This design comes from an exercise in tuning for small area on the open sky130 flow, not from production work.
In this exercise RTL edits were held to simulation tests only and were not proved equivalent to the original.
Not every run is shown, and edits may drop behaviour that the tests do not exercise.
No activity file was given, so power comes from the tool's default toggle rates.

==> run_1/wire_density.png <==
The bar under the picture is 50 um long. The die is cut into 23 by 23 equal tiles; black is low, pale yellow is high, scaled to the fullest tile. Values are wire area over tile area, all layers added.
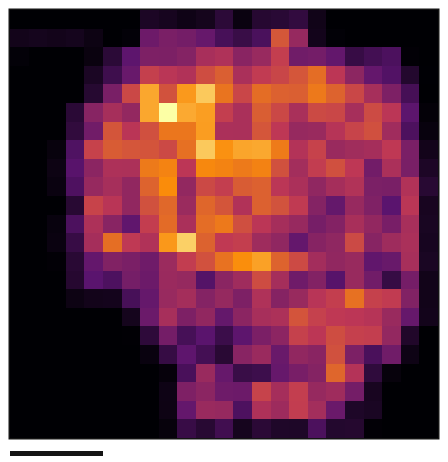
==> run_1/met2.png <==
The bar under the picture is 50 um long.
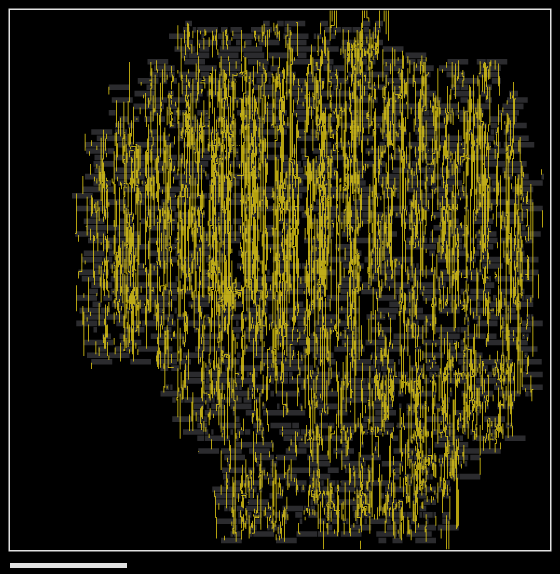
==> run_1/density.png <==
The die is cut into 23 by 23 equal tiles; black is low, pale yellow is high, 0 to 100% covered.
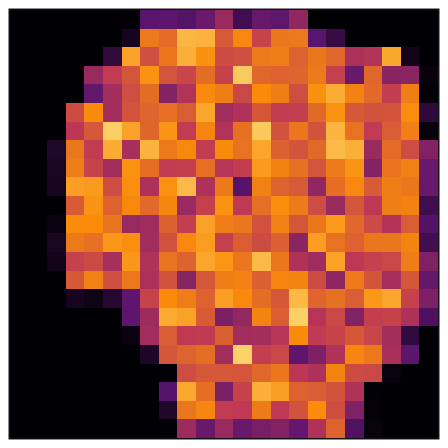
$ cat flow/run.sh
#!/bin/bash
# synth_recipe.tcl (not shown) runs the flow's synth.tcl, then flattens the netlist and writes it again
# the make line also repeats each setting of config.mk as NAME=value (left out here)
make -C /OpenROAD-flow-scripts/flow DESIGN_CONFIG=/design/flow/config.mk WORK_HOME=/design/flow/orfs CLKGATE_MAP_FILE= SYNTH_SCRIPT=/design/flow/synth_recipe.tcl finish
$ cat flow/config.mk
export PLATFORM = sky130hd
export DESIGN_NAME = display_chronometer
export DESIGN_NICKNAME = display_chronometer
export VERILOG_FILES = /design/flow/design.v
export SDC_FILE = /design/flow/constraint.sdc
export NUM_CORES = 4
export LEC_CHECK = 0
export CAP_MARGIN = 20
export CORE_MARGIN = 2
export CORE_UTILIZATION = 40
export SLEW_MARGIN = 20
$ cat flow/constraint.sdc
create_clock -name core_clock -period 10.0 [get_ports {clk}]
set_input_delay 2.0000 -clock core_clock [delete_from_list [all_inputs] [get_ports {clk}]]
set_output_delay 2.0000 -clock core_clock [all_outputs]
set_load 0.01 [all_outputs]
$ cat flow/design.v
module debounce #(parameter SIZE = 1) (
				       input 		 clk,
				       input 		 rst,
				       input [SIZE-1:0]  in,
				       output [SIZE-1:0] out
				       );
   reg [SIZE-1:0] 					 q1,q2;
   always @(posedge clk or posedge rst) begin
      if(rst) begin
	 q1 <= 'b0;
	 q2 <= 'b0;
      end
      else begin
	 q1 <= in;
	 q2 <= q1;
      end
   end
   assign out = q2;
endmodule  
module chronometer_control #( parameter SIZE = 32, parameter VALUE = 5000000, 
parameter ADDR_SIZE = 10, parameter DATA_SIZE = 16) (
									       input 	     rst,
									       input 	     clk,
									       input 	     start_d,
									       input 	     stop_d,
									       input 	     restart_d,
											 input blink,
									       output [15:0] value,
											 output [ADDR_SIZE-1 : 0]  rd_addr,
											 input  [DATA_SIZE-1 : 0] rd_data,
											 output [ADDR_SIZE-1 : 0]  wr_addr,
											 output [DATA_SIZE-1 : 0]      wr_data,
											 output 			      wr_en,
											 output rd_en,
											 output cs,
											 input rd_done
									       );
   localparam IDLE = 3'b000;
   localparam RUN = 3'b001;
   localparam STOP = 3'b010;
   localparam START = 3'b011;
	localparam PRE_START = 3'b100;
   reg [2:0] 										     state_nxt, state_reg;
   reg [15:0] 										     value_nxt, value_reg;
   reg [SIZE-1:0] 									     cnt_nxt,cnt_reg;
   wire 										     start,stop,restart;
   reg [DATA_SIZE-1:0] 											     wr_data_nxt,wr_data_reg;
   reg [ADDR_SIZE-1:0] 											     wr_addr_reg,wr_addr_nxt,rd_addr_reg,rd_addr_nxt;
   reg 													     wr_en_reg,wr_en_nxt,rd_en_nxt,rd_en_reg;
   reg cs_nxt,cs_reg;
	assign wr_en = wr_en_reg;
	assign wr_data = wr_data_reg;
	assign rd_addr = rd_addr_reg;
	assign wr_addr = wr_addr_reg;
   assign rd_en = rd_en_reg;
   assign start = start_d & ~restart_d & ~stop_d;
   assign stop = ~start_d & ~restart_d & stop_d;
   assign restart = ~start_d & restart_d & ~stop_d;
	assign cs = cs_reg;
   assign value = value_reg;
   always @(*) begin
      value_nxt = value_reg;
      state_nxt = state_reg;
      cnt_nxt = cnt_reg;
      rd_addr_nxt = rd_addr_reg;
      wr_en_nxt = wr_en_reg;
      wr_addr_nxt = wr_addr_reg;
		wr_data_nxt = wr_data_reg;
		rd_en_nxt = rd_en_reg;
		cs_nxt = cs_reg;
      case(state_nxt)
	IDLE : begin
		value_nxt = 'b0;
		cnt_nxt = 'b0;
		wr_en_nxt = 1'b1;
		cs_nxt = 1'b1;
		wr_data_nxt = value_nxt;
	   if(start == 1'b1) begin
			wr_en_nxt = 1'b0;
		 state_nxt = RUN;		 
	   end
	end
	START: begin
		rd_en_nxt = 1'b0;
		if(rd_done) begin
			state_nxt = RUN;
			value_nxt = rd_data;
		end
	end
	RUN : begin
	   if(stop) begin
	      state_nxt = STOP;
	      wr_en_nxt = 1'b1;
	      wr_data_nxt = value_reg;
	      cs_nxt = 1'b0;
	      rd_addr_nxt = wr_addr_reg;  
	   end
	   else if(restart) begin
	      state_nxt = IDLE;	      
	   end
	   else begin
			state_nxt = RUN;
			cnt_nxt = cnt_reg+1;
			wr_en_nxt = 1'b0;
	      if(cnt_reg == VALUE) begin
				 value_nxt = value_reg + 1;
				 cnt_nxt = 'b1;
				 wr_en_nxt = 1'b1;
				 wr_data_nxt = value_nxt;
				 cs_nxt = 1'b1;
	      end
	   end
	end  
	STOP: begin
		wr_en_nxt = 1'b0;
		if(start) begin
			state_nxt = START;
			wr_addr_nxt = wr_addr_reg + 1;
			rd_en_nxt = 1'b1;
			cs_nxt = 1'b0;
		end
		else if(restart) begin
			state_nxt = IDLE;
			wr_addr_nxt = wr_addr_reg + 1;
		end
	end	
      endcase  
   end  
   always @(posedge clk or posedge rst) begin
      if(rst) begin
	 state_reg <= IDLE;
	 value_reg <= 'b0;
	 cnt_reg <= 'b0;
	 wr_en_reg <= 1'b0;
	 rd_en_reg <= 1'b0;
	 rd_addr_reg <= 'b0;
	 wr_addr_reg <= 'b0;
	 wr_data_reg <= 'b0;
	 cs_reg <= 1'b0;
      end
      else begin
		wr_data_reg <= wr_data_nxt;
	 state_reg <= state_nxt;
	 value_reg <= value_nxt;
	 wr_en_reg <= wr_en_nxt;
	 wr_addr_reg <= wr_addr_nxt;
	 rd_addr_reg <= rd_addr_nxt;
	 rd_en_reg <= rd_en_nxt;
	 cnt_reg <= cnt_nxt;
	 cs_reg <= cs_nxt;
      end
   end
endmodule  
module led_chronometer #( parameter CLK_FPGA = 100000000, parameter CLK_DIV = 5000000, parameter ADDR_SIZE = 4, parameter DATA_SIZE = 16) (
											  input 	rst,
											  input 	clk,
											  input 	start,
											  input 	stop,
											  input 	restart,
											  output [ADDR_SIZE-1 : 0]  rd_addr,
											 input  [DATA_SIZE-1 : 0] rd_data,
											 output [ADDR_SIZE-1 : 0]  wr_addr,
											 output [DATA_SIZE-1 : 0]      wr_data,
											 output 			      wr_en,
											 output rd_en,
											 output cs,
											 input rd_done,
											 output [15:0] value
											  );
   wire 			     blink;
   wire 			     clk_out,clk_int;
   chronometer_control #( .SIZE(32), .VALUE(CLK_DIV), .DATA_SIZE(DATA_SIZE), .ADDR_SIZE(ADDR_SIZE)) control (
				.clk(clk),
				.rst(rst),
				.start_d(start),
				.stop_d(stop),
				.restart_d(restart),
				.wr_data(wr_data),
			  .rd_data(rd_data),
			  .rd_addr(rd_addr),
			  .wr_addr(wr_addr),
			  .wr_en(wr_en),
			  .rd_en(rd_en),
			  .cs(cs),
			  .rd_done(rd_done),
			  .value(value)
				);
endmodule  
`timescale 1ns / 1ps
module master_interface #(parameter WB_DATA_WIDTH=32, parameter WB_ADDR_WIDTH=11,parameter GRANULARITY = 8,
	parameter CLK_FPGA=100000000, parameter CLK_DIV = 5000000,parameter DATA_SIZE=16,parameter ADDR_SIZE= 10) (
	input clk_i,
	input rst_i,
	output [WB_ADDR_WIDTH-1:0] addr_o,
	input [WB_DATA_WIDTH-1:0] data_i,
	output [WB_DATA_WIDTH-1:0] data_o,
	output stb_o,
	output [WB_DATA_WIDTH/GRANULARITY-1:0] sel_o,
	input ack_i,
	output cyc_o,
	output we_o,
	input start,
	input restart,
	input stop,
	output [15:0] value
    );
localparam IDLE = 2'b00;
localparam ACK_PHASE = 2'b01;
localparam DATA_PHASE = 2'b10;
reg [1:0] state_nxt ,state_reg;
wire rd_en,wr_en;
wire [ADDR_SIZE-1:0] rd_addr,wr_addr;
wire [DATA_SIZE-1:0] wr_data;
reg [DATA_SIZE-1:0] rd_data_reg,rd_data_nxt;
reg stb_reg,stb_nxt;
reg cyc_reg, cyc_nxt;
reg we_reg,we_nxt;
reg [WB_ADDR_WIDTH-1:0] addr_reg,addr_nxt;
reg [WB_DATA_WIDTH-1:0] data_reg,data_nxt;
reg [WB_DATA_WIDTH/GRANULARITY-1:0] sel_nxt,sel_reg;
wire en;
led_chronometer #( .CLK_FPGA(CLK_FPGA), .CLK_DIV(CLK_DIV), .DATA_SIZE(DATA_SIZE), .ADDR_SIZE(ADDR_SIZE)) led (
			  .clk(clk_i),
			  .rst(rst_i),
			  .start(start),
			  .stop(stop),
			  .restart(restart),
			  .wr_data(wr_data),
			  .rd_data(rd_data_reg),
			  .rd_addr(rd_addr),
			  .wr_addr(wr_addr),
			  .wr_en(wr_en),
			  .rd_en(rd_en),
			  .cs(en),
			  .rd_done(ack_i),
			  .value(value)
			  );
assign addr_o = addr_reg;
assign data_o = data_reg;
assign we_o = we_reg;
assign cyc_o = cyc_reg;
assign stb_o = stb_reg;
assign sel_o = sel_reg;
always @(*) begin
	state_nxt = state_reg;
	cyc_nxt = cyc_reg;
	sel_nxt = sel_reg;
	addr_nxt = addr_reg;
	data_nxt = data_reg;
	stb_nxt = stb_reg;
	we_nxt = we_reg;
	rd_data_nxt = rd_data_reg;
	case(state_nxt)
	IDLE:begin
		if(wr_en) begin
			state_nxt = ACK_PHASE;
			addr_nxt = {en,{(WB_ADDR_WIDTH-1-ADDR_SIZE){1'b0}},wr_addr};
			data_nxt = wr_data;
			cyc_nxt = 1'b1;
			stb_nxt = 1'b1;
			we_nxt = 1'b1;
			sel_nxt = 4'b0011;
		end
		else if(rd_en) begin
			state_nxt = ACK_PHASE;
			addr_nxt = {en,{(WB_ADDR_WIDTH-1-ADDR_SIZE){1'b0}},rd_addr};
			cyc_nxt = 1'b1;
			stb_nxt = 1'b1;
			we_nxt = 1'b0;
			sel_nxt = 4'b0011;
		end
	end
	ACK_PHASE: begin
		if(ack_i) begin
			state_nxt = IDLE;
			cyc_nxt = 1'b0;
			stb_nxt = 1'b0;
			rd_data_nxt = data_i;
		end
	end
	endcase
end
always @(posedge clk_i or posedge rst_i) begin
	if(rst_i) begin
		stb_reg <= 1'b0;
		cyc_reg <= 1'b0;
		addr_reg <= 'b0;
		data_reg <= 'b0;
		sel_reg <= 'b0;
		we_reg <= 1'b0;
		state_reg <= IDLE;
		rd_data_reg <= 'b0;
	end
	else begin
		rd_data_reg <= rd_data_nxt;
		stb_reg <= stb_nxt;
		cyc_reg <=cyc_nxt;
		addr_reg <= addr_nxt;
		data_reg <= data_nxt;
		sel_reg <= sel_nxt;
		state_reg <= state_nxt;
		we_reg <= we_nxt;
	end
end
endmodule
`timescale 1ns / 1ps
module wb_conbus_top(
	clk_i, rst_i,
	m0_dat_i, m0_dat_o, m0_adr_i, m0_sel_i, m0_we_i, m0_cyc_i,
	m0_stb_i, m0_ack_o, m0_err_o, m0_rty_o, m0_cab_i,
	s0_dat_i, s0_dat_o, s0_adr_o, s0_sel_o, s0_we_o, s0_cyc_o,
	s0_stb_o, s0_ack_i, s0_err_i, s0_rty_i, s0_cab_o,
	s1_dat_i, s1_dat_o, s1_adr_o, s1_sel_o, s1_we_o, s1_cyc_o,
	s1_stb_o, s1_ack_i, s1_err_i, s1_rty_i, s1_cab_o,
	value
    );
parameter		s0_addr_w = 1 ;			 
parameter		s0_addr = 1'b0;			 
parameter		s1_addr_w = 1 ;			 
parameter		s1_addr = 1'b1;			 
input		clk_i, rst_i;
input		[32-1 : 0]		m0_dat_i;
output	[32-1:0]		m0_dat_o;
input		[11-1 : 0]		m0_adr_i; 
input		[32 / 8-1 : 0]		m0_sel_i; 
input							m0_we_i; 
input							m0_cyc_i;
input							m0_stb_i;
input							m0_cab_i;
output						m0_ack_o;
output						m0_err_o;
output						m0_rty_o;
input [15:0] value;
input		[32-1:0]		s0_dat_i;
output	[32-1:0]		s0_dat_o;
output	[11-1:0]		s0_adr_o;
output	[32 / 8-1:0]		s0_sel_o;
output						s0_we_o;
output						s0_cyc_o;
output						s0_stb_o;
output						s0_cab_o;
input							s0_ack_i;
input							s0_err_i;
input							s0_rty_i;
input		[32-1:0]		s1_dat_i;
output	[32-1:0]		s1_dat_o;
output	[11-1:0]		s1_adr_o;
output	[32 / 8-1:0]		s1_sel_o;
output						s1_we_o;
output						s1_cyc_o;
output						s1_stb_o;
output						s1_cab_o;
input							s1_ack_i;
input							s1_err_i;
input							s1_rty_i;
wire	[2 -1:0]	i_ssel_dec;
		wire		[11 + 32 / 8 + 32 +4 -1:0]	i_bus_m;		 
wire	[32 -1:0]		i_dat_s;	 
wire	[3 -1:0]	i_bus_s;	 
assign	m0_dat_o = i_dat_s;
assign  {m0_ack_o, m0_err_o, m0_rty_o} = i_bus_s;  
assign  i_bus_s = {s0_ack_i | s1_ack_i, s0_err_i | s1_err_i, s0_rty_i | s1_rty_i};
assign  {s0_adr_o, s0_sel_o, s0_dat_o, s0_we_o, s0_cab_o,s0_cyc_o} = i_bus_m[11 + 32 / 8 + 32 +4 -1:1];
assign	 s0_stb_o = i_bus_m[0] & i_ssel_dec[0];     
assign  {s1_adr_o, s1_sel_o, s1_dat_o, s1_we_o, s1_cab_o, s1_cyc_o} = i_bus_m[11 + 32 / 8 + 32 +4 -1:1];
assign	s1_stb_o = i_bus_m[0] & i_ssel_dec[1];
	assign i_bus_m = {m0_adr_i, m0_sel_i, m0_dat_i, m0_we_i, m0_cab_i, m0_cyc_i,m0_stb_i};
	assign	i_dat_s = i_ssel_dec[0] ? s0_dat_i :
				  i_ssel_dec[1] ? s1_dat_i : 0; 
wire [1:0]	m0_ssel_dec;
assign i_ssel_dec = m0_ssel_dec;
assign m0_ssel_dec[0] = (m0_adr_i[11 -1 : 11 - s0_addr_w ] == s0_addr);
assign m0_ssel_dec[1] = (m0_adr_i[11 -1 : 11 - s1_addr_w ] == s1_addr);
endmodule
module bram_inf  #(parameter RAM_WIDTH = 16,    parameter RAM_ADDR_BITS = 9)   (
											       input 			      clk,
											       input 			      rst,
											       input [RAM_ADDR_BITS-1 : 0]  rd_addr,
											       output reg [RAM_WIDTH-1 : 0] rd_data,
											       input [RAM_ADDR_BITS-1 : 0]  wr_addr,
											       input [RAM_WIDTH-1 : 0]      wr_data,
											       input 			      wr_en
											       );
   reg [RAM_WIDTH- 1 : 0] 												      ram [2**RAM_ADDR_BITS-1:0];
   integer i;
				       											      always @(posedge clk or posedge rst)
																begin
																   if(rst) begin
																      for(i = 0; i < 2**RAM_ADDR_BITS; i = i + 1)
																	ram[i] <= 'b0;
																      rd_data <= 'b0;
																   end
																   else begin
																      if(wr_en)
																	ram[wr_addr] <= wr_data;
																      rd_data<= ram[rd_addr];
																   end
																end
endmodule
`timescale 1ns / 1ps
module wb_slave #(parameter WB_DATA_WIDTH=32, parameter WB_ADDR_WIDTH=11,parameter GRANULARITY = 8,
parameter SLAVE_ADDR_WIDTH = 1, parameter SLAVE_ADDR = 0) (
	input clk_i,
	input rst_i,
	input [WB_ADDR_WIDTH-1:0] addr_i,
	input [WB_DATA_WIDTH-1:0] data_i,
	output [WB_DATA_WIDTH-1:0] data_o,
	input stb_i,
	input [WB_DATA_WIDTH/GRANULARITY-1:0] sel_i,
	output ack_o,
	input cyc_i,
	input we_i,
	output start,
	output wr_rd,
	output [WB_DATA_WIDTH-1:0] interface_data_o,
	input [WB_DATA_WIDTH-1:0] interface_data_i,
	input [15:0] value
    );
localparam IDLE = 2'b00;
localparam RUN = 2'b01;
reg state_nxt,state_reg;
reg [WB_DATA_WIDTH-1:0] data_reg,data_nxt;
reg ack_reg,ack_nxt;
reg start_nxt,start_reg;
reg [WB_DATA_WIDTH-1:0] tmp_data;
assign ack_o = ack_reg;
assign data_o = data_reg;
assign start = start_reg;
assign wr_rd = we_i;
assign interface_data_o = data_i;
always @(*) begin
	state_nxt= state_reg;
	start_nxt = start_reg;
	data_nxt = data_reg;
	ack_nxt = ack_reg;
	case(state_nxt)
	IDLE:begin
		ack_nxt = 1'b0;
		if(cyc_i & stb_i & (addr_i[WB_ADDR_WIDTH-1:WB_ADDR_WIDTH-SLAVE_ADDR_WIDTH] == SLAVE_ADDR)) begin
			state_nxt = RUN;
			start_nxt = 1'b1;
		end
	end
	RUN:begin
		start_nxt = 1'b0;
		if(cyc_i & stb_i & (addr_i[WB_ADDR_WIDTH-1:WB_ADDR_WIDTH-SLAVE_ADDR_WIDTH] == SLAVE_ADDR)) begin
			state_nxt = IDLE;
			ack_nxt = 1'b1;
			if(we_i) begin
				data_nxt = data_i;
			end
			else begin
				data_nxt = interface_data_i;
			end
		end
	end	
	endcase
end
always @(posedge clk_i or posedge rst_i) begin
	if(rst_i) begin
		state_reg <= IDLE;
		start_reg <= 'b0;
		data_reg <= 'b0;
		ack_reg <= 'b0;
	end
	else begin
		state_reg <= state_nxt;
		start_reg <= start_nxt;
		data_reg <= data_nxt;
		ack_reg <= ack_nxt;
	end
end
endmodule
`timescale 1ns / 1ps
module slave_interface #(parameter WB_DATA_WIDTH=32, parameter WB_ADDR_WIDTH=11,parameter GRANULARITY = 8,
	parameter CLK_FPGA=100000000, parameter CLK_DIV = 5000000,parameter DATA_SIZE=16,parameter ADDR_SIZE= 10,
	parameter SLAVE_ADDR_WIDTH = 1) (
	input clk_i,
	input rst_i,
	input [WB_ADDR_WIDTH-1:0] addr_i,
	input [WB_DATA_WIDTH-1:0] data_i,
	output [WB_DATA_WIDTH-1:0] data_o,
	input stb_i,
	input [WB_DATA_WIDTH/GRANULARITY-1:0] sel_i,
	output ack_o,
	input cyc_i,
	input we_i,
	input [15:0] value
    );
wire start, wr_rd;
wire [WB_DATA_WIDTH-1:0] interface_data_o,interface_data_i;
wire [DATA_SIZE-1:0] ram_rd_data;
assign interface_data_i = {{(WB_DATA_WIDTH-DATA_SIZE){1'b0}},ram_rd_data};
wire wr_en;
wire [WB_DATA_WIDTH-1:0] tmp_data;
assign wr_en = (start == 1'b1 && wr_rd == 1'b1);
wb_slave slave (
	.clk_i(clk_i),
	.rst_i(rst_i),
	.addr_i(addr_i),
	.data_i(data_i),
	.data_o(data_o),
	.stb_i(stb_i),
	.sel_i(sel_i),
	.ack_o(ack_o),
	.cyc_i(cyc_i),
	.we_i(we_i),
	.start(start),
	.interface_data_o(interface_data_o),
	.interface_data_i(interface_data_i),
	.wr_rd(wr_rd),
	.value(value)
);
bram_inf #( .RAM_WIDTH(DATA_SIZE), .RAM_ADDR_BITS(ADDR_SIZE)) ram (
								     .clk(clk_i),
								     .rst(rst_i),
								     .wr_data(interface_data_o[DATA_SIZE-1:0]),
									  .rd_data(ram_rd_data),
									  .rd_addr(addr_i[ADDR_SIZE-1:0]),
									  .wr_addr(addr_i[ADDR_SIZE-1:0]),
									  .wr_en(wr_en)
								     );
endmodule
module display_7_seg (
		      input 	   clk,
		      input 	   rst,
		      input [15:0] data,
		      output [7:0] hex_display,
		      output [3:0] an
		      );
   localparam N = 18;
   reg [N-1:0] 		     count;  
   always @ (posedge clk or posedge rst)
     begin
	if (rst)
	  count <= 0;
	else
	  count <= count + 1;
     end
   reg [6:0]sseg;  
   reg [3:0] an_temp;  
   always @ (*)
     begin
	case(count[N-6:N-7])  
	  2'b00 :   
	    begin
	       sseg = data[3:0];
	       an_temp = 4'b1110;
	    end
	  2'b01:   
	    begin
	       sseg = data[7:4];
	       an_temp = 4'b1101;
	    end
	  2'b10:   
	    begin
	       sseg = data[11:8];
	       an_temp = 4'b1011;
	    end
	  2'b11:   
	    begin
	       sseg = data[15:12];
	       an_temp = 4'b0111;
	    end
	endcase
     end
   assign an = an_temp;
   reg [6:0] sseg_temp;  
   always @ (*)
		      begin
			 case(sseg)
			   4'd0 : sseg_temp = 7'b1000000;  
			   4'd1 : sseg_temp = 7'b1111001;  
			   4'd2 : sseg_temp = 7'b0100100;  
			   4'd3 : sseg_temp = 7'b0110000;  
			   4'd4 : sseg_temp = 7'b0011001;  
			   4'd5 : sseg_temp = 7'b0010010;  
			   4'd6 : sseg_temp = 7'b0000010;  
			   4'd7 : sseg_temp = 7'b1111000;  
			   4'd8 : sseg_temp = 7'b0000000;  
			   4'd9 : sseg_temp = 7'b0010000;  
			   4'ha: sseg_temp = 7'b0001000; 
			   4'hb: sseg_temp = 7'b0000011; 
			   4'hc: sseg_temp = 7'b1000110; 
			   4'hd: sseg_temp = 7'b0100001; 
			   4'he: sseg_temp = 7'b0000110; 
			   4'hf: sseg_temp = 7'b0001110; 
			   default : sseg_temp = 7'b0111111;  
			 endcase
		      end
   assign hex_display = {1'b1,sseg_temp};  
endmodule
`timescale 1ns / 1ps
module display_slave #(parameter WB_DATA_WIDTH=32, parameter WB_ADDR_WIDTH=11,parameter GRANULARITY = 8,
	parameter CLK_FPGA=100000000, parameter CLK_DIV = 5000000,parameter DATA_SIZE=16,parameter ADDR_SIZE= 10,
	parameter SLAVE_ADDR_WIDTH = 1) (
	input clk_i,
	input rst_i,
	input [WB_ADDR_WIDTH-1:0] addr_i,
	input [WB_DATA_WIDTH-1:0] data_i,
	output [WB_DATA_WIDTH-1:0] data_o,
	input stb_i,
	input [WB_DATA_WIDTH/GRANULARITY-1:0] sel_i,
	output ack_o,
	input cyc_i,
	input we_i,
	output [3:0] an,
	output [7:0] hex_display
    );
	wire [15:0] value;
	wire [WB_DATA_WIDTH-1:0] interface_data_o;
	wire start,wr_rd;
	assign value = interface_data_o;
	display_7_seg display (
			  .clk(clk_i),
			  .rst(rst_i),
			  .data(value),
			  .hex_display(hex_display),
			  .an(an)
			  );
	wb_slave #( .SLAVE_ADDR(1'b1)) slave (
	.clk_i(clk_i),
	.rst_i(rst_i),
	.addr_i(addr_i),
	.data_i(data_i),
	.data_o(data_o),
	.stb_i(stb_i),
	.sel_i(sel_i),
	.ack_o(ack_o),
	.cyc_i(cyc_i),
	.we_i(we_i),
	.start(start),
	.interface_data_o(interface_data_o),
	.interface_data_i({WB_DATA_WIDTH{1'b0}}),
	.wr_rd(wr_rd)
);
endmodule
module display_chronometer #( parameter WB_DATA_WIDTH=32, parameter WB_ADDR_WIDTH=11,parameter GRANULARITY = 8,
parameter CLK_FPGA = 100000000, 
parameter CLK_DIV=100, parameter CLK_DISPLAY = 1000, 
parameter ADDR_SIZE = 4, parameter DATA_SIZE = 16) (
			    input clk,
			    input rst,
			    input start,
			    input stop,
			    input restart,
			    output [7:0] hex_display,
			    output [3:0] an
			    );
   wire 				 start_d; 
   wire [WB_ADDR_WIDTH-1:0] m_addr,s1_addr,s0_addr;
	wire [WB_DATA_WIDTH-1:0] m_data_o,m_data_i,s0_data_o,s0_data_i,s1_data_i,s1_data_o;
	wire m_ack,m_cyc,m_stb,m_we,s0_ack,s0_cyc,s0_stb,s0_we,s1_we,s1_cyc,s1_stb,s1_ack;
	wire [WB_DATA_WIDTH/GRANULARITY-1:0] m_sel,s0_sel,s1_sel;
	wire clk_int, clk_i;
	wire [15:0] value;  
   debounce sta (
		 .clk(clk_i),
		 .rst(rst),
		 .in(start),
		 .out(start_d)
		 );
	assign clk_i = clk;
   master_interface #( .CLK_DIV(CLK_DIV), .DATA_SIZE(DATA_SIZE), .ADDR_SIZE(ADDR_SIZE)) m (
		.clk_i(clk_i),
		.rst_i(rst),
		.addr_o(m_addr),
		.data_i(m_data_i),
		.data_o(m_data_o),
		.sel_o(m_sel),
		.stb_o(m_stb),
		.cyc_o(m_cyc),
		.we_o(m_we),
		.ack_i(m_ack),
		.start(start_d),
		.restart(restart),
		.stop(stop),
		.value(value)  
		);
	wb_conbus_top w(
		.clk_i(clk_i),
		.rst_i(rst),
		.m0_dat_i(m_data_o),
		.m0_dat_o(m_data_i),
		.m0_adr_i(m_addr), 
		.m0_sel_i(m_sel), 
		.m0_we_i(m_we), 
		.m0_cyc_i(m_cyc),
		.m0_stb_i(m_stb), 
		.m0_ack_o(m_ack), 
		.m0_err_o(),
		.m0_rty_o(),
		.m0_cab_i(1'b0),
		.value(value),  
		.s0_dat_i(s0_data_o),
		.s0_dat_o(s0_data_i),
		.s0_adr_o(s0_addr),
		.s0_sel_o(s0_sel),
		.s0_we_o(s0_we),
		.s0_cyc_o(s0_cyc),
		.s0_stb_o(s0_stb),
		.s0_ack_i(s0_ack),
		.s0_err_i(1'b0),
		.s0_rty_i(1'b0), 
		.s0_cab_o(),
		.s1_dat_i(s1_data_o),
		.s1_dat_o(s1_data_i),
		.s1_adr_o(s1_addr),
		.s1_sel_o(s1_sel),
		.s1_we_o(s1_we),
		.s1_cyc_o(s1_cyc),
		.s1_stb_o(s1_stb),
		.s1_ack_i(s1_ack),
		.s1_err_i(1'b0),
		.s1_rty_i(1'b0), 
		.s1_cab_o()
		);
	slave_interface #( .DATA_SIZE(DATA_SIZE), .ADDR_SIZE(ADDR_SIZE)) s0(
		.clk_i(clk_i),
		.rst_i(rst),
		.addr_i(s0_addr),
		.data_i(s0_data_i),
		.data_o(s0_data_o),
		.sel_i(s0_sel),
		.stb_i(s0_stb),
		.cyc_i(s0_cyc),
		.ack_o(s0_ack),
		.we_i(s0_we),
		.value(value)  
		);
		display_slave s1(
		.clk_i(clk_i),
		.rst_i(rst),
		.addr_i(s1_addr),
		.data_i(s1_data_i),
		.data_o(s1_data_o),
		.sel_i(s1_sel),
		.stb_i(s1_stb),
		.cyc_i(s1_cyc),
		.ack_o(s1_ack),
		.we_i(s1_we),
		.an(an),
		.hex_display(hex_display)
		);
endmodule  
==> flow_summary.toml, run 1 <==
[clock_network]
holdBufCountCts = 0
cts_root_buf = "clkbuf_16"
cts_setup_buffers = 0

[place]
hpwl_um = 34600
port_buffers = 15
dp_slack_ns = 5.12

[sta]
max-slew-margin-rel_pct = 23.0
setup_tns_ns = 0
hold_ws_ns = 0.347
drv_slew = 0
fmax_mhz = 187
min_period_over_period_pct = 53.6
worst_slew_pin_slew_ns = 1.15

[finish]
final_common_cell = "dfrtp_1"
mostFrequentLayoutCells = "dfrtp_1, mux2_2, nor2_1"
largest_reg_flops = 256
drive_above_1_share_pct = 25.6
fin_cells = 2436

[global_route]
met2_usage_pct = 32.4
track_usage_pct = 21.0

[detailed_routing]
initialDrtViolationCount = 1246
vias = 13901
wl_um = 54700
met3_length_um = 3260
drt-pass1-iter-count = 5

[worst_setup_path]
required_ns = 8.00
crit_type = "reg2out"
worstRegToRegCells = 5

[pwr]
seqPwrFrac_pct = 43.6
irDropWorstVdd_uv = 117
switchingPower_mw = 1.82
total_power_mw = 5.41

[run_status]
outcome = "no timing/DRC/antenna violations"

[logic_synthesis]
synth_edf_count = 0
synth_area_per_cell_um2 = 11.7
synthSimpleGateAreaFrac_pct = 9.70
synthAdderAreaFrac_pct = 1.22
yosysWarnings = 8

[flow_run]
max-cap-violations = 0

[worst_hold_path]
hp-start = "sta.q1"
-- wire_density.png (at the start) --
- emptiest ninth of the die: bottom left
- tiles over half the peak: 22%
- fullest tile: 0.57
- nearly empty tiles: 26%

-- met2.png (at the start) --
- longest straight run: 92.1 um
- nets with wire on the layer: 1496
- main direction: vertical
- wire length on this layer: 24.8 mm
- share of all routed wire: 45%

-- density.png (at the start) --
- tiles over 75% full: 11%
- nearly empty tiles: 26%
- emptiest ninth of the die: bottom left
final core utilization: 45.7%
Core ar.: 50300 um^2
Initial Util: 40.7%

[run 1: synth_stat cells, types with 27 or more instances]
master	instances	share of area, %
mux2_2	284	16
nor2_1	101	1.9
nand3_1	73	1.8
a22oi_1	59	2.2
buf_2	37	0.91
clkbuf_1	83	1.5
o21ai_0	73	1.8
nand2_1	89	1.6
inv_1	65	1.2
mux2i_1	47	2.3
dfrtp_1	440	54
xnor2_1	28	1.2
xor2_1	27	1.2
a21oi_1	60	1.5
[run 1: power groups by stage]
stage                     sequential [mW]  combinational [mW]  clock (mW)
after floorplan                      2.20               0.994           0
after global placement               2.37                1.24           0
after detailed placement             2.39                1.26           0
after CTS                            2.35                1.27        1.82
after global routing                 2.40                1.40        1.89
final                                2.36                1.27        1.79
[run 1: worst max-delay path, cell delays in order, from the launching register on]
cell	delay, ns
dfrtp_1	0.84
mux4_2	0.48
inv_1	0.12
ha_1	0.31
inv_1	0.04
mux4_2	0.47
clkdlybuf4s50_1	0.49
[run 1: final cells by class]
type | count | area, um^2
clock buffers | 61 | 1300
clock inverters | 25 | 285
fillers | 4578 | 27300
inverters | 65 | 248
multi-input cells | 1112 | 8700
flip-flops and latches | 440 | 11000
well taps | 672 | 841
repair buffers | 61 | 574
--- run 2 (changed files replaced; the others as in run 1) ---
==> flow/design.v <==
module display_chronometer #(parameter CLK_DIV = 100) (
    input            clk,
    input            rst,
    input            start,
    input            stop,
    input            restart,
    output [7:0]     hex_display,
    output [3:0]     an
);
   localparam IDLE = 2'd0, RUN = 2'd1, STOP = 2'd2, START = 2'd3;
   reg q1, q2;
   always @(posedge clk or posedge rst)
     if (rst) begin q1 <= 1'b0; q2 <= 1'b0; end
     else begin q1 <= start; q2 <= q1; end
   wire b_start   =  q2 & ~restart & ~stop;
   wire b_stop    = ~q2 & ~restart &  stop;
   wire b_restart = ~q2 &  restart & ~stop;
   reg [1:0]  st;
   reg [15:0] value;
   reg [6:0]  cnt;
   reg        wen, ren;
   reg [3:0]  wa;
   reg        busy, a10, we, ack;
   reg [3:0]  a;
   reg [15:0] data;
   reg [15:0] rdata;
   reg        warm0, warm1, pulse0;
   reg [15:0] mem [0:15];
   wire [15:0] mem_rd = mem[a];
   wire warm_sel = a10 ? warm1 : warm0;
   wire take_wr  = ~busy & wen;
   wire take_rd  = ~busy & ~wen & ren;
   wire ack_now  = busy & ack;
   wire rd_load  = (take_rd & warm0) | (busy & ~ack & ~we & ~a10 & ~warm0);
   wire [15:0] rdata_nxt = (ack_now & we) ? data : rd_load ? mem_rd : rdata;
   integer i;
   always @(posedge clk or posedge rst) begin
      if (rst) begin
         st <= IDLE; value <= 16'd0; cnt <= 7'd0; wen <= 1'b0; ren <= 1'b0; wa <= 4'd0;
         busy <= 1'b0; a10 <= 1'b0; we <= 1'b0; ack <= 1'b0; a <= 4'd0; data <= 16'd0;
         rdata <= 16'd0; warm0 <= 1'b0; warm1 <= 1'b0; pulse0 <= 1'b0;
         for (i = 0; i < 16; i = i + 1) mem[i] <= 16'd0;
      end else begin
         case (st)
           IDLE: begin
              value <= 16'd0;
              cnt <= 7'd0;
              wen <= ~b_start;
              if (b_start) st <= RUN;
           end
           RUN: begin
              if (b_stop) begin
                 st <= STOP;
                 wen <= 1'b1;
              end else if (b_restart) begin
                 st <= IDLE;
              end else begin
                 if (cnt == CLK_DIV) begin
                    value <= value + 16'd1;
                    cnt <= 7'd1;
                    wen <= 1'b1;
                 end else begin
                    cnt <= cnt + 7'd1;
                    wen <= 1'b0;
                 end
              end
           end
           STOP: begin
              wen <= 1'b0;
              if (b_start) begin
                 st <= START;
                 wa <= wa + 4'd1;
                 ren <= 1'b1;
                 value <= rdata_nxt;
              end else if (b_restart) begin
                 st <= IDLE;
                 wa <= wa + 4'd1;
              end
           end
           START: begin
              ren <= 1'b0;
              if (ack_now) st <= RUN;
           end
         endcase
         if (take_wr) begin
            busy <= 1'b1;
            a10 <= (st != STOP);
            a <= wa;
            data <= value;
            we <= 1'b1;
         end else if (take_rd) begin
            busy <= 1'b1;
            a10 <= 1'b0;
            a <= wa - 4'd1;
            we <= 1'b0;
         end else if (ack_now) begin
            busy <= 1'b0;
         end
         rdata <= rdata_nxt;
         if (busy & ~ack) begin
            if (warm_sel) ack <= 1'b1;
            else if (a10) warm1 <= 1'b1;
            else warm0 <= 1'b1;
         end else begin
            ack <= 1'b0;
         end
         pulse0 <= busy & ~a10 & (ack | ~warm0);
         if (pulse0 & we) mem[a] <= data;
      end
   end
   reg [12:0] dcnt;
   always @(posedge clk or posedge rst)
     if (rst) dcnt <= 13'd0;
     else dcnt <= dcnt + 13'd1;
   reg [3:0] digit;
   reg [3:0] an_r;
   always @(*) begin
      case (dcnt[12:11])
        2'b00: begin digit = data[3:0];   an_r = 4'b1110; end
        2'b01: begin digit = data[7:4];   an_r = 4'b1101; end
        2'b10: begin digit = data[11:8];  an_r = 4'b1011; end
        default: begin digit = data[15:12]; an_r = 4'b0111; end
      endcase
   end
   assign an = an_r;
   reg [6:0] seg;
   always @(*) begin
      case (digit)
        4'h0: seg = 7'b1000000;
        4'h1: seg = 7'b1111001;
        4'h2: seg = 7'b0100100;
        4'h3: seg = 7'b0110000;
        4'h4: seg = 7'b0011001;
        4'h5: seg = 7'b0010010;
        4'h6: seg = 7'b0000010;
        4'h7: seg = 7'b1111000;
        4'h8: seg = 7'b0000000;
        4'h9: seg = 7'b0010000;
        4'ha: seg = 7'b0001000;
        4'hb: seg = 7'b0000011;
        4'hc: seg = 7'b1000110;
        4'hd: seg = 7'b0100001;
        4'he: seg = 7'b0000110;
        default: seg = 7'b0001110;
      endcase
   end
   assign hex_display = {1'b1, seg};
endmodule
==> flow/config.mk <==
export PLATFORM = sky130hd
export DESIGN_NAME = display_chronometer
export DESIGN_NICKNAME = display_chronometer
export VERILOG_FILES = /design/flow/design.v
export SDC_FILE = /design/flow/constraint.sdc
export NUM_CORES = 4
export LEC_CHECK = 0
export ABC_AREA = 1
export CAP_MARGIN = 20
export CORE_MARGIN = 2
export CORE_UTILIZATION = 40
export CTS_BUF_LIST = sky130_fd_sc_hd__clkbuf_4 sky130_fd_sc_hd__clkbuf_8
export SLEW_MARGIN = 20
==> run 2 against run 1 <==
  * Combinational power down 16%
  * Register-to-register slack better by 0.30 ns
  * Maximum frequency up 2.4%
  * Via count down 1.3%
  * Clock power down 25%
==> flow_summary.toml, run 2 <==
[finish]
mostFrequentLayoutCells = "nand2_1, dfrtp_1, o21ai_0"
largest_reg_flops = 256
fin_util_pct = 45.2
multi_input_area_um2 = 6770
clock_cell_area_share_pct = 6.90
inv_count = 91
largest_class = "sequential cells"
nFillCells = 4102
design.seq.count = 345
n_all_buffers = 43
comb.multi_input.count = 1488
drive_above_1_share_pct = 7.64
final_common_cell = "nand2_1"
multi_input_area_share_pct = 37.5
clock_buffers = 91
fin_cells = 2592
buf_share_pct = 2.07

[run_status]
outcome = "no timing/DRC/antenna violations"

[logic_synthesis]
synth_edf_count = 0
synth_top_area_share_pct = 53.3
yosysWarnings = 2
netlist_top_cells_area = "dfrtp_1, nand2_1, o21ai_0"
netlist_top_cells_count = "nand2_1, dfrtp_1, o21ai_0"
synth_area_per_cell_um2 = 7.94
synthAdderAreaFrac_pct = 1.31
yosysMostFrequentCell = "nand2_1"
yosysTopAreaCell = "dfrtp_1"
synthSimpleGateAreaFrac_pct = 28.0

[clock_network]
holdBufCountCts = 0
cts_setup_buffers = 0
cts_root_buf = "clkbuf_8"
path_clk_slew_ns = 0.06
cts.sinks = 345

[floorplan]
fp.coreArea_um2 = 39800
nWellTaps = 525
initial_core_util_pct = 40.7
die_w_um = 205
ios = 17

[worst_setup_path]
worstRegToRegCells = 9
crit_slowest_cell = "clkdlybuf4s50_1"
crit_chain = "inv_1 > o221ai_1 > o21ai_0 > clkinv_1 > o21ai_0 > nand2_1 > o21ai_0 > clkdlybuf4s50_1"
path_depth = 8
cp_top_family = "buffers and inverters"
end_kind = "primary output"
worst-path-buf-inv = 3
crit_type = "reg2out"
slowest_delay_ns = 0.56
required_ns = 8.00

[detailed_routing]
drt-pass1-iter-count = 5
vias = 13722
wl_um = 48200
initialDrtViolationCount = 1209

[sta]
worst_slew_pin_slew_ns = 1.13
fmax_mhz = 191
setup_tns_ns = 0
hold_violations = 0
hold_ws_ns = 0.362
drv_slew = 0

[worst_hold_path]
hp-start = "q1"
whs_path_depth = 0

[place]
dp_slack_ns = 5.20
port_buffers = 15
place_area_um2 = 16800

[flow_run]
max-cap-violations = 0

[global_route]
overflow = 0
track_usage_pct = 23.8

[pwr]
total_power_mw = 3.99
switchingPower_mw = 1.46
seqPwrFrac_pct = 39.4
==> run 2: changes by cell type in the layout (fill, tap and decap cells not counted), moves of 47 or more <==
cell,before,now
mux2_2,284,0
a21oi_1,60,6
a22oi_1,59,1
dfrtp_1,440,345
nand2_1,89,715
clkbuf_16,47,0
nand3_1,73,200
clkbuf_8,8,77
mux2i_1,47,0
o21ai_0,73,300
==> run 2: power groups by stage <==
stage / Sequential (mW) / Combinational, mW / Clock, mW
5_1_grt: 1.59 / 1.19 / 1.43
6_report: 1.57 / 1.07 / 1.34
3_5_place_dp: 1.60 / 1.06 / 0
3_3_place_gp: 1.60 / 1.06 / 0
4_1_cts: 1.57 / 1.07 / 1.37
2_1_floorplan: 1.57 / 0.719 / 0
==> run 2: final timing paths <==
check                            endpoint  slack (ns)
min in group asynchronous      mem[8][14]        1.84
max reg2reg                     value[13]        6.89
max                        hex_display[6]        4.76
min                                    q2        0.36
min reg2reg                            q2        0.36
max in group asynchronous       mem[4][3]        6.71
==> run 2: layer usage <==
metal	track usage [%]	vias to the layer above	part of all wire, %
met1	31.7	6595	44
met5	0	-	0
met2	39.1	453	47
met3	4.17	85	6.9
li1	-	6589	-
met4	8.30	0	2.4
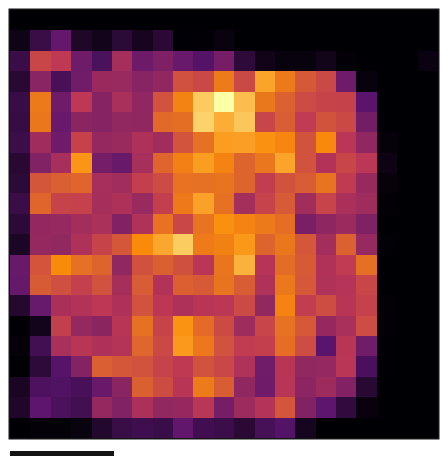
(run_2/wire_density.png)
The bar under the picture is 50 um long. The die is cut into 21 by 21 equal tiles; black is low, pale yellow is high, scaled to the fullest tile. Values are wire area over tile area, all layers added.
- nearly empty tiles: 22%
- emptiest ninth of the die: top right
- mean over tiles: 0.19

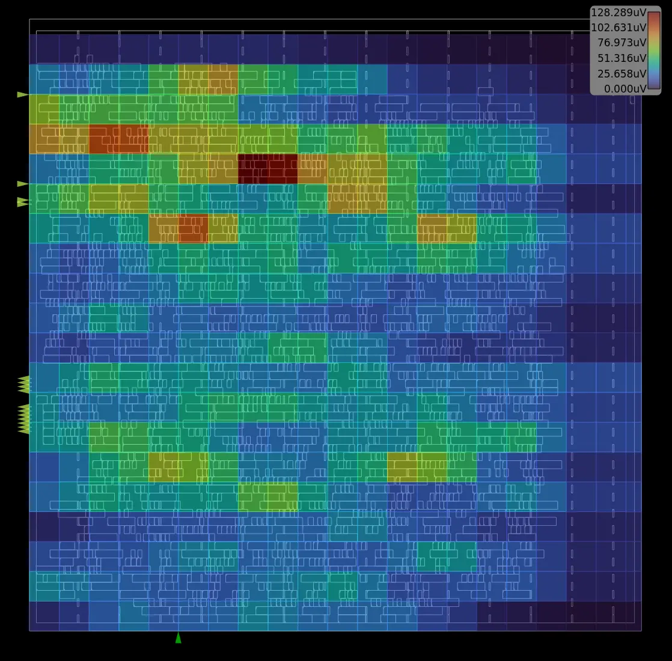
(run_2/final_ir_drop.png)
Power Density: 222 nW/um^2
Int Power: 2.53 mW

## Run 3: files that changed since run 2, shown whole
==> flow/design.v <==
module display_chronometer #(parameter CLK_DIV = 100) (
    input            clk,
    input            rst,
    input            start,
    input            stop,
    input            restart,
    output [7:0]     hex_display,
    output [3:0]     an
);
   localparam IDLE = 2'd0, RUN = 2'd1, STOP = 2'd2, START = 2'd3;
   reg q1, q2;
   always @(posedge clk or posedge rst)
     if (rst) begin q1 <= 1'b0; q2 <= 1'b0; end
     else begin q1 <= start; q2 <= q1; end
   wire b_start   =  q2 & ~restart & ~stop;
   wire b_stop    = ~q2 & ~restart &  stop;
   wire b_restart = ~q2 &  restart & ~stop;
   reg [1:0]  st;
   reg [15:0] value;
   reg [6:0]  cnt;
   reg        wen, ren;
   reg [3:0]  wa;
   reg        busy, a10, we, ack;
   reg [15:0] data;
   reg [15:0] rdata;
   reg        warm0, warm1;
   reg [12:0] dcnt;
   wire [1:0] ph = dcnt[1:0];
   reg        init;                
   reg        cv, cpt, csr;         
   reg [1:0]  cage;
   reg [3:0]  ca;
   reg        ov;                  
   reg [3:0]  oa;
   reg        rp;                  
   reg [15:0] ring0 [0:3];
   reg [15:0] ring1 [0:3];
   reg [15:0] ring2 [0:3];
   reg [15:0] ring3 [0:3];
   wire take_wr  = ~busy & wen;
   wire take_rd  = ~busy & ~wen & ren;
   wire take_wr0 = take_wr & (st == STOP);
   wire ack_now  = busy & ack;
   wire busy_nxt = take_wr | take_rd | (busy & ~ack);
   wire warm_sel = a10 ? warm1 : warm0;
   wire [3:0] ta = wa - 4'd1;      
   wire [1:0] ev_c = ca[1:0] + ph;
   wire [1:0] ev_o = oa[1:0] + ph;
   wire [1:0] ev_t = ta[1:0] + ph;
   wire stay_stop = (st == STOP) & ~b_start & ~b_restart;
   wire tp        = (st == STOP) & b_start & ~busy_nxt;
   wire c_elig    = (cage == 2'd1) ? ~stay_stop : (cage == 2'd2) ? ~tp : 1'b1;
   wire commit_c  = cv & (ev_c == 2'd3) & c_elig;
   wire commit_o  = ov & (ev_o == 2'd3);
   wire [15:0] wsrc = (commit_o | csr) ? rdata : data;
   wire [3:0] wp;
   assign wp[0] = ~init | (commit_c & (ca[3:2] == 2'd0)) | (commit_o & (oa[3:2] == 2'd0));
   assign wp[1] = ~init | (commit_c & (ca[3:2] == 2'd1)) | (commit_o & (oa[3:2] == 2'd1));
   assign wp[2] = ~init | (commit_c & (ca[3:2] == 2'd2)) | (commit_o & (oa[3:2] == 2'd2));
   assign wp[3] = ~init | (commit_c & (ca[3:2] == 2'd3)) | (commit_o & (oa[3:2] == 2'd3));
   reg [15:0] tail;
   always @(*) begin
      case (ta[3:2])
        2'd0: tail = ring0[3];
        2'd1: tail = ring1[3];
        2'd2: tail = ring2[3];
        default: tail = ring3[3];
      endcase
   end
   wire rd_take_w = take_rd & warm0;
   wire rd_now    = (rd_take_w | rp) & (ev_t == 2'd3);
   wire byp       = (commit_c & ~cpt & (ca == ta)) | (commit_o & (oa == ta));
   wire [15:0] sample = byp ? wsrc : tail;
   integer k;
   always @(posedge clk) begin
      ring0[0] <= wp[0] ? wsrc : ring0[3];
      ring1[0] <= wp[1] ? wsrc : ring1[3];
      ring2[0] <= wp[2] ? wsrc : ring2[3];
      ring3[0] <= wp[3] ? wsrc : ring3[3];
      for (k = 1; k < 4; k = k + 1) begin
         ring0[k] <= ring0[k-1];
         ring1[k] <= ring1[k-1];
         ring2[k] <= ring2[k-1];
         ring3[k] <= ring3[k-1];
      end
   end
   always @(posedge clk or posedge rst) begin
      if (rst) begin
         st <= IDLE; wen <= 1'b0; ren <= 1'b0;
         busy <= 1'b0; ack <= 1'b0; data <= 16'd0;
         warm0 <= 1'b0; warm1 <= 1'b0;
         init <= 1'b0; cv <= 1'b0; csr <= 1'b0; ov <= 1'b0; rp <= 1'b0;
      end else begin
         case (st)
           IDLE: begin
              wen <= ~b_start;
              if (b_start) st <= RUN;
           end
           RUN: begin
              if (b_stop) begin
                 st <= STOP;
                 wen <= 1'b1;
              end else if (b_restart) begin
                 st <= IDLE;
              end else begin
                 wen <= (cnt == CLK_DIV);
              end
           end
           STOP: begin
              wen <= 1'b0;
              if (b_start) begin
                 st <= START;
                 ren <= 1'b1;
              end else if (b_restart) begin
                 st <= IDLE;
              end
           end
           START: begin
              ren <= 1'b0;
              if (ack_now) st <= RUN;
           end
         endcase
         if (take_wr) begin
            busy <= 1'b1;
            data <= value;
         end else if (take_rd) begin
            busy <= 1'b1;
         end else if (ack_now) begin
            busy <= 1'b0;
         end
         if (busy & ~ack) begin
            if (warm_sel) ack <= 1'b1;
            else if (a10) warm1 <= 1'b1;
            else warm0 <= 1'b1;
         end else begin
            ack <= 1'b0;
         end
         if (ph == 2'd3) init <= 1'b1;
         if (rd_now) rp <= 1'b0;
         else if (rd_take_w) rp <= 1'b1;
         if (commit_o) ov <= 1'b0;
         if (take_wr0) begin
            if (cv & ~commit_c) ov <= 1'b1;
            cv <= 1'b1;
            csr <= 1'b0;
         end else if (cv) begin
            if (commit_c) cv <= 1'b0;
            if (take_wr) csr <= 1'b1;
         end
      end
   end
   always @(posedge clk) begin
      case (st)
        IDLE: begin
           value <= 16'd0;
           cnt <= 7'd0;
        end
        RUN: begin
           if (~b_stop & ~b_restart) begin
              if (cnt == CLK_DIV) begin
                 value <= value + 16'd1;
                 cnt <= 7'd1;
              end else begin
                 cnt <= cnt + 7'd1;
              end
           end
        end
        STOP: begin
           if (b_start | b_restart) wa <= wa + 4'd1;
           if (b_start) value <= (ack_now & we) ? data : rdata;
        end
        default: ;
      endcase
      if (take_wr) begin
         a10 <= (st != STOP);
         we <= 1'b1;
      end else if (take_rd) begin
         a10 <= 1'b0;
         we <= 1'b0;
      end
      if (ack_now & we) rdata <= data;
      else if (take_rd & ~warm0) rdata <= 16'd0;    
      else if (rd_now) rdata <= sample;
      if (take_wr0) begin
         if (cv & ~commit_c) oa <= ca;
         ca <= wa;
         cage <= 2'd1;
         cpt <= 1'b0;
      end else if (cv) begin
         if (cage != 2'd3) cage <= cage + 2'd1;
         if (cage == 2'd2 && tp) cpt <= 1'b1;
      end
   end
   always @(posedge clk or posedge rst)
     if (rst) dcnt <= 13'd0;
     else dcnt <= dcnt + 13'd1;
   reg [3:0] digit;
   reg [3:0] an_r;
   always @(*) begin
      case (dcnt[12:11])
        2'b00: begin digit = data[3:0];   an_r = 4'b1110; end
        2'b01: begin digit = data[7:4];   an_r = 4'b1101; end
        2'b10: begin digit = data[11:8];  an_r = 4'b1011; end
        default: begin digit = data[15:12]; an_r = 4'b0111; end
      endcase
   end
   assign an = an_r;
   reg [6:0] seg;
   always @(*) begin
      case (digit)
        4'h0: seg = 7'b1000000;
        4'h1: seg = 7'b1111001;
        4'h2: seg = 7'b0100100;
        4'h3: seg = 7'b0110000;
        4'h4: seg = 7'b0011001;
        4'h5: seg = 7'b0010010;
        4'h6: seg = 7'b0000010;
        4'h7: seg = 7'b1111000;
        4'h8: seg = 7'b0000000;
        4'h9: seg = 7'b0010000;
        4'ha: seg = 7'b0001000;
        4'hb: seg = 7'b0000011;
        4'hc: seg = 7'b1000110;
        4'hd: seg = 7'b0100001;
        4'he: seg = 7'b0000110;
        default: seg = 7'b0001110;
      endcase
   end
   assign hex_display = {1'b1, seg};
endmodule
==> flow/config.mk <==
export PLATFORM = sky130hd
export DESIGN_NAME = display_chronometer
export DESIGN_NICKNAME = display_chronometer
export VERILOG_FILES = /design/flow/design.v
export SDC_FILE = /design/flow/constraint.sdc
export NUM_CORES = 4
export LEC_CHECK = 0
export CAP_MARGIN = 20
export CORE_MARGIN = 2
export CORE_UTILIZATION = 40
export CTS_BUF_LIST = sky130_fd_sc_hd__clkbuf_4 sky130_fd_sc_hd__clkbuf_8
export SLEW_MARGIN = 20
==> run 3 against run 2 <==
  * Still clean
  * First-iteration DRC count is 67% lower
  * Largest cell class unchanged
  * Sequential power is 34% higher
  * Total power is 6.9% higher
  * Global-route usage is 9.5 points lower
  * Synthesized area is 24% lower
==> flow_summary.toml, run 3 <==
[finish]
clock_buffers = 84
comb.multi_input.count = 487
fin_util_pct = 46.1
seq_share_pct = 56.2
multi_input_area_um2 = 4130
nFillCells = 2674
area_delta_synth_final_pct = 14.3
largest_class = "sequential cells"
buf_share_pct = 1.54
multi_input_area_share_pct = 29.5
drive_above_1_share_pct = 22.8
fin_cells = 1378
clock_cell_area_share_pct = 8.71
design.seq.count = 356
final_common_cell = "dfxtp_1"
n_all_buffers = 21
inv_count = 20
mostFrequentLayoutCells = "dfxtp_1, nand2_1, mux2_2"

[logic_synthesis]
synth.area.mux_share_pct = 14.1
netlist_top_cells_area = "dfxtp_1, edfxtp_1, dfrtp_1"
synthSimpleGateAreaFrac_pct = 6.95
synthAdderAreaFrac_pct = 2.25
yosysWarnings = 5
yosysMostFrequentCell = "dfxtp_1"
netlist_top_cells_count = "dfxtp_1, nand2_1, mux2_2"
yosysTopAreaCell = "dfxtp_1"
synth_area_per_cell_um2 = 13.7
synth_top_area_share_pct = 42.5
synth_edf_count = 52
synth-compound-area-share_pct = 6.31

[floorplan]
dieHeight_um = 179
design.die.area_um2 = 32100
nWellTaps = 396
num_rows = 64
fp.coreArea_um2 = 30300
die_w_um = 179
ios = 17
initial_core_util_pct = 40.4

[worst_hold_path]
hold-path-endpoint = "ring0[1][15]"
hold_class = "reg2reg"
whs_path_depth = 0
hp-start = "ring0[0][15]"

[detailed_routing]
wl_um = 22100
initialDrtViolationCount = 401
drt-pass1-iter-count = 5
antenna_left = 0

[worst_setup_path]
r2r_start = "st[0]"
regToRegSetupSlack_ns = 6.71
required_ns = 8.00
crit_end = "hex_display[3]"
worstRegToRegCells = 7
crit_type = "reg2out"
rr_endpoint = "ring2[0][12]"
crit_path_max_fanout = 10
end_kind = "primary output"

[sta]
final.min_clock_period_ns = 5.07
fmax_mhz = 197
drv_slew = 0
hold_ws_ns = 0.303
setup_tns_ns = 0
worst_slew_pin_slew_ns = 1.05
hold_violations = 0

[run_status]
outcome = "no timing/DRC/antenna violations"

[clock_network]
cts_root_buf = "clkbuf_8"
path_clk_slew_ns = 0.06
holdBufCountCts = 0
cts_setup_buffers = 0
cts.sinks = 356

[pwr]
p_per_area_nw_per_um2 = 305
total_power_mw = 4.27

[global_route]
overflow = 0

[place]
dp_slack_ns = 5.15
place_area_um2 = 12700
port_buffers = 15

[flow_run]
max-cap-violations = 0
## run 3: logic make-up after synthesis
family	Yosys count
DFF	356
and+or+nand+nor	180
muxes	134
AOI/OAI and AO/OA	101
buffers and inverters	51
xor gates and xnor gates	49
adders and majority gates	22
other	1
## run 3: layer usage
metal	vias up	share of wire [%]	GRT usage [%]
met5	-	0	0
li1	3262	-	-
met4	0	1.7	4.44
met2	108	45	22.1
met3	34	4.1	2.91
met1	3273	49	20.2
## run 3: worst max-delay path, stage by stage (launching register included)
cell and delay [ns]:
dfrtp_1 0.59, mux4_2 0.64, inv_1 0.14, ha_1 0.17, inv_1 0.08, nor2_1 0.11, a211oi_1 0.06, a31oi_1 0.14
clkdlybuf4s50_1 0.55
## run 3: power breakdown
group | total (mW) | switching (mW) | internal [mW]
sequential | 2.10 | 0.221 | 1.88
clock | 1.29 | 0.554 | 0.736
combinational | 0.877 | 0.476 | 0.401
total | 4.27 | 1.25 | 3.01
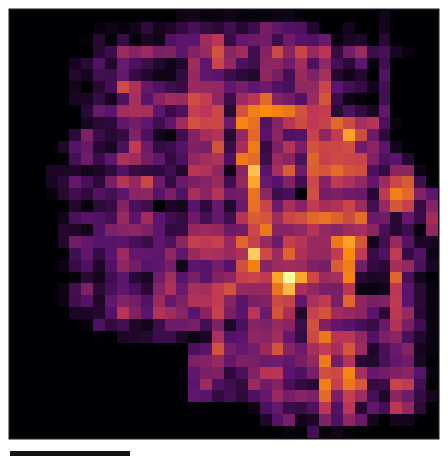
(run_3/wire_density.png)
The bar under the picture is 50 um long. The die is cut into 36 by 36 equal tiles; black is low, pale yellow is high, scaled to the fullest tile. Values are wire area over tile area, all layers added.
- fullest tile: 0.49
- mean over tiles: 0.11
- tiles over half the peak: 11%
- nearly empty tiles: 29%
- emptiest ninth of the die: bottom left
GRT Total Usage: 14.3%
via count: 6677
post-DR wirelength/cell: 16.1 um

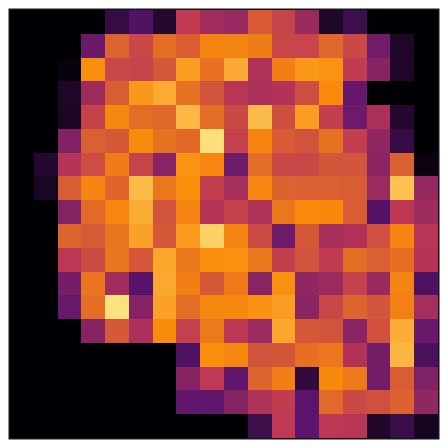
(run_3/density.png)
The die is cut into 18 by 18 equal tiles; black is low, pale yellow is high, 0 to 100% covered.
- tiles over 75% full: 10%
- fullest tile: 94%
- emptiest ninth of the die: bottom left
- mean over tiles: 42%
- nearly empty tiles: 22%

==> inputs of run 4 (changes only) <==
==> flow/flow/run.sh (new file) <==
#!/bin/bash
# Standard ORFS layout (standard.sh, unchanged synthesis), with a
# lighter clock tree: clkbuf_4 leaf buffers, clusters of at most 10 sinks and
# no dummy loads.  Tool output goes to flow_make.log in the work folder; ORFS
# keeps each step's own log under orfs/logs/.
set -euo pipefail
export CTS_ARGS="-sink_clustering_enable -repair_clock_nets -dont_use_dummy_load -buf_list sky130_fd_sc_hd__clkbuf_4 -sink_clustering_size 10 -sink_clustering_max_diameter 35"
bash standard.sh > flow_make.log 2>&1
==> flow/standard.sh (new file) <==
#!/bin/bash
# synth_recipe.tcl (not shown) runs the flow's synth.tcl, then flattens the netlist and writes it again
# the make line also repeats each setting of config.mk as NAME=value (left out here)
make -C /OpenROAD-flow-scripts/flow DESIGN_CONFIG=/design/flow/config.mk WORK_HOME=/design/flow/orfs CLKGATE_MAP_FILE= SYNTH_SCRIPT=/design/flow/synth_recipe.tcl "${@:-finish}"
--- a/flow/config.mk
+++ b/flow/config.mk
@@ -10,3 +10,2 @@
 export CORE_UTILIZATION = 40
-export CTS_BUF_LIST = sky130_fd_sc_hd__clkbuf_4 sky130_fd_sc_hd__clkbuf_8
 export SLEW_MARGIN = 20
removed: flow/run.sh
==> run 4 against run 3 <==
  * Sequential share of layout area rose by 3.7 points
  * Critical path depth did not move
  * Via count fell by 1.4%
  * Non-clock buffer count unchanged
  * Maximum frequency is 1.2% lower
  * Clock power down about 50%
  * Total power fell by 15%
  * Combinational power about the same
  * Critical endpoint unchanged
  * Largest power group unchanged
  * Die area unchanged
  * Wire length decreased by 2.7%
  * Clock skew rose by 0.054 ns
==> flow_summary.toml, run 4 <==
[logic_synthesis]
ys_seq_area_share_pct = 64.2
ys_ff_latch = 356
synth_edf_count = 52
yosysMostFrequentCell = "dfxtp_1"
yosysTopAreaCell = "dfxtp_1"
syn_nets = 921
netlist_top_cells_area = "dfxtp_1, edfxtp_1, dfrtp_1"
netlist_top_cells_count = "dfxtp_1, nand2_1, mux2_2"
yosysWarnings = 5
synth_top_area_share_pct = 42.5
ys_types = 65
synth_area_per_cell_um2 = 13.7
synth_cells = 894
synth-main-ff-cell = "dfxtp_1"

[run_status]
outcome = "no timing/DRC/antenna violations"

[global_route]
grt_pass1_vias = 6478
top_usage_layer = "met2"
met2_usage_pct = 21.5
overflow = 0
met3_usage_pct = 2.86
grtUsageMet1_pct = 19.8
track_usage_pct = 14.0

[worst_setup_path]
crit_slowest_cell = "mux4_2"
cp_top_family = "buffers and inverters"
required_ns = 8.00
crit_path_max_fanout = 10
path_common_cell = "inv_1"
slowest_delay_ns = 0.64
end_kind = "primary output"
crit_type = "reg2out"
crit_chain = "mux4_2 > inv_1 > ha_1 > inv_1 > nor2_1 > a211oi_1 > a31oi_1 > clkdlybuf4s50_1"
worst-path-buf-inv = 3
cp.arrival_ns = 3.13

[finish]
fin_util_pct = 43.3
nFillCells = 2748
fin_cells = 1329
drive_above_1_share_pct = 18.7
num-nets-final = 961
area_delta_synth_final_pct = 7.28
multi_input_area_um2 = 4130
mostFrequentLayoutCells = "dfxtp_1, nand2_1, mux2_2"
final_common_cell = "dfxtp_1"

[clock_network]
clk_latency_ns = 0.70
cts_tree = "yes"
htree_levels = 2
cts.sinks = 356
cts_setup_buffers = 0
cts_max_path_buffers = 3
cts_root_buf = "clkbuf_4"
path_clk_slew_ns = 0.09
cts_resized = 0
holdBufCountCts = 0

[floorplan]
die_w_um = 179
num_rows = 64
fp.coreArea_um2 = 30300
ios = 17
dieHeight_um = 179
design.die.area_um2 = 32100
initial_core_util_pct = 40.4

[detailed_routing]
dr_wl_met2_um = 9450
met3_length_um = 965
wl_per_cell_um = 16.2
antenna_left = 0
routed.top_layer = "met4"
drt-pass1-iter-count = 4
vias = 6585
wl_um = 21500
drt-met1-wl_um = 10700
initialDrtViolationCount = 361

[pwr]
seqPwrFrac_pct = 58.0
total_power_mw = 3.61
p_comb_mw = 0.876
p_per_area_nw_per_um2 = 275
p_sw_share_pct = 30.9
switchingPower_mw = 1.12
p_seq_mw = 2.09
combPwrFrac_pct = 24.3
p_int_mw = 2.49
pg_clk_mw = 0.642
power_leader = "registers"
power.share.clock_pct = 17.8

[sta]
fmax_mhz = 195
final.min_clock_period_ns = 5.13
drv_slew = 0
setup_tns_ns = 0
worst_slew_pin_slew_ns = 1.04
hold_violations = 0
hold_ws_ns = 0.271

[place]
dp_slack_ns = 5.15
port_buffers = 15
place_area_um2 = 12700

[worst_hold_path]
hold_class = "reg2reg"

[flow_run]
max-cap-violations = 0
-- run 4: cell counts after synthesis --
No cell type changed its count.
-- run 4: final cells by class --
type                            count  share of cell area (%)
Clock buffer                       48                    2.74
Timing Repair Buffer               21                    1.64
Tap cell                          396                    3.77
Multi-Input combinational cell    487                    31.4
Inverter                           20                   0.581
Sequential cell                   356                    59.8
Antenna cell                        1                  0.0190
-- run 4: path summary, 6_finish.rpt --
path,from,slack (ns),cells past startpoint,to
worst max-delay path,dcnt[11],4.87,8,hex_display[3]
worst min-delay path,ring1[1][12],0.27,0,ring1[2][12]
worst max register to register,st[0],6.76,7,ring2[0][6]
worst min register to register,ring1[1][12],0.27,0,ring1[2][12]
max in group asynchronous,rst,7.70,2,data[12]
min in group asynchronous,rst,1.78,2,data[3]
-- run 4: logic make-up after synthesis --
group / count (synthesis) / share of synthesized area, %
xor gates and xnor gates: 49 / 3.96
and+or+nand+nor: 180 / 6.95
other: 1 / 0.0306
buffers and inverters: 51 / 2.15
DFF: 356 / 64.2
adders and majority gates: 22 / 2.25
AOI/OAI and AO/OA: 101 / 6.31
muxes: 134 / 14.1
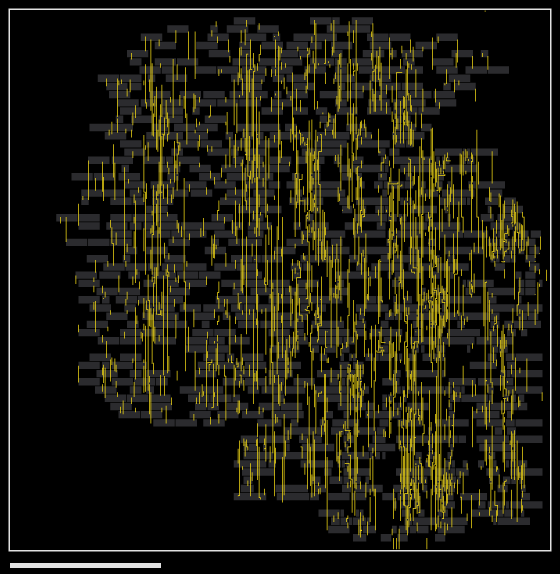
(run_4/met2.png)
The bar under the picture is 50 um long.
- wire length on this layer: 9450 um
- longest straight run: 64.3 um

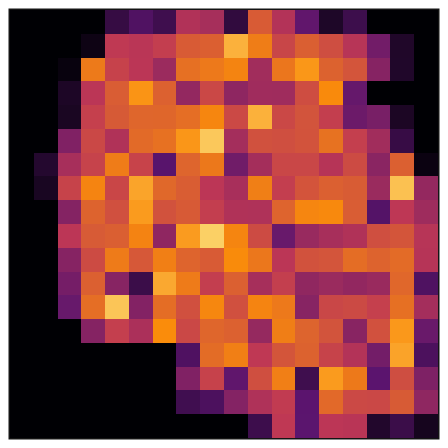
(run_4/density.png)
The die is cut into 18 by 18 equal tiles; black is low, pale yellow is high, 0 to 100% covered.
- tiles over 75% full: 5.2%
- fullest tile: 90%
- emptiest ninth of the die: bottom left
- mean over tiles: 40%

==> inputs of run 5 (changes only) <==
--- a/flow/design.v
+++ b/flow/design.v
@@ -10,2 +10,3 @@
    localparam IDLE = 2'd0, RUN = 2'd1, STOP = 2'd2, START = 2'd3;
+   localparam [6:0] CNT_0 = 7'b0000001, CNT_1 = 7'b0000010, CNT_TICK = 7'b0111011;
    reg q1, q2;
@@ -105,3 +106,3 @@
               end else begin
-                 wen <= (cnt == CLK_DIV);
+                 wen <= (cnt == CNT_TICK);
               end
@@ -155,3 +156,3 @@
            value <= 16'd0;
-           cnt <= 7'd0;
+           cnt <= CNT_0;
         end
@@ -159,7 +160,7 @@
            if (~b_stop & ~b_restart) begin
-              if (cnt == CLK_DIV) begin
+              if (cnt == CNT_TICK) begin
                  value <= value + 16'd1;
-                 cnt <= 7'd1;
+                 cnt <= CNT_1;
               end else begin
-                 cnt <= cnt + 7'd1;
+                 cnt <= {cnt[5:0], cnt[6] ^ cnt[5]};
               end
==> flow/flow/run.sh (replaced) <==
#!/bin/bash
# Layout flow: the standard layout (standard.sh) with two changes:
#  * synthesis runs synth_recipe.tcl with an area-oriented abc mapping script
#    (flow/synth.tcl, flow/area.abc); everything else in it is unchanged;
#  * clock tree: clkbuf_4 buffers, clusters of at most 10 sinks, no dummy
#    loads.
# Each tool's output: flow_synth.log and flow_make.log here, and ORFS's own
# per-step logs under orfs/logs/.
set -euo pipefail
W=$(pwd)
export FLOW_WORK=$W
export FLOW_ABC_SCRIPT=$W/flow/area.abc
# synthesis only, with our script; standard.sh then finds it done
make -C "$FLOW_HOME" DESIGN_CONFIG="$FLOW_CONFIG" WORK_HOME="$W/orfs" CLKGATE_MAP_FILE= \
  SYNTH_SCRIPT="$W/flow/synth.tcl" synth > flow_synth.log 2>&1
export CTS_ARGS="-sink_clustering_enable -repair_clock_nets -dont_use_dummy_load -buf_list sky130_fd_sc_hd__clkbuf_4 -sink_clustering_size 10 -sink_clustering_max_diameter 35"
bash standard.sh > flow_make.log 2>&1
==> flow/flow/area.abc (new file) <==
&get -n
&st
&dch
&nf -C 32 -p -R 100 -F 10 -A 10 -a
&put
==> flow/flow/synth.tcl (new file) <==
# The standard synthesis (synth_recipe.tcl, unchanged), with only the abc
# technology-mapping script swapped for an area-oriented one (flow/area.abc).
# Registers are mapped before abc runs, so they come out as in the standard
# synthesis.
proc abc {args} {
  set i [lsearch -exact $args -script]
  if {$i >= 0} { lset args [expr {$i + 1}] $::env(FLOW_ABC_SCRIPT) }
  yosys abc {*}$args
}
source $::env(FLOW_WORK)/synth_recipe.tcl
==> run 5 against run 4 <==
  * Clock power is 1% higher
  * Clock-buffer cell count stayed put
  * Sequential share of layout area increased by 3.6 points
  * Highest routed layer unchanged
  * Non-clock buffer count increased by 6
  * Sequential cell count unchanged
  * Critical path depth fell by 3
  * Clock skew down 0.021 ns
  * Largest power group unchanged
==> flow_summary.toml, run 5 <==
[worst_hold_path]
hold-path-endpoint = "ring0[3][7]"
hold_class = "reg2reg"
whs_path_depth = 0

[sta]
final.min_clock_period_ns = 5.57
drv_slew = 0
hold_violations = 0
setup_tns_ns = 0

[worst_setup_path]
worst-path-buf-inv = 2
crit_slowest_cell = "dfrtp_1"
crit_type = "reg2out"
slowest_delay_ns = 0.70
rr_endpoint = "rdata[12]"
end_kind = "primary output"
crit_chain = "mux4_2 > clkinv_1 > ha_1 > o32ai_1 > clkdlybuf4s50_1"

[clock_network]
cts_resized = 0
htree_levels = 2
clk_latency_ns = 0.68
cts_setup_buffers = 0

[logic_synthesis]
netlist_top_cells_area = "dfxtp_1, edfxtp_1, dfrtp_1"
syn_nets = 949
synthXorXnorAreaFrac_pct = 2.33
ys_types = 49
yosysMostFrequentCell = "dfxtp_1"
synth_top_family_by_area = "compound AO/OA/AOI/OAI gates"
synth_top_area_share_pct = 46.1

[detailed_routing]
wl_per_cell_um = 16.6
wl_um = 22900

[global_route]
grt_pass1_vias = 6711

[pwr]
p_seq_mw = 2.05
p_int_mw = 2.39
seqPwrFrac_pct = 57.8
p_sw_share_pct = 32.4

[finish]
mostFrequentLayoutCells = "dfxtp_1, nand2_1, a21oi_1"
seq_share_pct = 63.4
n_all_buffers = 27
final_common_cell = "dfxtp_1"
fin_cells = 1377
design.seq.count = 356

[floorplan]
ios = 17

[run_status]
outcome = "no timing/DRC/antenna violations"
==> run 5: worst max-delay path by stage <==
stage	start	to	slack, ns	depth (start not counted)
after CTS	dcnt[11]	hex_display[1]	4.36	5
after floorplan	restart	ring0[0][0]	3.86	6
after detailed placement	restart	rdata[3]	4.76	10
final	dcnt[11]	hex_display[1]	4.43	5
after global placement	restart	rdata[9]	4.87	10
after global routing	dcnt[11]	hex_display[1]	4.28	5
==> run 5: routing by layer <==
metal  global-route usage [%]  vias to the layer above  wire length, um
met1                     23.0                     3283            11300
met5                        0                        -                0
met2                     23.9                      145            10000
li1                         -                     3448                -
met4                     6.21                        0              618
met3                     3.09                       45              962
==> run 5: kinds of logic after synthesis <==
family                   count (synthesis)
AO/OA/AOI/OAI                          213
XOR/XNOR                                30
adder cells (fa/ha/maj)                 20
buffers and inverters                   16
flip-flops                             356
multiplexers                            28
other                                    1
AND/OR/NAND/NOR                        260
==> run 5: per-stage QoR <==
step	area [um^2]	utilization, %
after detailed placement	12000	43.3
final	12400	44.7
after floorplan	11300	-
after global placement	12000	43.3
after global routing	12400	44.7
after CTS	12400	44.6
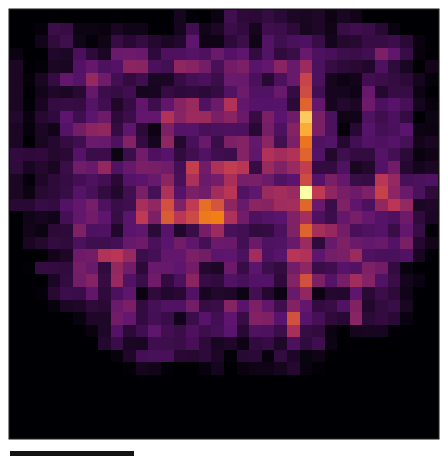
(run_5/wire_density.png)
The bar under the picture is 50 um long. The die is cut into 34 by 34 equal tiles; black is low, pale yellow is high, scaled to the fullest tile. Values are wire area over tile area, all layers added.
- densest ninth of the die: middle
- mean over tiles: 0.12
- tiles over half the peak: 2.3%

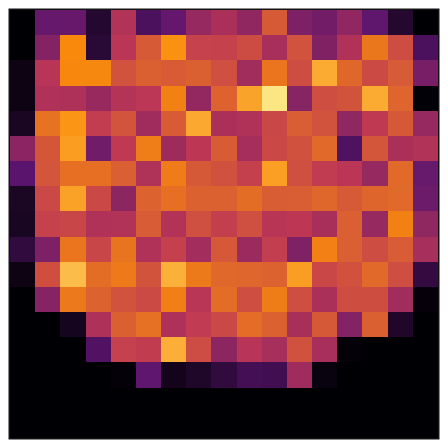
(run_5/density.png)
The die is cut into 17 by 17 equal tiles; black is low, pale yellow is high, 0 to 100% covered.
- tiles over 75% full: 4.8%
- nearly empty tiles: 20%
- mean over tiles: 40%
- fullest tile: 95%
Core ar.: 27800 um^2
Initial Util: 40.6%
final core utilization: 44.7%

==> inputs of run 6 (changes only) <==
--- a/flow/design.v
+++ b/flow/design.v
@@ -34,3 +34,3 @@
    reg        ov;                  
-   reg [3:0]  oa;
+   wire [3:0] oa = ca - 4'd1;
    reg        rp;                  
@@ -185,3 +185,2 @@
       if (take_wr0) begin
-         if (cv & ~commit_c) oa <= ca;
          ca <= wa;
==> run 6 against run 5 <==
  * Highest routed layer unchanged
  * Critical endpoint is now hex_display[3]
  * Sequential power up 4%
  * Die area shrank 0.82%
  * Worst setup slack better by 0.26 ns
==> flow_summary.toml, run 6 <==
[place]
place_congestion = 0.788
place_area_um2 = 11900
dp_cells = 1296
hpwl_um = 13600

[worst_hold_path]
hold-path-endpoint = "ring3[3][12]"
whs_path_depth = 0
hp-start = "ring3[2][12]"
hold_class = "reg2reg"

[worst_setup_path]
r2r_start = "st[0]"
end_kind = "primary output"
regToRegSetupSlack_ns = 6.42
cp_top_family = "multiplexers"
worst-path-buf-inv = 2
path_common_cell = "mux4_2"
cp.arrival_ns = 3.31
crit_slowest_cell = "mux4_2"
crit_type = "reg2out"
crit_end = "hex_display[3]"
critPathLaunch = "dcnt[11]"
path_depth = 5
slowest_delay_ns = 0.66
crit_chain = "mux4_2 > clkinv_1 > ha_1 > mux4_2 > clkdlybuf4s50_1"
worstRegToRegCells = 10
crit_path_max_fanout = 10
rr_endpoint = "rdata[2]"
required_ns = 8.00

[logic_synthesis]
synth-compound-area-share_pct = 11.8
ys_ff_latch = 352
ys_seq_area_share_pct = 69.2
yosysTopAreaCell = "dfxtp_1"
yosysMostFrequentCell = "dfxtp_1"
synth_edf_count = 48
netlist_top_cells_count = "dfxtp_1, nand2_1, o21ai_0"
synth_cells = 892
async_flop_share_pct = 12.5
synth.area.mux_share_pct = 4.76
yosysWarnings = 5
synth_top_area_share_pct = 46.5
synth_area_um2 = 11200
ys_types = 47
synth_top_family_by_area = "compound AO/OA/AOI/OAI gates"
syn_nets = 918
synthXorXnorAreaFrac_pct = 2.43
synth_area_per_cell_um2 = 12.5
synthSimpleGateAreaFrac_pct = 8.81
netlist_top_cells_area = "dfxtp_1, edfxtp_1, dfrtp_1"
synth-main-ff-cell = "dfxtp_1"

[run_status]
outcome = "no timing/DRC/antenna violations"

[finish]
nFillCells = 2578
design.seq.count = 352
buf_share_pct = 1.95
area_delta_synth_final_pct = 9.86
fin_area_um2 = 12300
multi_input_area_um2 = 3400
n_antenna_cell = 1
clock_cell_area_share_pct = 2.99
final_common_cell = "dfxtp_1"
n_all_buffers = 27
mostFrequentLayoutCells = "dfxtp_1, nand2_1, o21ai_0"
num-nets-final = 995
fin_cells = 1346
multi_input_area_share_pct = 27.7
inv_count = 16
largest_class = "sequential cells"
clock_buffers = 49
drive_above_1_share_pct = 7.65
seq_share_pct = 63.0

[sta]
setup_tns_ns = 0
fmax_mhz = 188
min_period_over_period_pct = 53.1
max-slew-margin-rel_pct = 27.3
drv_slew = 0
clock_skew_ns = 0.0689
final.min_clock_period_ns = 5.31
worst_slew_pin_slew_ns = 1.08
rsz0062_at_grt = "false"
hold_violations = 0

[floorplan]
dieHeight_um = 171
nWellTaps = 378
die_w_um = 171
ios = 17
fp.coreArea_um2 = 27600
design.die.area_um2 = 29300
initial_core_util_pct = 40.5

[global_route]
overflow = 0
track_usage_pct = 15.1
grt_pass1_vias = 6519
grt_pass1_wl_um = 34600
antenna_found_initial = 1
grt_max_degree = 45

[clock_network]
htree_levels = 2
cts.sinks = 352
holdBufCountCts = 0
cts_buffers = 49
cts_setup_buffers = 0
cts_max_path_buffers = 3
cts_resized = 0
clk_latency_ns = 0.67
cts_tree = "yes"

[pwr]
p_per_area_nw_per_um2 = 294
total_power_mw = 3.61
irDropWorstVdd_uv = 88.0

[detailed_routing]
antenna_left = 0
wl_per_cell_um = 16.2
drt-pass1-iter-count = 7
wl_um = 21800
drt-vias-per-instance = 5.02
vias = 6757

[flow_run]
max-cap-violations = 0
run 6: cell types whose count changed in the layout (fill, tap and decap cells not counted), sizes merged, moves of 5 or more:
cell | before | now
a21oi | 97 | 46
nor2 | 88 | 33
o21ai | 37 | 87
nand2b | 3 | 8
a221o | 9 | 4
mux2 | 0 | 16
run 6: cells by family after synthesis:
logic type               count (synthesis)
AO/OA/AOI/OAI                          210
XOR/XNOR                                31
adder cells (fa/ha/maj)                 21
buffers and inverters                   17
flip-flops                             352
multiplexers                            45
other                                    1
AND/OR/NAND/NOR                        215
run 6: metrics by stage:
stage	setup WS, ns	utilization (%)	hold WS, ns
2_1_floorplan	5.21	-	0.310
3_3_place_gp	4.44	43.1	0.310
3_5_place_dp	4.36	43.1	0.312
4_1_cts	4.59	44.5	0.296
5_1_grt	4.53	44.5	0.285
6_report	4.69	44.5	0.294
run 6: power breakdown:
group	switching (mW)	total, mW	internal [mW]
clock network	0.423	0.648	0.225
registers	0.218	2.13	1.91
logic	0.494	0.838	0.344
total	1.14	3.61	2.48
run 6: layer usage:
metal	vias up	global-route usage [%]	wire, um
met1	3221	21.3	10700
met5	-	0	0
li1	3344	-	-
met2	134	23.0	9420
met4	0	5.90	597
met3	58	3.11	1100
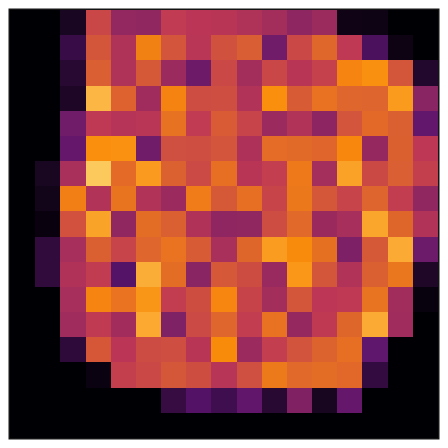
(run_6/density.png)
The die is cut into 17 by 17 equal tiles; black is low, pale yellow is high, 0 to 100% covered.
- emptiest ninth of the die: bottom left
- tiles over 75% full: 6.2%
- nearly empty tiles: 21%
- fullest tile: 88%
- mean over tiles: 40%

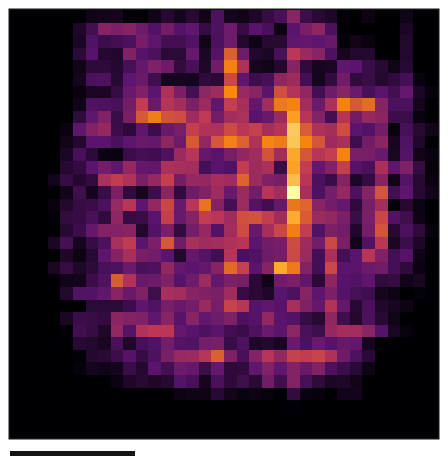
(run_6/wire_density.png)
The bar under the picture is 50 um long. The die is cut into 34 by 34 equal tiles; black is low, pale yellow is high, scaled to the fullest tile. Values are wire area over tile area, all layers added.
- mean over tiles: 0.12
- fullest tile: 0.61
- nearly empty tiles: 29%

==> inputs of run 7 (changes only) <==
--- a/flow/flow/run.sh
+++ b/flow/flow/run.sh
@@ -5,3 +5,5 @@
 #  * clock tree: clkbuf_4 buffers, clusters of at most 10 sinks, no dummy
-#    loads.
+#    loads;
+#  * port buffers (every input and output still gets one) are buf_1 cells
+#    instead of the default clkdlybuf4s50_1.
 # Each tool's output: flow_synth.log and flow_make.log here, and ORFS's own
@@ -16,2 +18,3 @@
 export CTS_ARGS="-sink_clustering_enable -repair_clock_nets -dont_use_dummy_load -buf_list sky130_fd_sc_hd__clkbuf_4 -sink_clustering_size 10 -sink_clustering_max_diameter 35"
+export BUFFER_PORTS_ARGS="-buffer_cell sky130_fd_sc_hd__buf_1"
 bash standard.sh > flow_make.log 2>&1
--- a/flow/config.mk
+++ b/flow/config.mk
@@ -7,5 +7,5 @@
 export LEC_CHECK = 0
-export CAP_MARGIN = 20
+export CAP_MARGIN = 0
 export CORE_MARGIN = 2
 export CORE_UTILIZATION = 40
-export SLEW_MARGIN = 20
+export SLEW_MARGIN = 0
==> run 7 against run 6 <==
  * Via count down 0.64%
  * Clock skew rose by 0.0049 ns
  * Cell area shrank 0.70%
  * Total power is 0.66% lower
  * Wire length grew 0.71%
  * Register-to-register slack got worse by 0.03 ns
  * Sequential share of layout area grew 0.45 points
==> flow_summary.toml, run 7 <==
[logic_synthesis]
syn_nets = 918
synthSimpleGateAreaFrac_pct = 8.81
synth_area_per_cell_um2 = 12.5
netlist_top_cells_area = "dfxtp_1, edfxtp_1, dfrtp_1"
synth_edf_count = 48
yosysTopAreaCell = "dfxtp_1"
synth.area.mux_share_pct = 4.76
netlist_top_cells_count = "dfxtp_1, nand2_1, o21ai_0"
synthAdderAreaFrac_pct = 2.35
ys_ff_latch = 352
ys_types = 47
synth-main-ff-cell = "dfxtp_1"
synth_top_area_share_pct = 46.5
yosysWarnings = 5
ys_seq_area_share_pct = 69.2
synthXorXnorAreaFrac_pct = 2.43
async_flop_share_pct = 12.5
yosysMostFrequentCell = "dfxtp_1"
synth_top_family_by_area = "compound AO/OA/AOI/OAI gates"
synth_cells = 892
synth_area_um2 = 11200
synth-compound-area-share_pct = 11.8

[detailed_routing]
initialDrtViolationCount = 498
drt-pass1-iter-count = 6
drt-vias-per-instance = 4.98
drc = 0
antenna_left = 0
vias = 6714
wl_per_cell_um = 16.3
wl_um = 21900

[finish]
fin_util_pct = 44.2
final_common_cell = "dfxtp_1"
drive_above_1_share_pct = 7.75
fin_area_um2 = 12200
num-nets-final = 996
area_delta_synth_final_pct = 9.09
mostFrequentLayoutCells = "dfxtp_1, nand2_1, o21ai_0"
fin_cells = 1347

[sta]
max-slew-margin-rel_pct = 25.7
clock_skew_ns = 0.0738
rsz0062_at_grt = "false"
min_period_over_period_pct = 49.7
hold_violations = 0
setup_viol_count_final = 0
fmax_mhz = 201
layout_setup_ws_ns = 5.03
final.min_clock_period_ns = 4.97
hold_ws_ns = 0.278
drv_slew = 0
setup_tns_ns = 0
worst_slew_pin_slew_ns = 1.10

[worst_setup_path]
crit_type = "reg2out"
cp.arrival_ns = 2.97
path_common_cell = "mux4_2"
crit_path_start_kind = "register"
cp_top_family = "multiplexers"
worst-path-buf-inv = 2
r2r_start = "q2"
crit_path_max_fanout = 10
regToRegSetupSlack_ns = 6.39
crit_chain = "mux4_2 > clkinv_1 > ha_1 > mux4_2 > buf_1"
required_ns = 8.00
crit_slowest_cell = "dfrtp_1"
rr_endpoint = "rdata[10]"
worstRegToRegCells = 8
slowest_delay_ns = 0.66
end_kind = "primary output"

[clock_network]
cts_setup_buffers = 0
cts_max_path_buffers = 3
cts.sinks = 352
cts_root_buf = "clkbuf_4"
htree_levels = 2
path_clk_slew_ns = 0.10
cts_resized = 0
cts_buffers = 50
clk_latency_ns = 0.68
cts_tree = "yes"
holdBufCountCts = 0

[worst_hold_path]
whs_path_depth = 0
hp-start = "ring0[0][6]"
hold_class = "reg2reg"
hold-path-endpoint = "ring0[1][6]"

[global_route]
grt_max_degree = 45
track_usage_pct = 15.3
grt_pass1_wl_um = 35100
antenna_found_initial = 1
overflow = 0
grt_pass1_vias = 6519

[floorplan]
design.die.area_um2 = 29300
ios = 17
dieHeight_um = 171
die_w_um = 171
num_rows = 61
fp.coreArea_um2 = 27600
initial_core_util_pct = 40.5

[pwr]
power_leakage_nw = 5.11
irDropWorstVdd_uv = 87.0

[place]
port_buffers = 15
place_congestion = 0.802
dp_cells = 1296
dp_slack_ns = 4.69
place_area_um2 = 11800
hpwl_um = 14000

[run_status]
outcome = "no timing/DRC/antenna violations"

[flow_run]
max-cap-violations = 0
## run 7: final cells by class
cell class	count	area [um^2]
diodes	1	2.50
clock buffers	50	375
fillers	2592	15400
inverters	16	60.1
multi-input cells	523	3400
flip-flops and latches	352	7750
well taps	378	473
repair buffers	27	146
## run 7: per-layer routing
layer / GRT usage (%) / wire length, um
met5: 0 / 0
met4: 4.97 / 472
met1: 21.0 / 10400
met2: 24.0 / 9800
met3: 3.77 / 1250
## run 7: where the power goes
| part | leakage, nW | switching, mW | internal, mW |
|---|---|---|---|
| registers | 3.20 | 0.223 | 1.91 |
| logic | 1.68 | 0.494 | 0.312 |
| clock network | 0.230 | 0.421 | 0.229 |
| total | 5.11 | 1.14 | 2.45 |
## run 7: worst max path at each step
stage	end	slack [ns]	start	cells after the start
floorplan	rdata[10]	5.21	restart	7
global placement	rdata[11]	4.82	restart	9
detailed placement	rdata[10]	4.69	stop	9
CTS	hex_display[3]	4.93	dcnt[11]	5
global route	hex_display[3]	4.86	dcnt[11]	5
finish	hex_display[3]	5.03	dcnt[11]	5
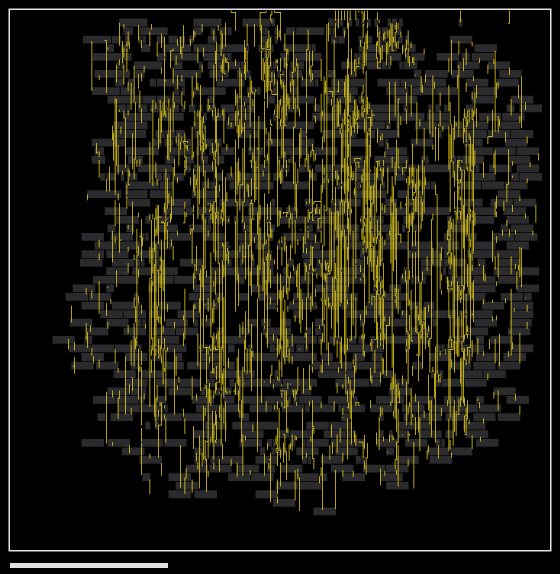
(run_7/met2.png)
The bar under the picture is 50 um long.
- nets with wire on the layer: 785
- longest straight run: 68.2 um
- share of all routed wire: 45%

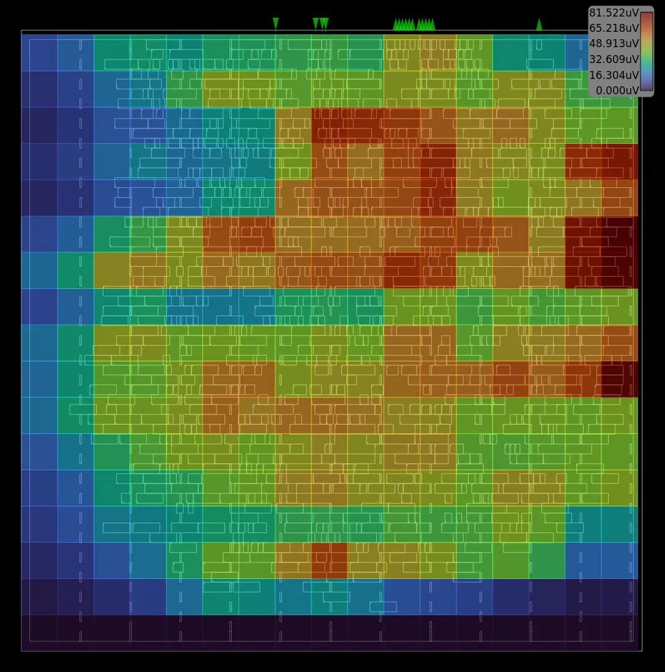
(run_7/final_ir_drop.png)
Final Power: 3.59 mW
Sw Pwr: 1.14 mW
Power Density: 294 nW/um^2
Int Power: 2.45 mW

==> inputs of run 8 (changes only) <==
--- a/flow/design.v
+++ b/flow/design.v
@@ -89,3 +89,3 @@
       if (rst) begin
-         st <= IDLE; wen <= 1'b0; ren <= 1'b0;
+         st <= IDLE; wen <= 1'b0; ren <= 1'b0; wa <= 4'd0;
          busy <= 1'b0; ack <= 1'b0; data <= 16'd0;
@@ -111,2 +111,3 @@
               wen <= 1'b0;
+              if (b_start | b_restart) wa <= wa + 4'd1;
               if (b_start) begin
@@ -169,3 +170,2 @@
         STOP: begin
-           if (b_start | b_restart) wa <= wa + 4'd1;
            if (b_start) value <= (ack_now & we) ? data : rdata;
--- a/flow/flow/run.sh
+++ b/flow/flow/run.sh
@@ -1,3 +1,3 @@
 #!/bin/bash
-# Layout flow: the standard layout (standard.sh) with two changes:
+# Layout flow: the standard layout (standard.sh) with these changes:
 #  * synthesis runs synth_recipe.tcl with an area-oriented abc mapping script
==> run 8 against run 7 <==
  * Cell area grew 0.34%
  * Clock-buffer cell count is 2 lower
  * Total power grew 6.0%
  * Combinational power up 32%
  * Clock power decreased by 2%
  * Register-to-register slack gained 0.05 ns
  * Sequential cell count did not move
  * Worst setup slack worse by 0.048 ns
  * Worst hold slack gained 0.0027 ns
==> flow_summary.toml, run 8 <==
[logic_synthesis]
synth-compound-area-share_pct = 11.8
syn_nets = 958
synth_top_family_by_area = "compound AO/OA/AOI/OAI gates"
yosysTopAreaCell = "dfxtp_1"
synth_top_area_share_pct = 46.4
synth-main-ff-cell = "dfxtp_1"

[finish]
seq_share_pct = 63.1
n_all_buffers = 29
inv_count = 17
largest_class = "sequential cells"
regArea_um2 = 7730
design.seq.count = 352
comb.multi_input.count = 562
fin_util_pct = 44.2

[clock_network]
cts_max_path_buffers = 3
cts_resized = 0
cts_buffers = 48
cts_root_buf = "clkbuf_4"
clk_latency_ns = 0.67
htree_levels = 2
cts_setup_buffers = 0

[worst_setup_path]
cp_top_family = "multiplexers"
required_ns = 8.00
crit_chain = "mux4_2 > clkinv_1 > ha_1 > mux4_2 > buf_1"
worstRegToRegCells = 9
regToRegSetupSlack_ns = 6.44
path_common_cell = "mux4_2"

[detailed_routing]
drc = 0
drt-vias-per-instance = 4.95
initialDrtViolationCount = 590

[place]
dp_slack_ns = 5.04
place_area_um2 = 11900
port_buffers = 15
hpwl_um = 13900

[pwr]
power_leakage_nw = 5.05
irDropWorstVdd_uv = 102

[worst_hold_path]
hp-start = "ring0[2][8]"
whs_path_depth = 0

[floorplan]
nWellTaps = 378
fp.coreArea_um2 = 27700

[run_status]
outcome = "no timing/DRC/antenna violations"

[sta]
setup_viol_count_final = 0
min_period_over_period_pct = 50.1

[global_route]
antenna_found_initial = 1
[run 8: changes by cell type after synthesis, sizes merged, moves of 3 or more]
cell    change
a31oi       -4
mux2i       +4
dfrtp       +4
o32ai       -3
xnor2       -3
mux2       -12
o21a        -4
a21oi      +35
nand2      +21
o21ai      -18
edfxtp      -4
nor2       +23
a221o       -4
[run 8: how the worst max path moves through the flow]
| stage | endpoint | cells after the start | slack [ns] |
|---|---|---|---|
| 2_1_floorplan | ring0[0][0] | 5 | 4.02 |
| 3_3_place_gp | rdata[12] | 10 | 5.23 |
| 3_5_place_dp | rdata[12] | 10 | 5.04 |
| 4_1_cts | hex_display[3] | 5 | 4.90 |
| 5_1_grt | hex_display[3] | 5 | 4.82 |
| 6_report | hex_display[3] | 5 | 4.99 |
[run 8: power by group]
part           switching (mW)  internal (mW)
logic                   0.663          0.397
clock network           0.418          0.221
registers               0.216           1.89
total                    1.30           2.51
[run 8: per-layer routing]
metal | vias up | track usage, % | part of all wire [%]
met3 | 47 | 2.95 | 4.6
met1 | 3238 | 21.5 | 49
met4 | 0 | 6.15 | 2.4
li1 | 3449 | - | -
met2 | 135 | 23.4 | 44
met5 | - | 0 | 0
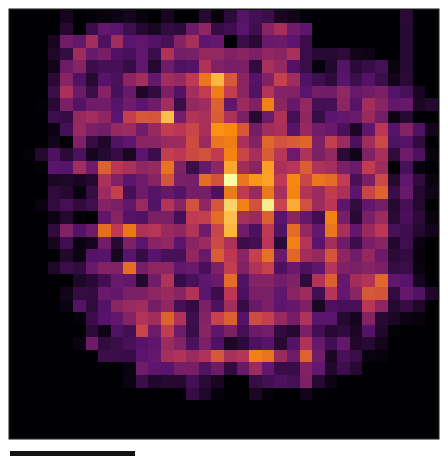
(run_8/wire_density.png)
The bar under the picture is 50 um long. The die is cut into 34 by 34 equal tiles; black is low, pale yellow is high, scaled to the fullest tile. Values are wire area over tile area, all layers added.
- nearly empty tiles: 29%
- densest ninth of the die: middle
- emptiest ninth of the die: bottom left
- mean over tiles: 0.12
- fullest tile: 0.54
- tiles over half the peak: 9.7%
via count: 6869
GRT Total Usage: 15.3%
routed wire length: 21800 um
post-DR wirelength/cell: 15.7 um

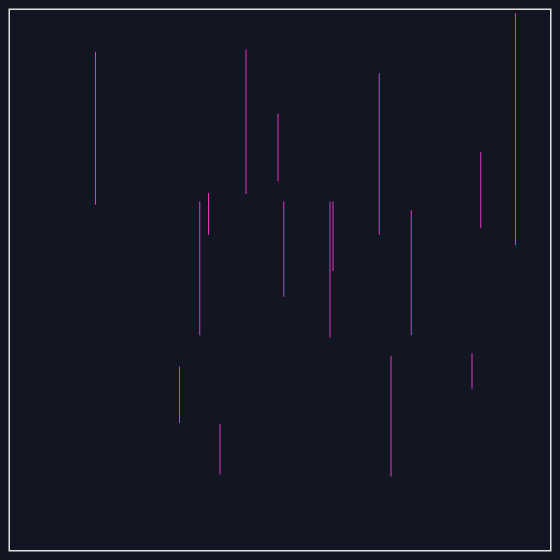
(run_8/met4.png)
- share of all routed wire: 2.5%
- wire length on this layer: 535 um
- nets with wire on the layer: 10
- longest straight run: 73.4 um

==> inputs of run 9 (changes only) <==
--- a/flow/design.v
+++ b/flow/design.v
@@ -31,3 +31,3 @@
    reg        cv, cpt, csr;         
-   reg [1:0]  cage;
+   reg        cage1, cage2;        
    reg [3:0]  ca;
@@ -52,3 +52,3 @@
    wire tp        = (st == STOP) & b_start & ~busy_nxt;
-   wire c_elig    = (cage == 2'd1) ? ~stay_stop : (cage == 2'd2) ? ~tp : 1'b1;
+   wire c_elig    = cage1 ? ~stay_stop : cage2 ? ~tp : 1'b1;
    wire commit_c  = cv & (ev_c == 2'd3) & c_elig;
@@ -72,3 +72,3 @@
    wire rd_now    = (rd_take_w | rp) & (ev_t == 2'd3);
-   wire byp       = (commit_c & ~cpt & (ca == ta)) | (commit_o & (oa == ta));
+   wire byp       = (commit_c & ~cpt & (ca[3:2] == ta[3:2])) | (commit_o & (oa[3:2] == ta[3:2]));
    wire [15:0] sample = byp ? wsrc : tail;
@@ -186,7 +186,9 @@
          ca <= wa;
-         cage <= 2'd1;
+         cage1 <= 1'b1;
+         cage2 <= 1'b0;
          cpt <= 1'b0;
       end else if (cv) begin
-         if (cage != 2'd3) cage <= cage + 2'd1;
-         if (cage == 2'd2 && tp) cpt <= 1'b1;
+         cage1 <= 1'b0;
+         cage2 <= cage1;
+         if (cage2 && tp) cpt <= 1'b1;
       end
==> run 9 against run 8 <==
  * Sequential cell count did not move
  * Cell area fell by 1.0%
  * Clock skew rose by 0.018 ns
  * Non-clock buffer count fell by 1
  * Worst hold slack barely moved
  * First-iteration DRC count fell by 22%
  * Core utilization fell by 0.21 points
  * Critical path depth did not move
  * Synthesized cell count fell by 1.2%
  * Maximum frequency fell by 0.24%
  * Via count fell by 0.48%
  * Clock-buffer cell count fell by 2
  * Largest power group unchanged
==> flow_summary.toml, run 9 <==
[global_route]
met2_usage_pct = 24.7
met3_usage_pct = 3.17
track_usage_pct = 15.9
antenna_found_initial = 1
grtUsageMet1_pct = 22.4

[detailed_routing]
drt-vias-per-instance = 4.98
drc = 0
wl_um = 22300
met3_length_um = 1040
wl_per_cell_um = 16.2
vias = 6836
initialDrtViolationCount = 461
routed.top_layer = "met4"

[place]
dp_slack_ns = 4.82
port_buffers = 15
hpwl_um = 14200

[worst_setup_path]
required_ns = 8.00
path_common_cell = "mux4_2"
crit_chain = "mux4_2 > clkinv_1 > ha_1 > mux4_2 > buf_1"
regToRegSetupSlack_ns = 6.41
cp_top_family = "multiplexers"
worstRegToRegCells = 12
path_depth = 5

[finish]
regArea_um2 = 7730
largest_class = "sequential cells"
comb.multi_input.count = 550
design.seq.count = 352
n_all_buffers = 28
inv_count = 18

[clock_network]
cts_root_buf = "clkbuf_4"
cts_setup_buffers = 0
htree_levels = 2
cts_buffers = 46
path_clk_slew_ns = 0.10
cts_resized = 0
clk_latency_ns = 0.66

[floorplan]
nWellTaps = 378

[logic_synthesis]
syn_nets = 944
netlist_top_cells_area = "dfxtp_1, edfxtp_1, dfrtp_1"
synth_top_area_share_pct = 46.8
ys_ff_latch = 352
yosysTopAreaCell = "dfxtp_1"

[pwr]
irDropWorstVdd_uv = 108

[sta]
setup_viol_count_final = 0
min_period_over_period_pct = 50.3

[worst_hold_path]
hp-start = "ring1[2][7]"

[run_status]
outcome = "no timing/DRC/antenna violations"

[flow_run]
max-cap-violations = 0
==> run 9: changes by cell type in the layout (fill, tap and decap cells not counted), moves of 8 or more <==
cell | before | now
a221oi_1 | 9 | 0
a21o_1 | 9 | 1
mux2_1 | 4 | 15
a21oi_1 | 79 | 49
a31oi_1 | 2 | 12
nor2_1 | 54 | 65
mux2i_1 | 28 | 18
nand2_1 | 130 | 120
o21ai_0 | 68 | 84
==> run 9: worst reg2reg max path: stages (launching register included) <==
cell      delay [ns]
dfrtp_1         0.42
clkinv_1        0.10
ha_1            0.46
nand2_1         0.20
nor2_1          0.19
nand2_1         0.07
o21ai_0         0.60
nor4_1          0.15
a31oi_2         0.46
buf_4           0.36
nand3_1         0.12
a31oi_1         0.18
nor2_1          0.05
==> run 9: kinds of logic after synthesis <==
kind of cell	Yosys count	share of synthesized area [%]
compound gates	199	10.8
xor+xnor	30	2.36
fa+ha+maj	18	2.02
buf+inv	19	0.675
flops	352	69.4
mux	38	4.15
other cells	1	0.0337
simple gates	264	10.5
==> run 9: power by group <==
group	total, mW	switching (mW)	internal (mW)
sequential	2.08	0.207	1.87
combinational	1.02	0.656	0.362
clock	0.623	0.412	0.212
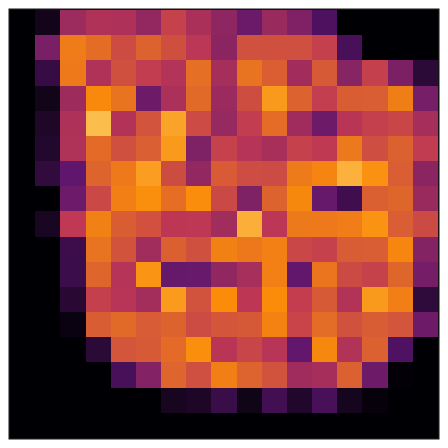
(run_9/density.png)
The die is cut into 17 by 17 equal tiles; black is low, pale yellow is high, 0 to 100% covered.
- fullest tile: 86%
- nearly empty tiles: 21%
- mean over tiles: 40%
- emptiest ninth of the die: bottom left
- tiles over 75% full: 5.5%

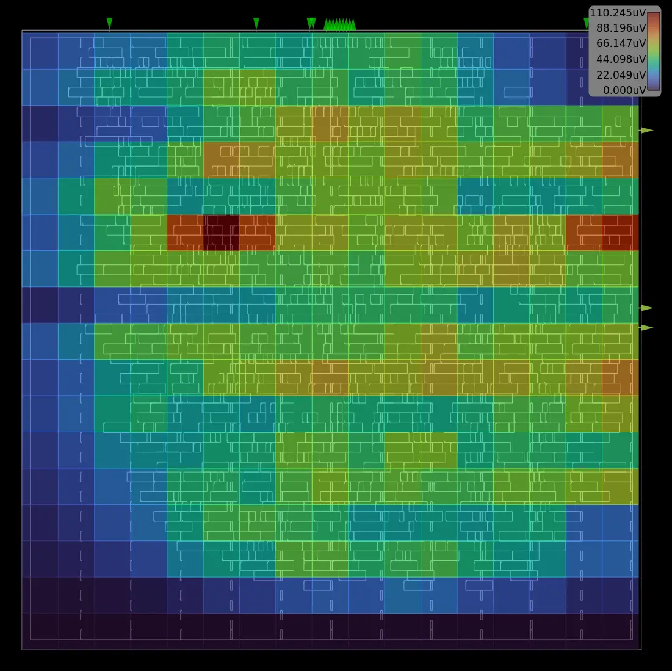
(run_9/final_ir_drop.png)
Int Power: 2.45 mW
Final Power: 3.72 mW
Sw Pwr: 1.27 mW
Power Density: 307 nW/um^2

==> inputs of run 10 (changes only) <==
--- a/flow/design.v
+++ b/flow/design.v
@@ -70,3 +70,3 @@
    end
-   wire rd_take_w = take_rd & warm0;
+   wire rd_take_w = take_rd;
    wire rd_now    = (rd_take_w | rp) & (ev_t == 2'd3);
@@ -169,4 +169,4 @@
         end
-        STOP: begin
-           if (b_start) value <= (ack_now & we) ? data : rdata;
+        START: begin
+           if (ren) value <= rdata;
         end
@@ -182,3 +182,2 @@
       if (ack_now & we) rdata <= data;
-      else if (take_rd & ~warm0) rdata <= 16'd0;    
       else if (rd_now) rdata <= sample;
==> run 10 against run 9 <==
  * Still clean on timing, DRC and antenna
  * Via count is 3.2% lower
  * Non-clock buffer count increased by 1
  * Synthesized area fell by 1.6%
  * Global-route usage is 0.78 points lower
  * Total power grew 1.8%
  * Die area is 1.5% lower
  * Wire length is 4.7% lower
  * Final cell count down 4.2%
  * Largest cell class unchanged
==> flow_summary.toml, run 10 <==
[run_status]
outcome = "no timing/DRC/antenna violations"

[clock_network]
clk_latency_ns = 0.71
htree_levels = 2
path_clk_slew_ns = 0.10
cts_setup_buffers = 0
cts_root_buf = "clkbuf_4"
cts_buffers = 50

[detailed_routing]
drt-vias-per-instance = 5.03
initialDrtViolationCount = 583
drc = 0
met3_length_um = 961
routed.top_layer = "met4"

[logic_synthesis]
yosysTopAreaCell = "dfxtp_1"
synth_top_area_share_pct = 47.5
netlist_top_cells_area = "dfxtp_1, edfxtp_1, dfrtp_1"
ys_ff_latch = 352
syn_nets = 919

[finish]
comb.multi_input.count = 525
design.seq.count = 352
n_all_buffers = 29
largest_class = "sequential cells"
regArea_um2 = 7730

[pwr]
combPwrFrac_pct = 26.7
seqPwrFrac_pct = 56.1
p_sw_share_pct = 33.4
power.share.clock_pct = 17.2
irDropWorstVdd_uv = 90.7

[floorplan]
design.die.area_um2 = 28700
die_w_um = 169
nWellTaps = 341

[worst_setup_path]
path_common_cell = "o21ai_0"
worstRegToRegCells = 8
required_ns = 8.00
crit_chain = "mux4_2 > ha_1 > nand2_1 > o21ai_0 > o21ai_0 > buf_1"
regToRegSetupSlack_ns = 6.43

[flow_run]
max-cap-violations = 0

[global_route]
met3_usage_pct = 3.03
met2_usage_pct = 24.0

[sta]
setup_viol_count_final = 0
min_period_over_period_pct = 49.4

[place]
dp_slack_ns = 5.02
port_buffers = 15

[worst_hold_path]
hp-start = "ring2[2][12]"
-- run 10: changes by cell type after synthesis, moves of 9 or more --
| cell | delta |
|---|---|
| a31oi_1 | -12 |
| a221oi_1 | +14 |
| a21o_1 | +14 |
| a21boi_0 | -9 |
| nor2_1 | -36 |
| nand2_1 | +30 |
| mux2_1 | -15 |
-- run 10: power by group through the flow --
stage,logic (mW),registers [mW],clock network (mW)
floorplan,0.714,2.07,0
global placement,0.996,2.14,0
detailed placement,1.02,2.15,0
CTS,1.02,2.12,0.678
global route,1.14,2.17,0.736
finish,1.01,2.12,0.650
-- run 10: worst max path at each step --
| stage | endpoint | slack, ns | cells past startpoint |
|---|---|---|---|
| global route | hex_display[4] | 4.83 | 6 |
| floorplan | ring0[0][0] | 3.86 | 7 |
| CTS | hex_display[4] | 4.92 | 6 |
| finish | hex_display[4] | 5.06 | 6 |
| global placement | ring1[0][15] | 5.14 | 9 |
| detailed placement | ring1[0][11] | 5.02 | 9 |
-- run 10: cell families after synthesis --
logic type / share of synthesized area [%]
compound gates: 11.3
xor+xnor: 2.88
fa+ha+maj: 2.17
buf+inv: 0.651
flops: 70.5
mux: 2.74
other cells: 0.0342
simple gates: 9.70
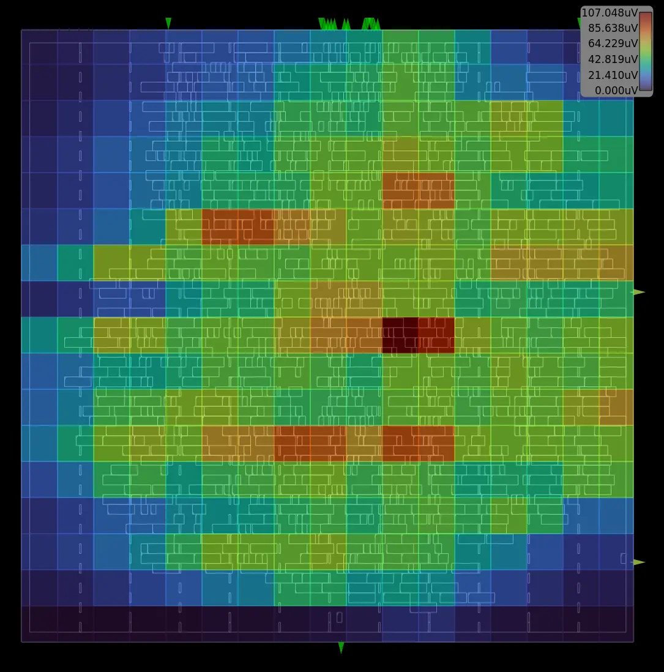
(run_10/final_ir_drop.png)
Final Power: 3.79 mW
Sw Pwr: 1.27 mW
Power Density: 317 nW/um^2
Int Power: 2.52 mW

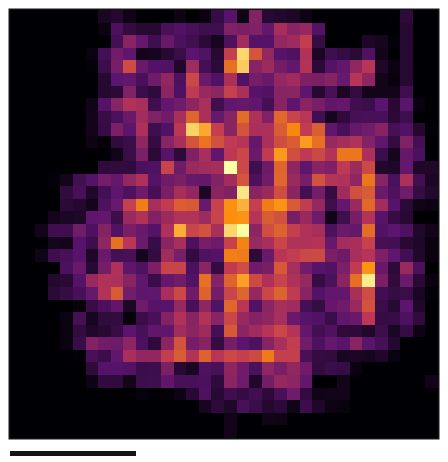
(run_10/wire_density.png)
The bar under the picture is 50 um long. The die is cut into 34 by 34 equal tiles; black is low, pale yellow is high, scaled to the fullest tile. Values are wire area over tile area, all layers added.
- emptiest ninth of the die: bottom left
- nearly empty tiles: 28%
- fullest tile: 0.54
- tiles over half the peak: 11%
post-DR wirelength/cell: 16.2 um
GRT Total Usage: 15.2%
routed wire length: 21300 um

==> inputs of run 11 (changes only) <==
--- a/flow/design.v
+++ b/flow/design.v
@@ -75,3 +75,11 @@
    integer k;
-   always @(posedge clk) begin
+   always @(posedge clk or posedge rst) begin
+     if (rst) begin
+      for (k = 0; k < 4; k = k + 1) begin
+         ring0[k] <= 16'd0;
+         ring1[k] <= 16'd0;
+         ring2[k] <= 16'd0;
+         ring3[k] <= 16'd0;
+      end
+     end else begin
       ring0[0] <= wp[0] ? wsrc : ring0[3];
@@ -86,2 +94,3 @@
       end
+     end
    end
@@ -153,3 +162,7 @@
    end
-   always @(posedge clk) begin
+   always @(posedge clk or posedge rst) begin
+     if (rst) begin
+      value <= 16'd0; cnt <= CNT_0; a10 <= 1'b0; we <= 1'b0; rdata <= 16'd0;
+      ca <= 4'd0; cage1 <= 1'b0; cage2 <= 1'b0; cpt <= 1'b0;
+     end else begin
       case (st)
@@ -193,2 +206,3 @@
       end
+     end
    end
==> run 11 against run 10 <==
  * Clock skew is 0.038 ns lower
  * Worst setup slack gained 0.087 ns
  * Sequential share of layout area rose by 0.66 points
  * Cell area increased by 13%
  * Global-route usage rose by 0.42 points
  * Clock power rose by 2%
  * Die area up 13%
  * Highest routed layer unchanged
==> flow_summary.toml, run 11 <==
[finish]
n_all_buffers = 30
design.seq.count = 352
fin_cells = 1434
area_delta_synth_final_pct = 8.92
fin_area_um2 = 13500
multi_input_area_um2 = 3540
regArea_um2 = 8810
largest_class = "sequential cells"
clock_cell_area_share_pct = 2.78
comb.multi_input.count = 588
buf_share_pct = 1.35
nFillCells = 2769

[worst_setup_path]
crit_type = "reg2out"
required_ns = 8.00
crit_slowest_cell = "dfrtp_1"
slowest_delay_ns = 0.66
crit_chain = "mux4_2 > clkinv_1 > ha_1 > a21oi_1 > o21ai_0 > nand2_1 > buf_1"
cp_top_family = "flip-flops"
crit_path_max_fanout = 10
worst-path-buf-inv = 2
crit_path_start_kind = "register"

[sta]
drv_slew = 0
min_period_over_period_pct = 48.5
clock_skew_ns = 0.0795
worst_slew_pin_slew_ns = 1.07
final.min_clock_period_ns = 4.85
hold_violations = 0
setup_viol_count_final = 0
hold_ws_ns = 0.286
setup_tns_ns = 0
layout_setup_ws_ns = 5.15
rsz0062_at_grt = "false"

[logic_synthesis]
synthAdderAreaFrac_pct = 1.92
yosysTopAreaCell = "dfrtp_1"
netlist_top_cells_count = "dfrtp_1, nand2_1, o21ai_0"
syn_nets = 982
synth_top_area_share_pct = 71.0
netlist_top_cells_area = "dfrtp_1, nand2_1, o21ai_0"
synthXorXnorAreaFrac_pct = 2.55
synth.area.mux_share_pct = 2.18
ys_ff_latch = 352
synth_area_um2 = 12400
synthSimpleGateAreaFrac_pct = 10.9
synth_top_family_by_area = "simple AND/OR/NAND/NOR gates"
synth-main-ff-cell = "dfrtp_1"
synth_area_per_cell_um2 = 12.9
synth-compound-area-share_pct = 10.7
ys_types = 46
async_flop_share_pct = 100
synth_cells = 958

[clock_network]
clk_latency_ns = 0.71
cts_root_buf = "clkbuf_4"
cts.sinks = 352
holdBufCountCts = 0
cts_buffers = 50
path_clk_slew_ns = 0.10
htree_levels = 2
cts_setup_buffers = 0

[pwr]
seqPwrFrac_pct = 51.5
p_per_area_nw_per_um2 = 267
power.share.clock_pct = 18.5
switchingPower_mw = 1.29
combPwrFrac_pct = 30.0
p_int_mw = 2.31
irDropWorstVdd_uv = 143
total_power_mw = 3.60
p_sw_share_pct = 35.8

[run_status]
outcome = "no timing/DRC/antenna violations"

[floorplan]
die_w_um = 180
initial_core_util_pct = 40.6
dieHeight_um = 180
design.die.area_um2 = 32400
ios = 17
nWellTaps = 396
num_rows = 64

[detailed_routing]
initialDrtViolationCount = 505
drc = 0
drt-vias-per-instance = 5.16

[global_route]
grt_pass1_wl_um = 40800
overflow = 0
grt_max_degree = 178

[flow_run]
max-cap-violations = 0

[place]
dp_slack_ns = 4.88
place_congestion = 0.780
dp_cells = 1383
port_buffers = 15
hpwl_um = 14900
## run 11: cell count changes after synthesis, sizes merged, moves of 16 or more
cell / before / now
dfrtp: 48 / 351
dfxtp: 260 / 0
edfxtp: 44 / 0
nand2: 150 / 180
nor2: 31 / 54
a2111oi: 0 / 16
a221o: 0 / 16
## run 11: worst paths after layout
kind,start,to,slack [ns],cells past startpoint
max,dcnt[11],hex_display[3],5.15,7
min,q1,q2,0.29,0
max reg2reg,q2,rdata[15],6.49,9
min reg2reg,q1,q2,0.29,0
max in group asynchronous,rst,ring2[0][4],7.14,3
min in group asynchronous,rst,ring2[2][13],1.46,2
## run 11: power groups by stage
stage / clock network (mW) / registers [mW] / logic, mW
after floorplan: 0 / 1.82 / 0.786
after global placement: 0 / 1.87 / 1.06
after detailed placement: 0 / 1.88 / 1.08
after CTS: 0.701 / 1.85 / 1.09
after global routing: 0.763 / 1.88 / 1.22
final: 0.666 / 1.85 / 1.08
## run 11: layer usage
metal	up-vias	track usage, %	share of wire, %
met5	-	0	0
met4	0	4.13	2.1
met3	51	3.08	4.3
met2	128	23.3	44
met1	3717	23.3	50
li1	3507	-	-
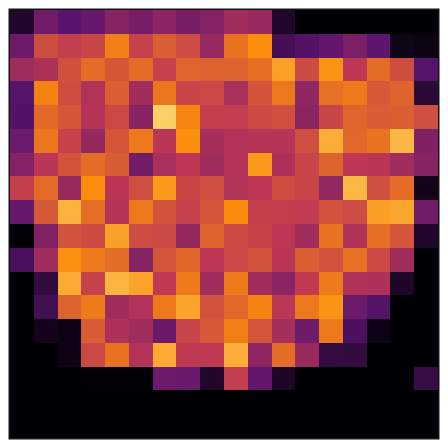
(run_11/density.png)
The die is cut into 18 by 18 equal tiles; black is low, pale yellow is high, 0 to 100% covered.
- tiles over 75% full: 7.1%
- mean over tiles: 40%
- emptiest ninth of the die: bottom right
- fullest tile: 90%
Core ar.: 30500 um^2
final core utilization: 44.2%

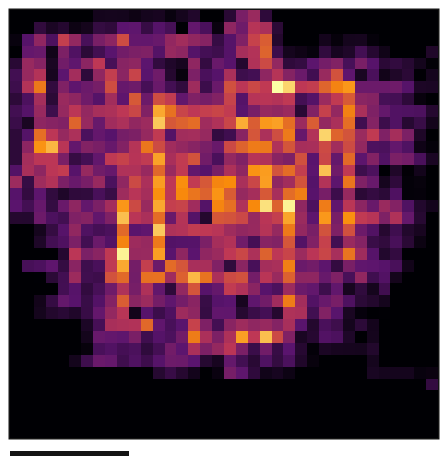
(run_11/wire_density.png)
The bar under the picture is 50 um long. The die is cut into 36 by 36 equal tiles; black is low, pale yellow is high, scaled to the fullest tile. Values are wire area over tile area, all layers added.
- nearly empty tiles: 28%
- fullest tile: 0.49
- mean over tiles: 0.12
- emptiest ninth of the die: bottom right
- densest ninth of the die: middle
post-DR wirelength/cell: 17.0 um
routed wire length: 24400 um
via count: 7403
GRT Total Usage: 15.6%

==> inputs of run 12 (changes only) <==
--- a/flow/design.v
+++ b/flow/design.v
@@ -75,11 +75,3 @@
    integer k;
-   always @(posedge clk or posedge rst) begin
-     if (rst) begin
-      for (k = 0; k < 4; k = k + 1) begin
-         ring0[k] <= 16'd0;
-         ring1[k] <= 16'd0;
-         ring2[k] <= 16'd0;
-         ring3[k] <= 16'd0;
-      end
-     end else begin
+   always @(posedge clk) begin
       ring0[0] <= wp[0] ? wsrc : ring0[3];
@@ -94,3 +86,2 @@
       end
-     end
    end
@@ -162,7 +153,3 @@
    end
-   always @(posedge clk or posedge rst) begin
-     if (rst) begin
-      value <= 16'd0; cnt <= CNT_0; a10 <= 1'b0; we <= 1'b0; rdata <= 16'd0;
-      ca <= 4'd0; cage1 <= 1'b0; cage2 <= 1'b0; cpt <= 1'b0;
-     end else begin
+   always @(posedge clk) begin
       case (st)
@@ -206,3 +193,2 @@
       end
-     end
    end
--- a/flow/flow/run.sh
+++ b/flow/flow/run.sh
@@ -4,3 +4,3 @@
 #    (flow/synth.tcl, flow/area.abc); everything else in it is unchanged;
-#  * clock tree: clkbuf_4 buffers, clusters of at most 10 sinks, no dummy
+#  * clock tree: clkbuf_4 buffers, clusters of at most 10 sinks within 70 um, no dummy
 #    loads;
@@ -17,3 +17,3 @@
   SYNTH_SCRIPT="$W/flow/synth.tcl" synth > flow_synth.log 2>&1
-export CTS_ARGS="-sink_clustering_enable -repair_clock_nets -dont_use_dummy_load -buf_list sky130_fd_sc_hd__clkbuf_4 -sink_clustering_size 10 -sink_clustering_max_diameter 35"
+export CTS_ARGS="-sink_clustering_enable -repair_clock_nets -dont_use_dummy_load -buf_list sky130_fd_sc_hd__clkbuf_4 -sink_clustering_size 10 -sink_clustering_max_diameter 70"
 export BUFFER_PORTS_ARGS="-buffer_cell sky130_fd_sc_hd__buf_1"
==> run 12 against run 11 <==
  * Sequential cell count did not move
  * Clock-buffer cell count decreased by 9
  * Global-route usage is 0.45 points lower
  * Cell area fell by 12%
  * Largest cell class unchanged
  * Core utilization fell by 0.11 points
  * Synthesized area down 11%
  * Combinational power is 6% lower
==> flow_summary.toml, run 12 <==
[detailed_routing]
drt-vias-per-instance = 5.05
dr_wl_met2_um = 9340
drc = 0
initialDrtViolationCount = 581
met3_length_um = 900
routed.top_layer = "met4"
drt-met1-wl_um = 10300
drt-pass1-iter-count = 5
wl_um = 21100

[pwr]
total_power_mw = 3.74
irDropWorstVdd_uv = 82.1
switchingPower_mw = 1.26
p_per_area_nw_per_um2 = 315
p_int_mw = 2.48
p_sw_share_pct = 33.6
power_leakage_nw = 4.97
combPwrFrac_pct = 27.2
power.share.clock_pct = 16.1
seqPwrFrac_pct = 56.8

[worst_setup_path]
crit_end = "hex_display[4]"
end_kind = "primary output"
crit_path_start_kind = "register"
crit_path_max_fanout = 10
r2r_start = "busy"
worstRegToRegCells = 8
crit_type = "reg2out"
regToRegSetupSlack_ns = 6.44
required_ns = 8.00
rr_endpoint = "ring1[0][9]"
critPathLaunch = "dcnt[11]"

[floorplan]
dieHeight_um = 169
initial_core_util_pct = 40.6
design.die.area_um2 = 28700
ios = 17
die_w_um = 169
fp.coreArea_um2 = 27000
num_rows = 60

[clock_network]
holdBufCountCts = 0
cts.sinks = 352
cts_buffers = 41
cts_setup_buffers = 0
htree_levels = 2
cts_root_buf = "clkbuf_4"
path_clk_slew_ns = 0.10
clk_latency_ns = 0.66
cts_max_path_buffers = 3

[place]
dp_slack_ns = 5.02
place_area_um2 = 11600
port_buffers = 15
dp_cells = 1264
place_congestion = 0.829
hpwl_um = 13400

[flow_run]
max-cap-violations = 0

[logic_synthesis]
yosysWarnings = 5
synth_area_um2 = 11000
synth.area.mux_share_pct = 2.74
synth_cells = 895
yosysMostFrequentCell = "dfxtp_1"
netlist_top_cells_area = "dfxtp_1, edfxtp_1, dfrtp_1"
synth-main-ff-cell = "dfxtp_1"
yosysTopAreaCell = "dfxtp_1"
async_flop_share_pct = 13.6
synth_top_family_by_area = "compound AO/OA/AOI/OAI gates"
synthXorXnorAreaFrac_pct = 2.88
netlist_top_cells_count = "dfxtp_1, nand2_1, o21ai_0"
synth_top_area_share_pct = 47.5
synth-compound-area-share_pct = 11.3
syn_nets = 919
synthAdderAreaFrac_pct = 2.17
ys_ff_latch = 352
synthSimpleGateAreaFrac_pct = 9.70
ys_types = 45
synth_area_per_cell_um2 = 12.2

[sta]
setup_viol_count_final = 0
clock_skew_ns = 0.0635
hold_violations = 0
drv_slew = 0
min_period_over_period_pct = 49.2
worst_slew_pin_slew_ns = 0.980
fmax_mhz = 203
setup_tns_ns = 0
layout_setup_ws_ns = 5.08
hold_ws_ns = 0.311
final.min_clock_period_ns = 4.92
rsz0062_at_grt = "false"

[global_route]
met2_usage_pct = 24.0
met3_usage_pct = 2.43
overflow = 0
track_usage_pct = 15.1
grtUsageMet1_pct = 21.2
grt_max_degree = 49
grt_pass1_wl_um = 34300
top_usage_layer = "met2"

[finish]
fin_cells = 1306
fin_area_um2 = 11900
fin_util_pct = 44.1
area_delta_synth_final_pct = 8.43

[worst_hold_path]
hold_class = "reg2reg"
whs_path_depth = 0
hold-path-endpoint = "ring1[2][13]"
hp-start = "ring1[1][13]"

[run_status]
outcome = "no timing/DRC/antenna violations"
[run 12: cell types whose count changed in the layout (fill, tap and decap cells not counted), moves of 14 or more]
cell / delta
a221oi_1: +14
dfxtp_1: +260
nor2_1: -22
a2111oi_0: -16
a221o_1: -16
a21o_1: +14
edfxtp_1: +44
and3_1: -14
dfrtp_1: -303
nand2_1: -30
[run 12: power groups by stage]
stage / logic [mW] / clock network [mW] / registers, mW
final: 1.02 / 0.600 / 2.12
after floorplan: 0.714 / 0 / 2.07
after global placement: 0.996 / 0 / 2.14
after CTS: 1.02 / 0.628 / 2.12
after global routing: 1.14 / 0.680 / 2.17
after detailed placement: 1.02 / 0 / 2.15
[run 12: area by class of cell]
| type | count | area (um^2) |
|---|---|---|
| repair buffers | 29 | 161 |
| diodes | 1 | 2.50 |
| multi-input cells | 525 | 3190 |
| well taps | 341 | 427 |
| fillers | 2492 | 15100 |
| flip-flops and latches | 352 | 7730 |
| clock buffers | 41 | 308 |
| inverters | 17 | 63.8 |
[run 12: critical path, stage by stage, from the launching register on]
cell and delay [ns]:
dfrtp_1 0.69, mux4_2 0.70, ha_1 0.25, nand2_1 0.05, o21ai_0 0.07, o21ai_0 0.33
buf_1 0.21
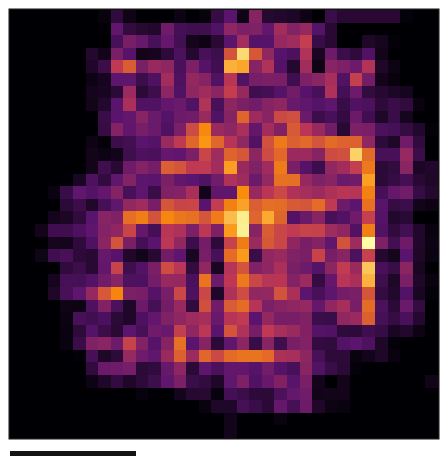
(run_12/wire_density.png)
The bar under the picture is 50 um long. The die is cut into 34 by 34 equal tiles; black is low, pale yellow is high, scaled to the fullest tile. Values are wire area over tile area, all layers added.
- fullest tile: 0.53
- densest ninth of the die: middle
- mean over tiles: 0.12
- nearly empty tiles: 28%
via count: 6600
post-DR wirelength/cell: 16.2 um

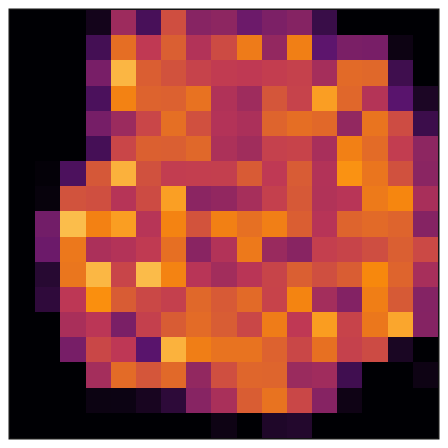
(run_12/density.png)
The die is cut into 17 by 17 equal tiles; black is low, pale yellow is high, 0 to 100% covered.
- tiles over 75% full: 4.5%
- nearly empty tiles: 22%
- fullest tile: 86%


==> layout pictures side by side <==
Metal 4.
panel A
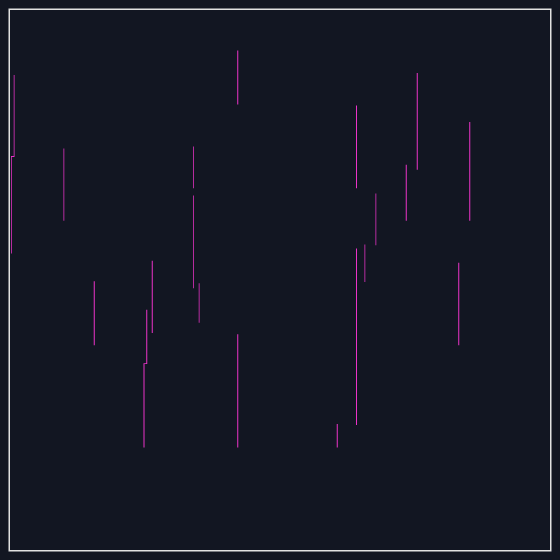
panel B
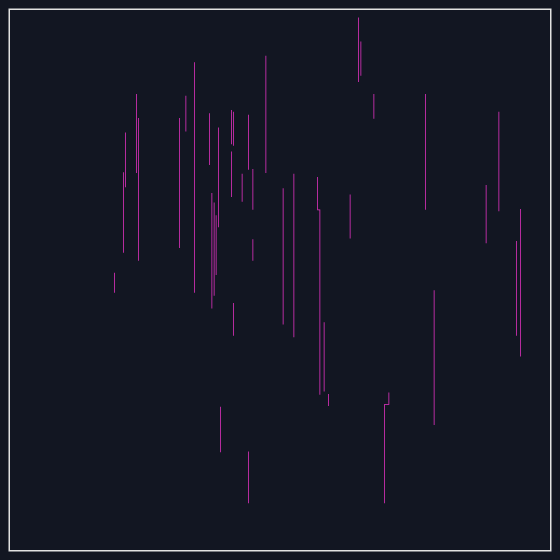
panel C
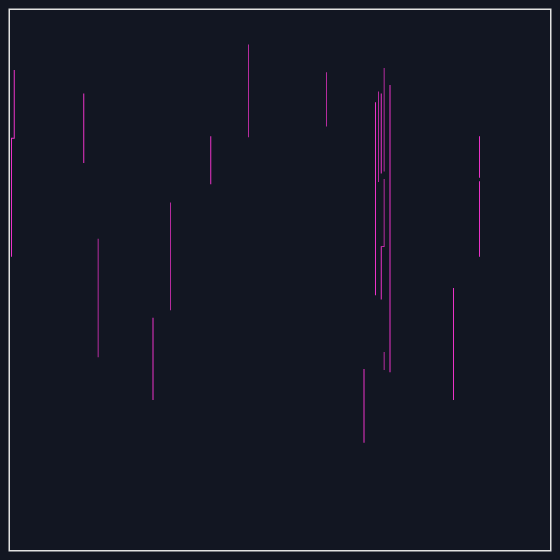
panel D
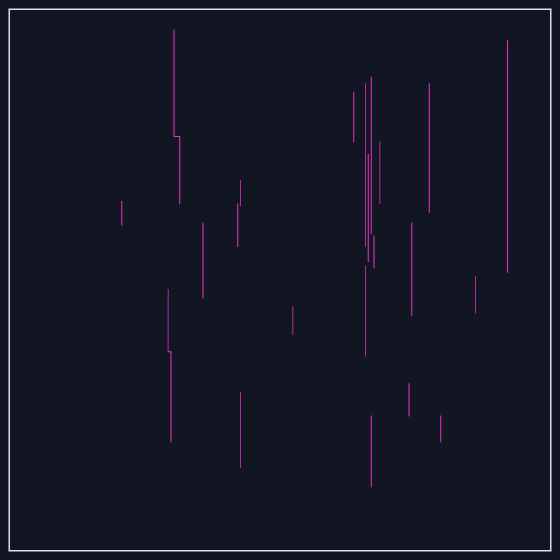
panel E
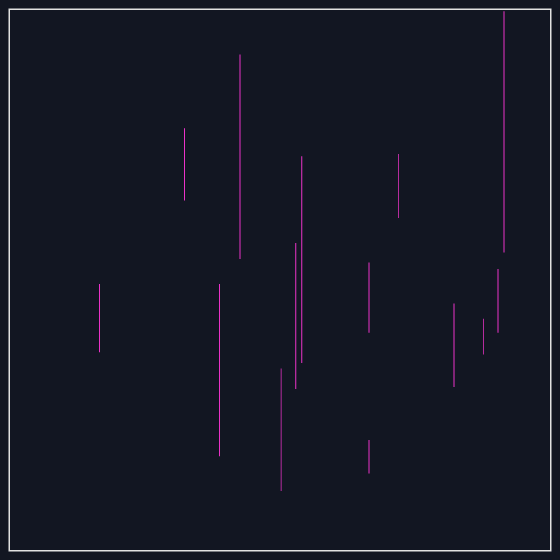
panel F
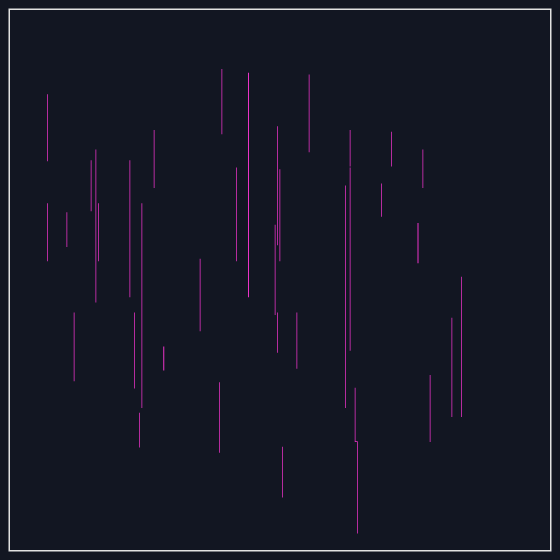
Panel F is run 2.
Panel E is run 10.
Panel C is run 5.
Panel A is run 11.
Panel B is run 1.
Panel D is run 6.


==> screenshots <==
Signal wires on met2.
The bar under the picture is 50 um long.
Plate I
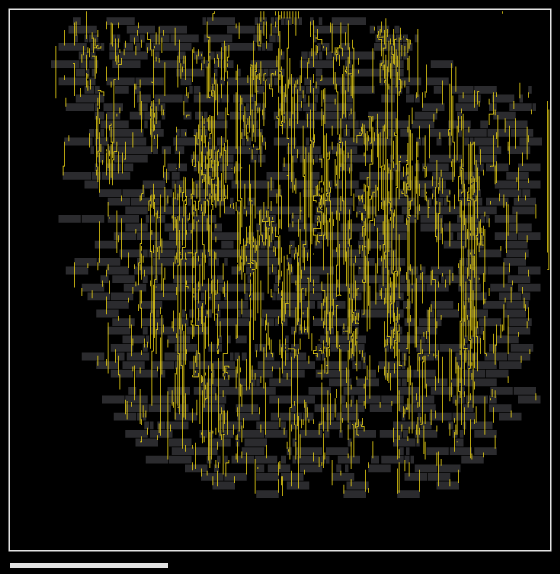
Plate II
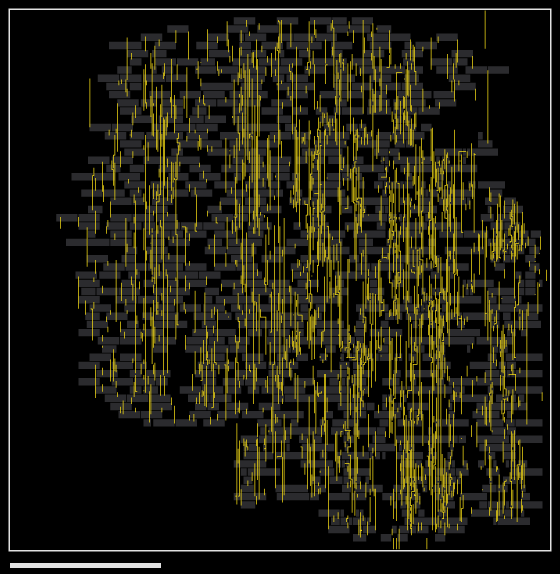
Plate III
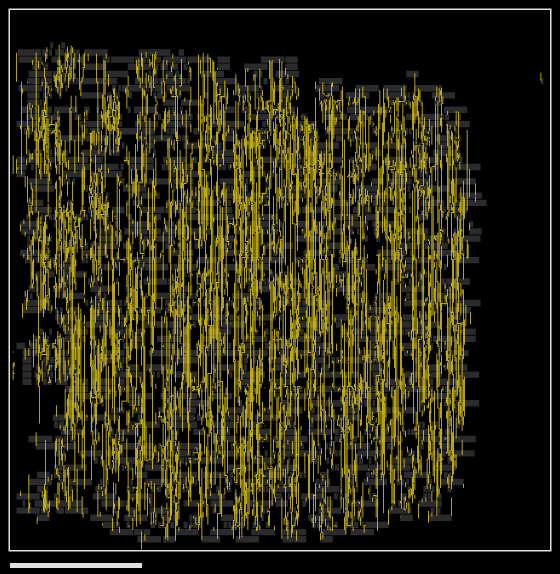
Plate IV
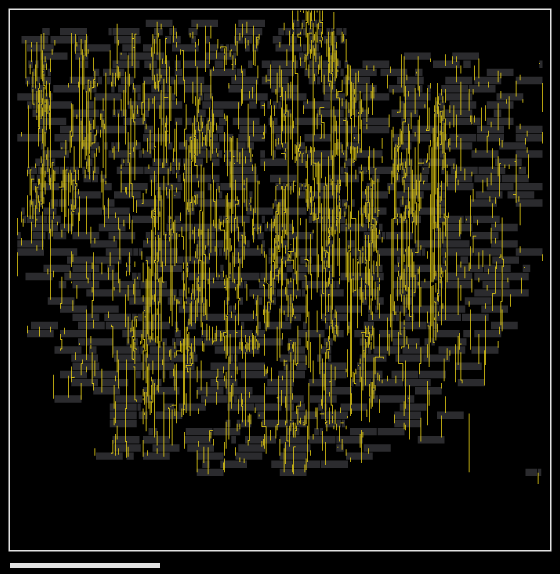
- Plate IV = run 11
- Plate II = run 3
- Plate I = run 9
- Plate III = run 2
- largest die: Plate III

Key to Plate IV:
- wire length on this layer: 10700 um
- nets with wire on the layer: 856

re-timing with driven ports:
How much do the figures lean on ideal ports? The routed layouts below were timed once more, with nothing changed but the port constraints.
Step 1: set_driving_cell puts a clkbuf_16 on clk and a buf_2 on each other input, an assumption about the parent block.
Step 2 also shifts input and output timing later by t, the mid clock arrival at the registers, as if the neighbouring blocks saw the same clock.
a / b / c = ideal ports / drivers / drivers and shift; a / b = the first two.
| run | shift t [ns] | setup WS [ns] | worst slew at a driven data input, ns | pins driven straight from the clock port |
|---|---|---|---|---|
| run 1 | 0.641 | 4.639 / 4.578 / 5.119 | 0.03 | 1 |
| run 2 | 0.683 | 4.763 / 4.711 / 5.394 | 0.03 | 1 |
| run 3 | 0.636 | 4.933 / 4.889 / 5.179 | 0.03 | 1 |
| run 4 | 0.691 | 4.872 / 4.832 / 5.194 | 0.03 | 1 |
| run 5 | 0.683 | 4.432 / 4.394 / 4.739 | 0.03 | 1 |
| run 6 | 0.676 | 4.689 / 4.649 / 4.371 | 0.03 | 1 |
| run 7 | 0.681 | 5.035 / 4.996 / 4.591 | 0.03 | 1 |
| run 8 | 0.682 | 4.986 / 4.947 / 5.026 | 0.03 | 1 |
| run 9 | 0.666 | 4.974 / 4.933 / 4.866 | 0.03 | 1 |
| run 10 | 0.690 | 5.065 / 5.023 / 5.001 | 0.03 | 1 |
| run 11 | 0.703 | 5.152 / 5.111 / 4.802 | 0.03 | 1 |
| run 12 | 0.668 | 5.076 / 5.035 / 5.009 | 0.03 | 1 |
After both steps every run listed still meets setup and hold. The setup slack of run 7, which loses most, moves by -0.039 ns with the drivers and by -0.444 ns with both steps.
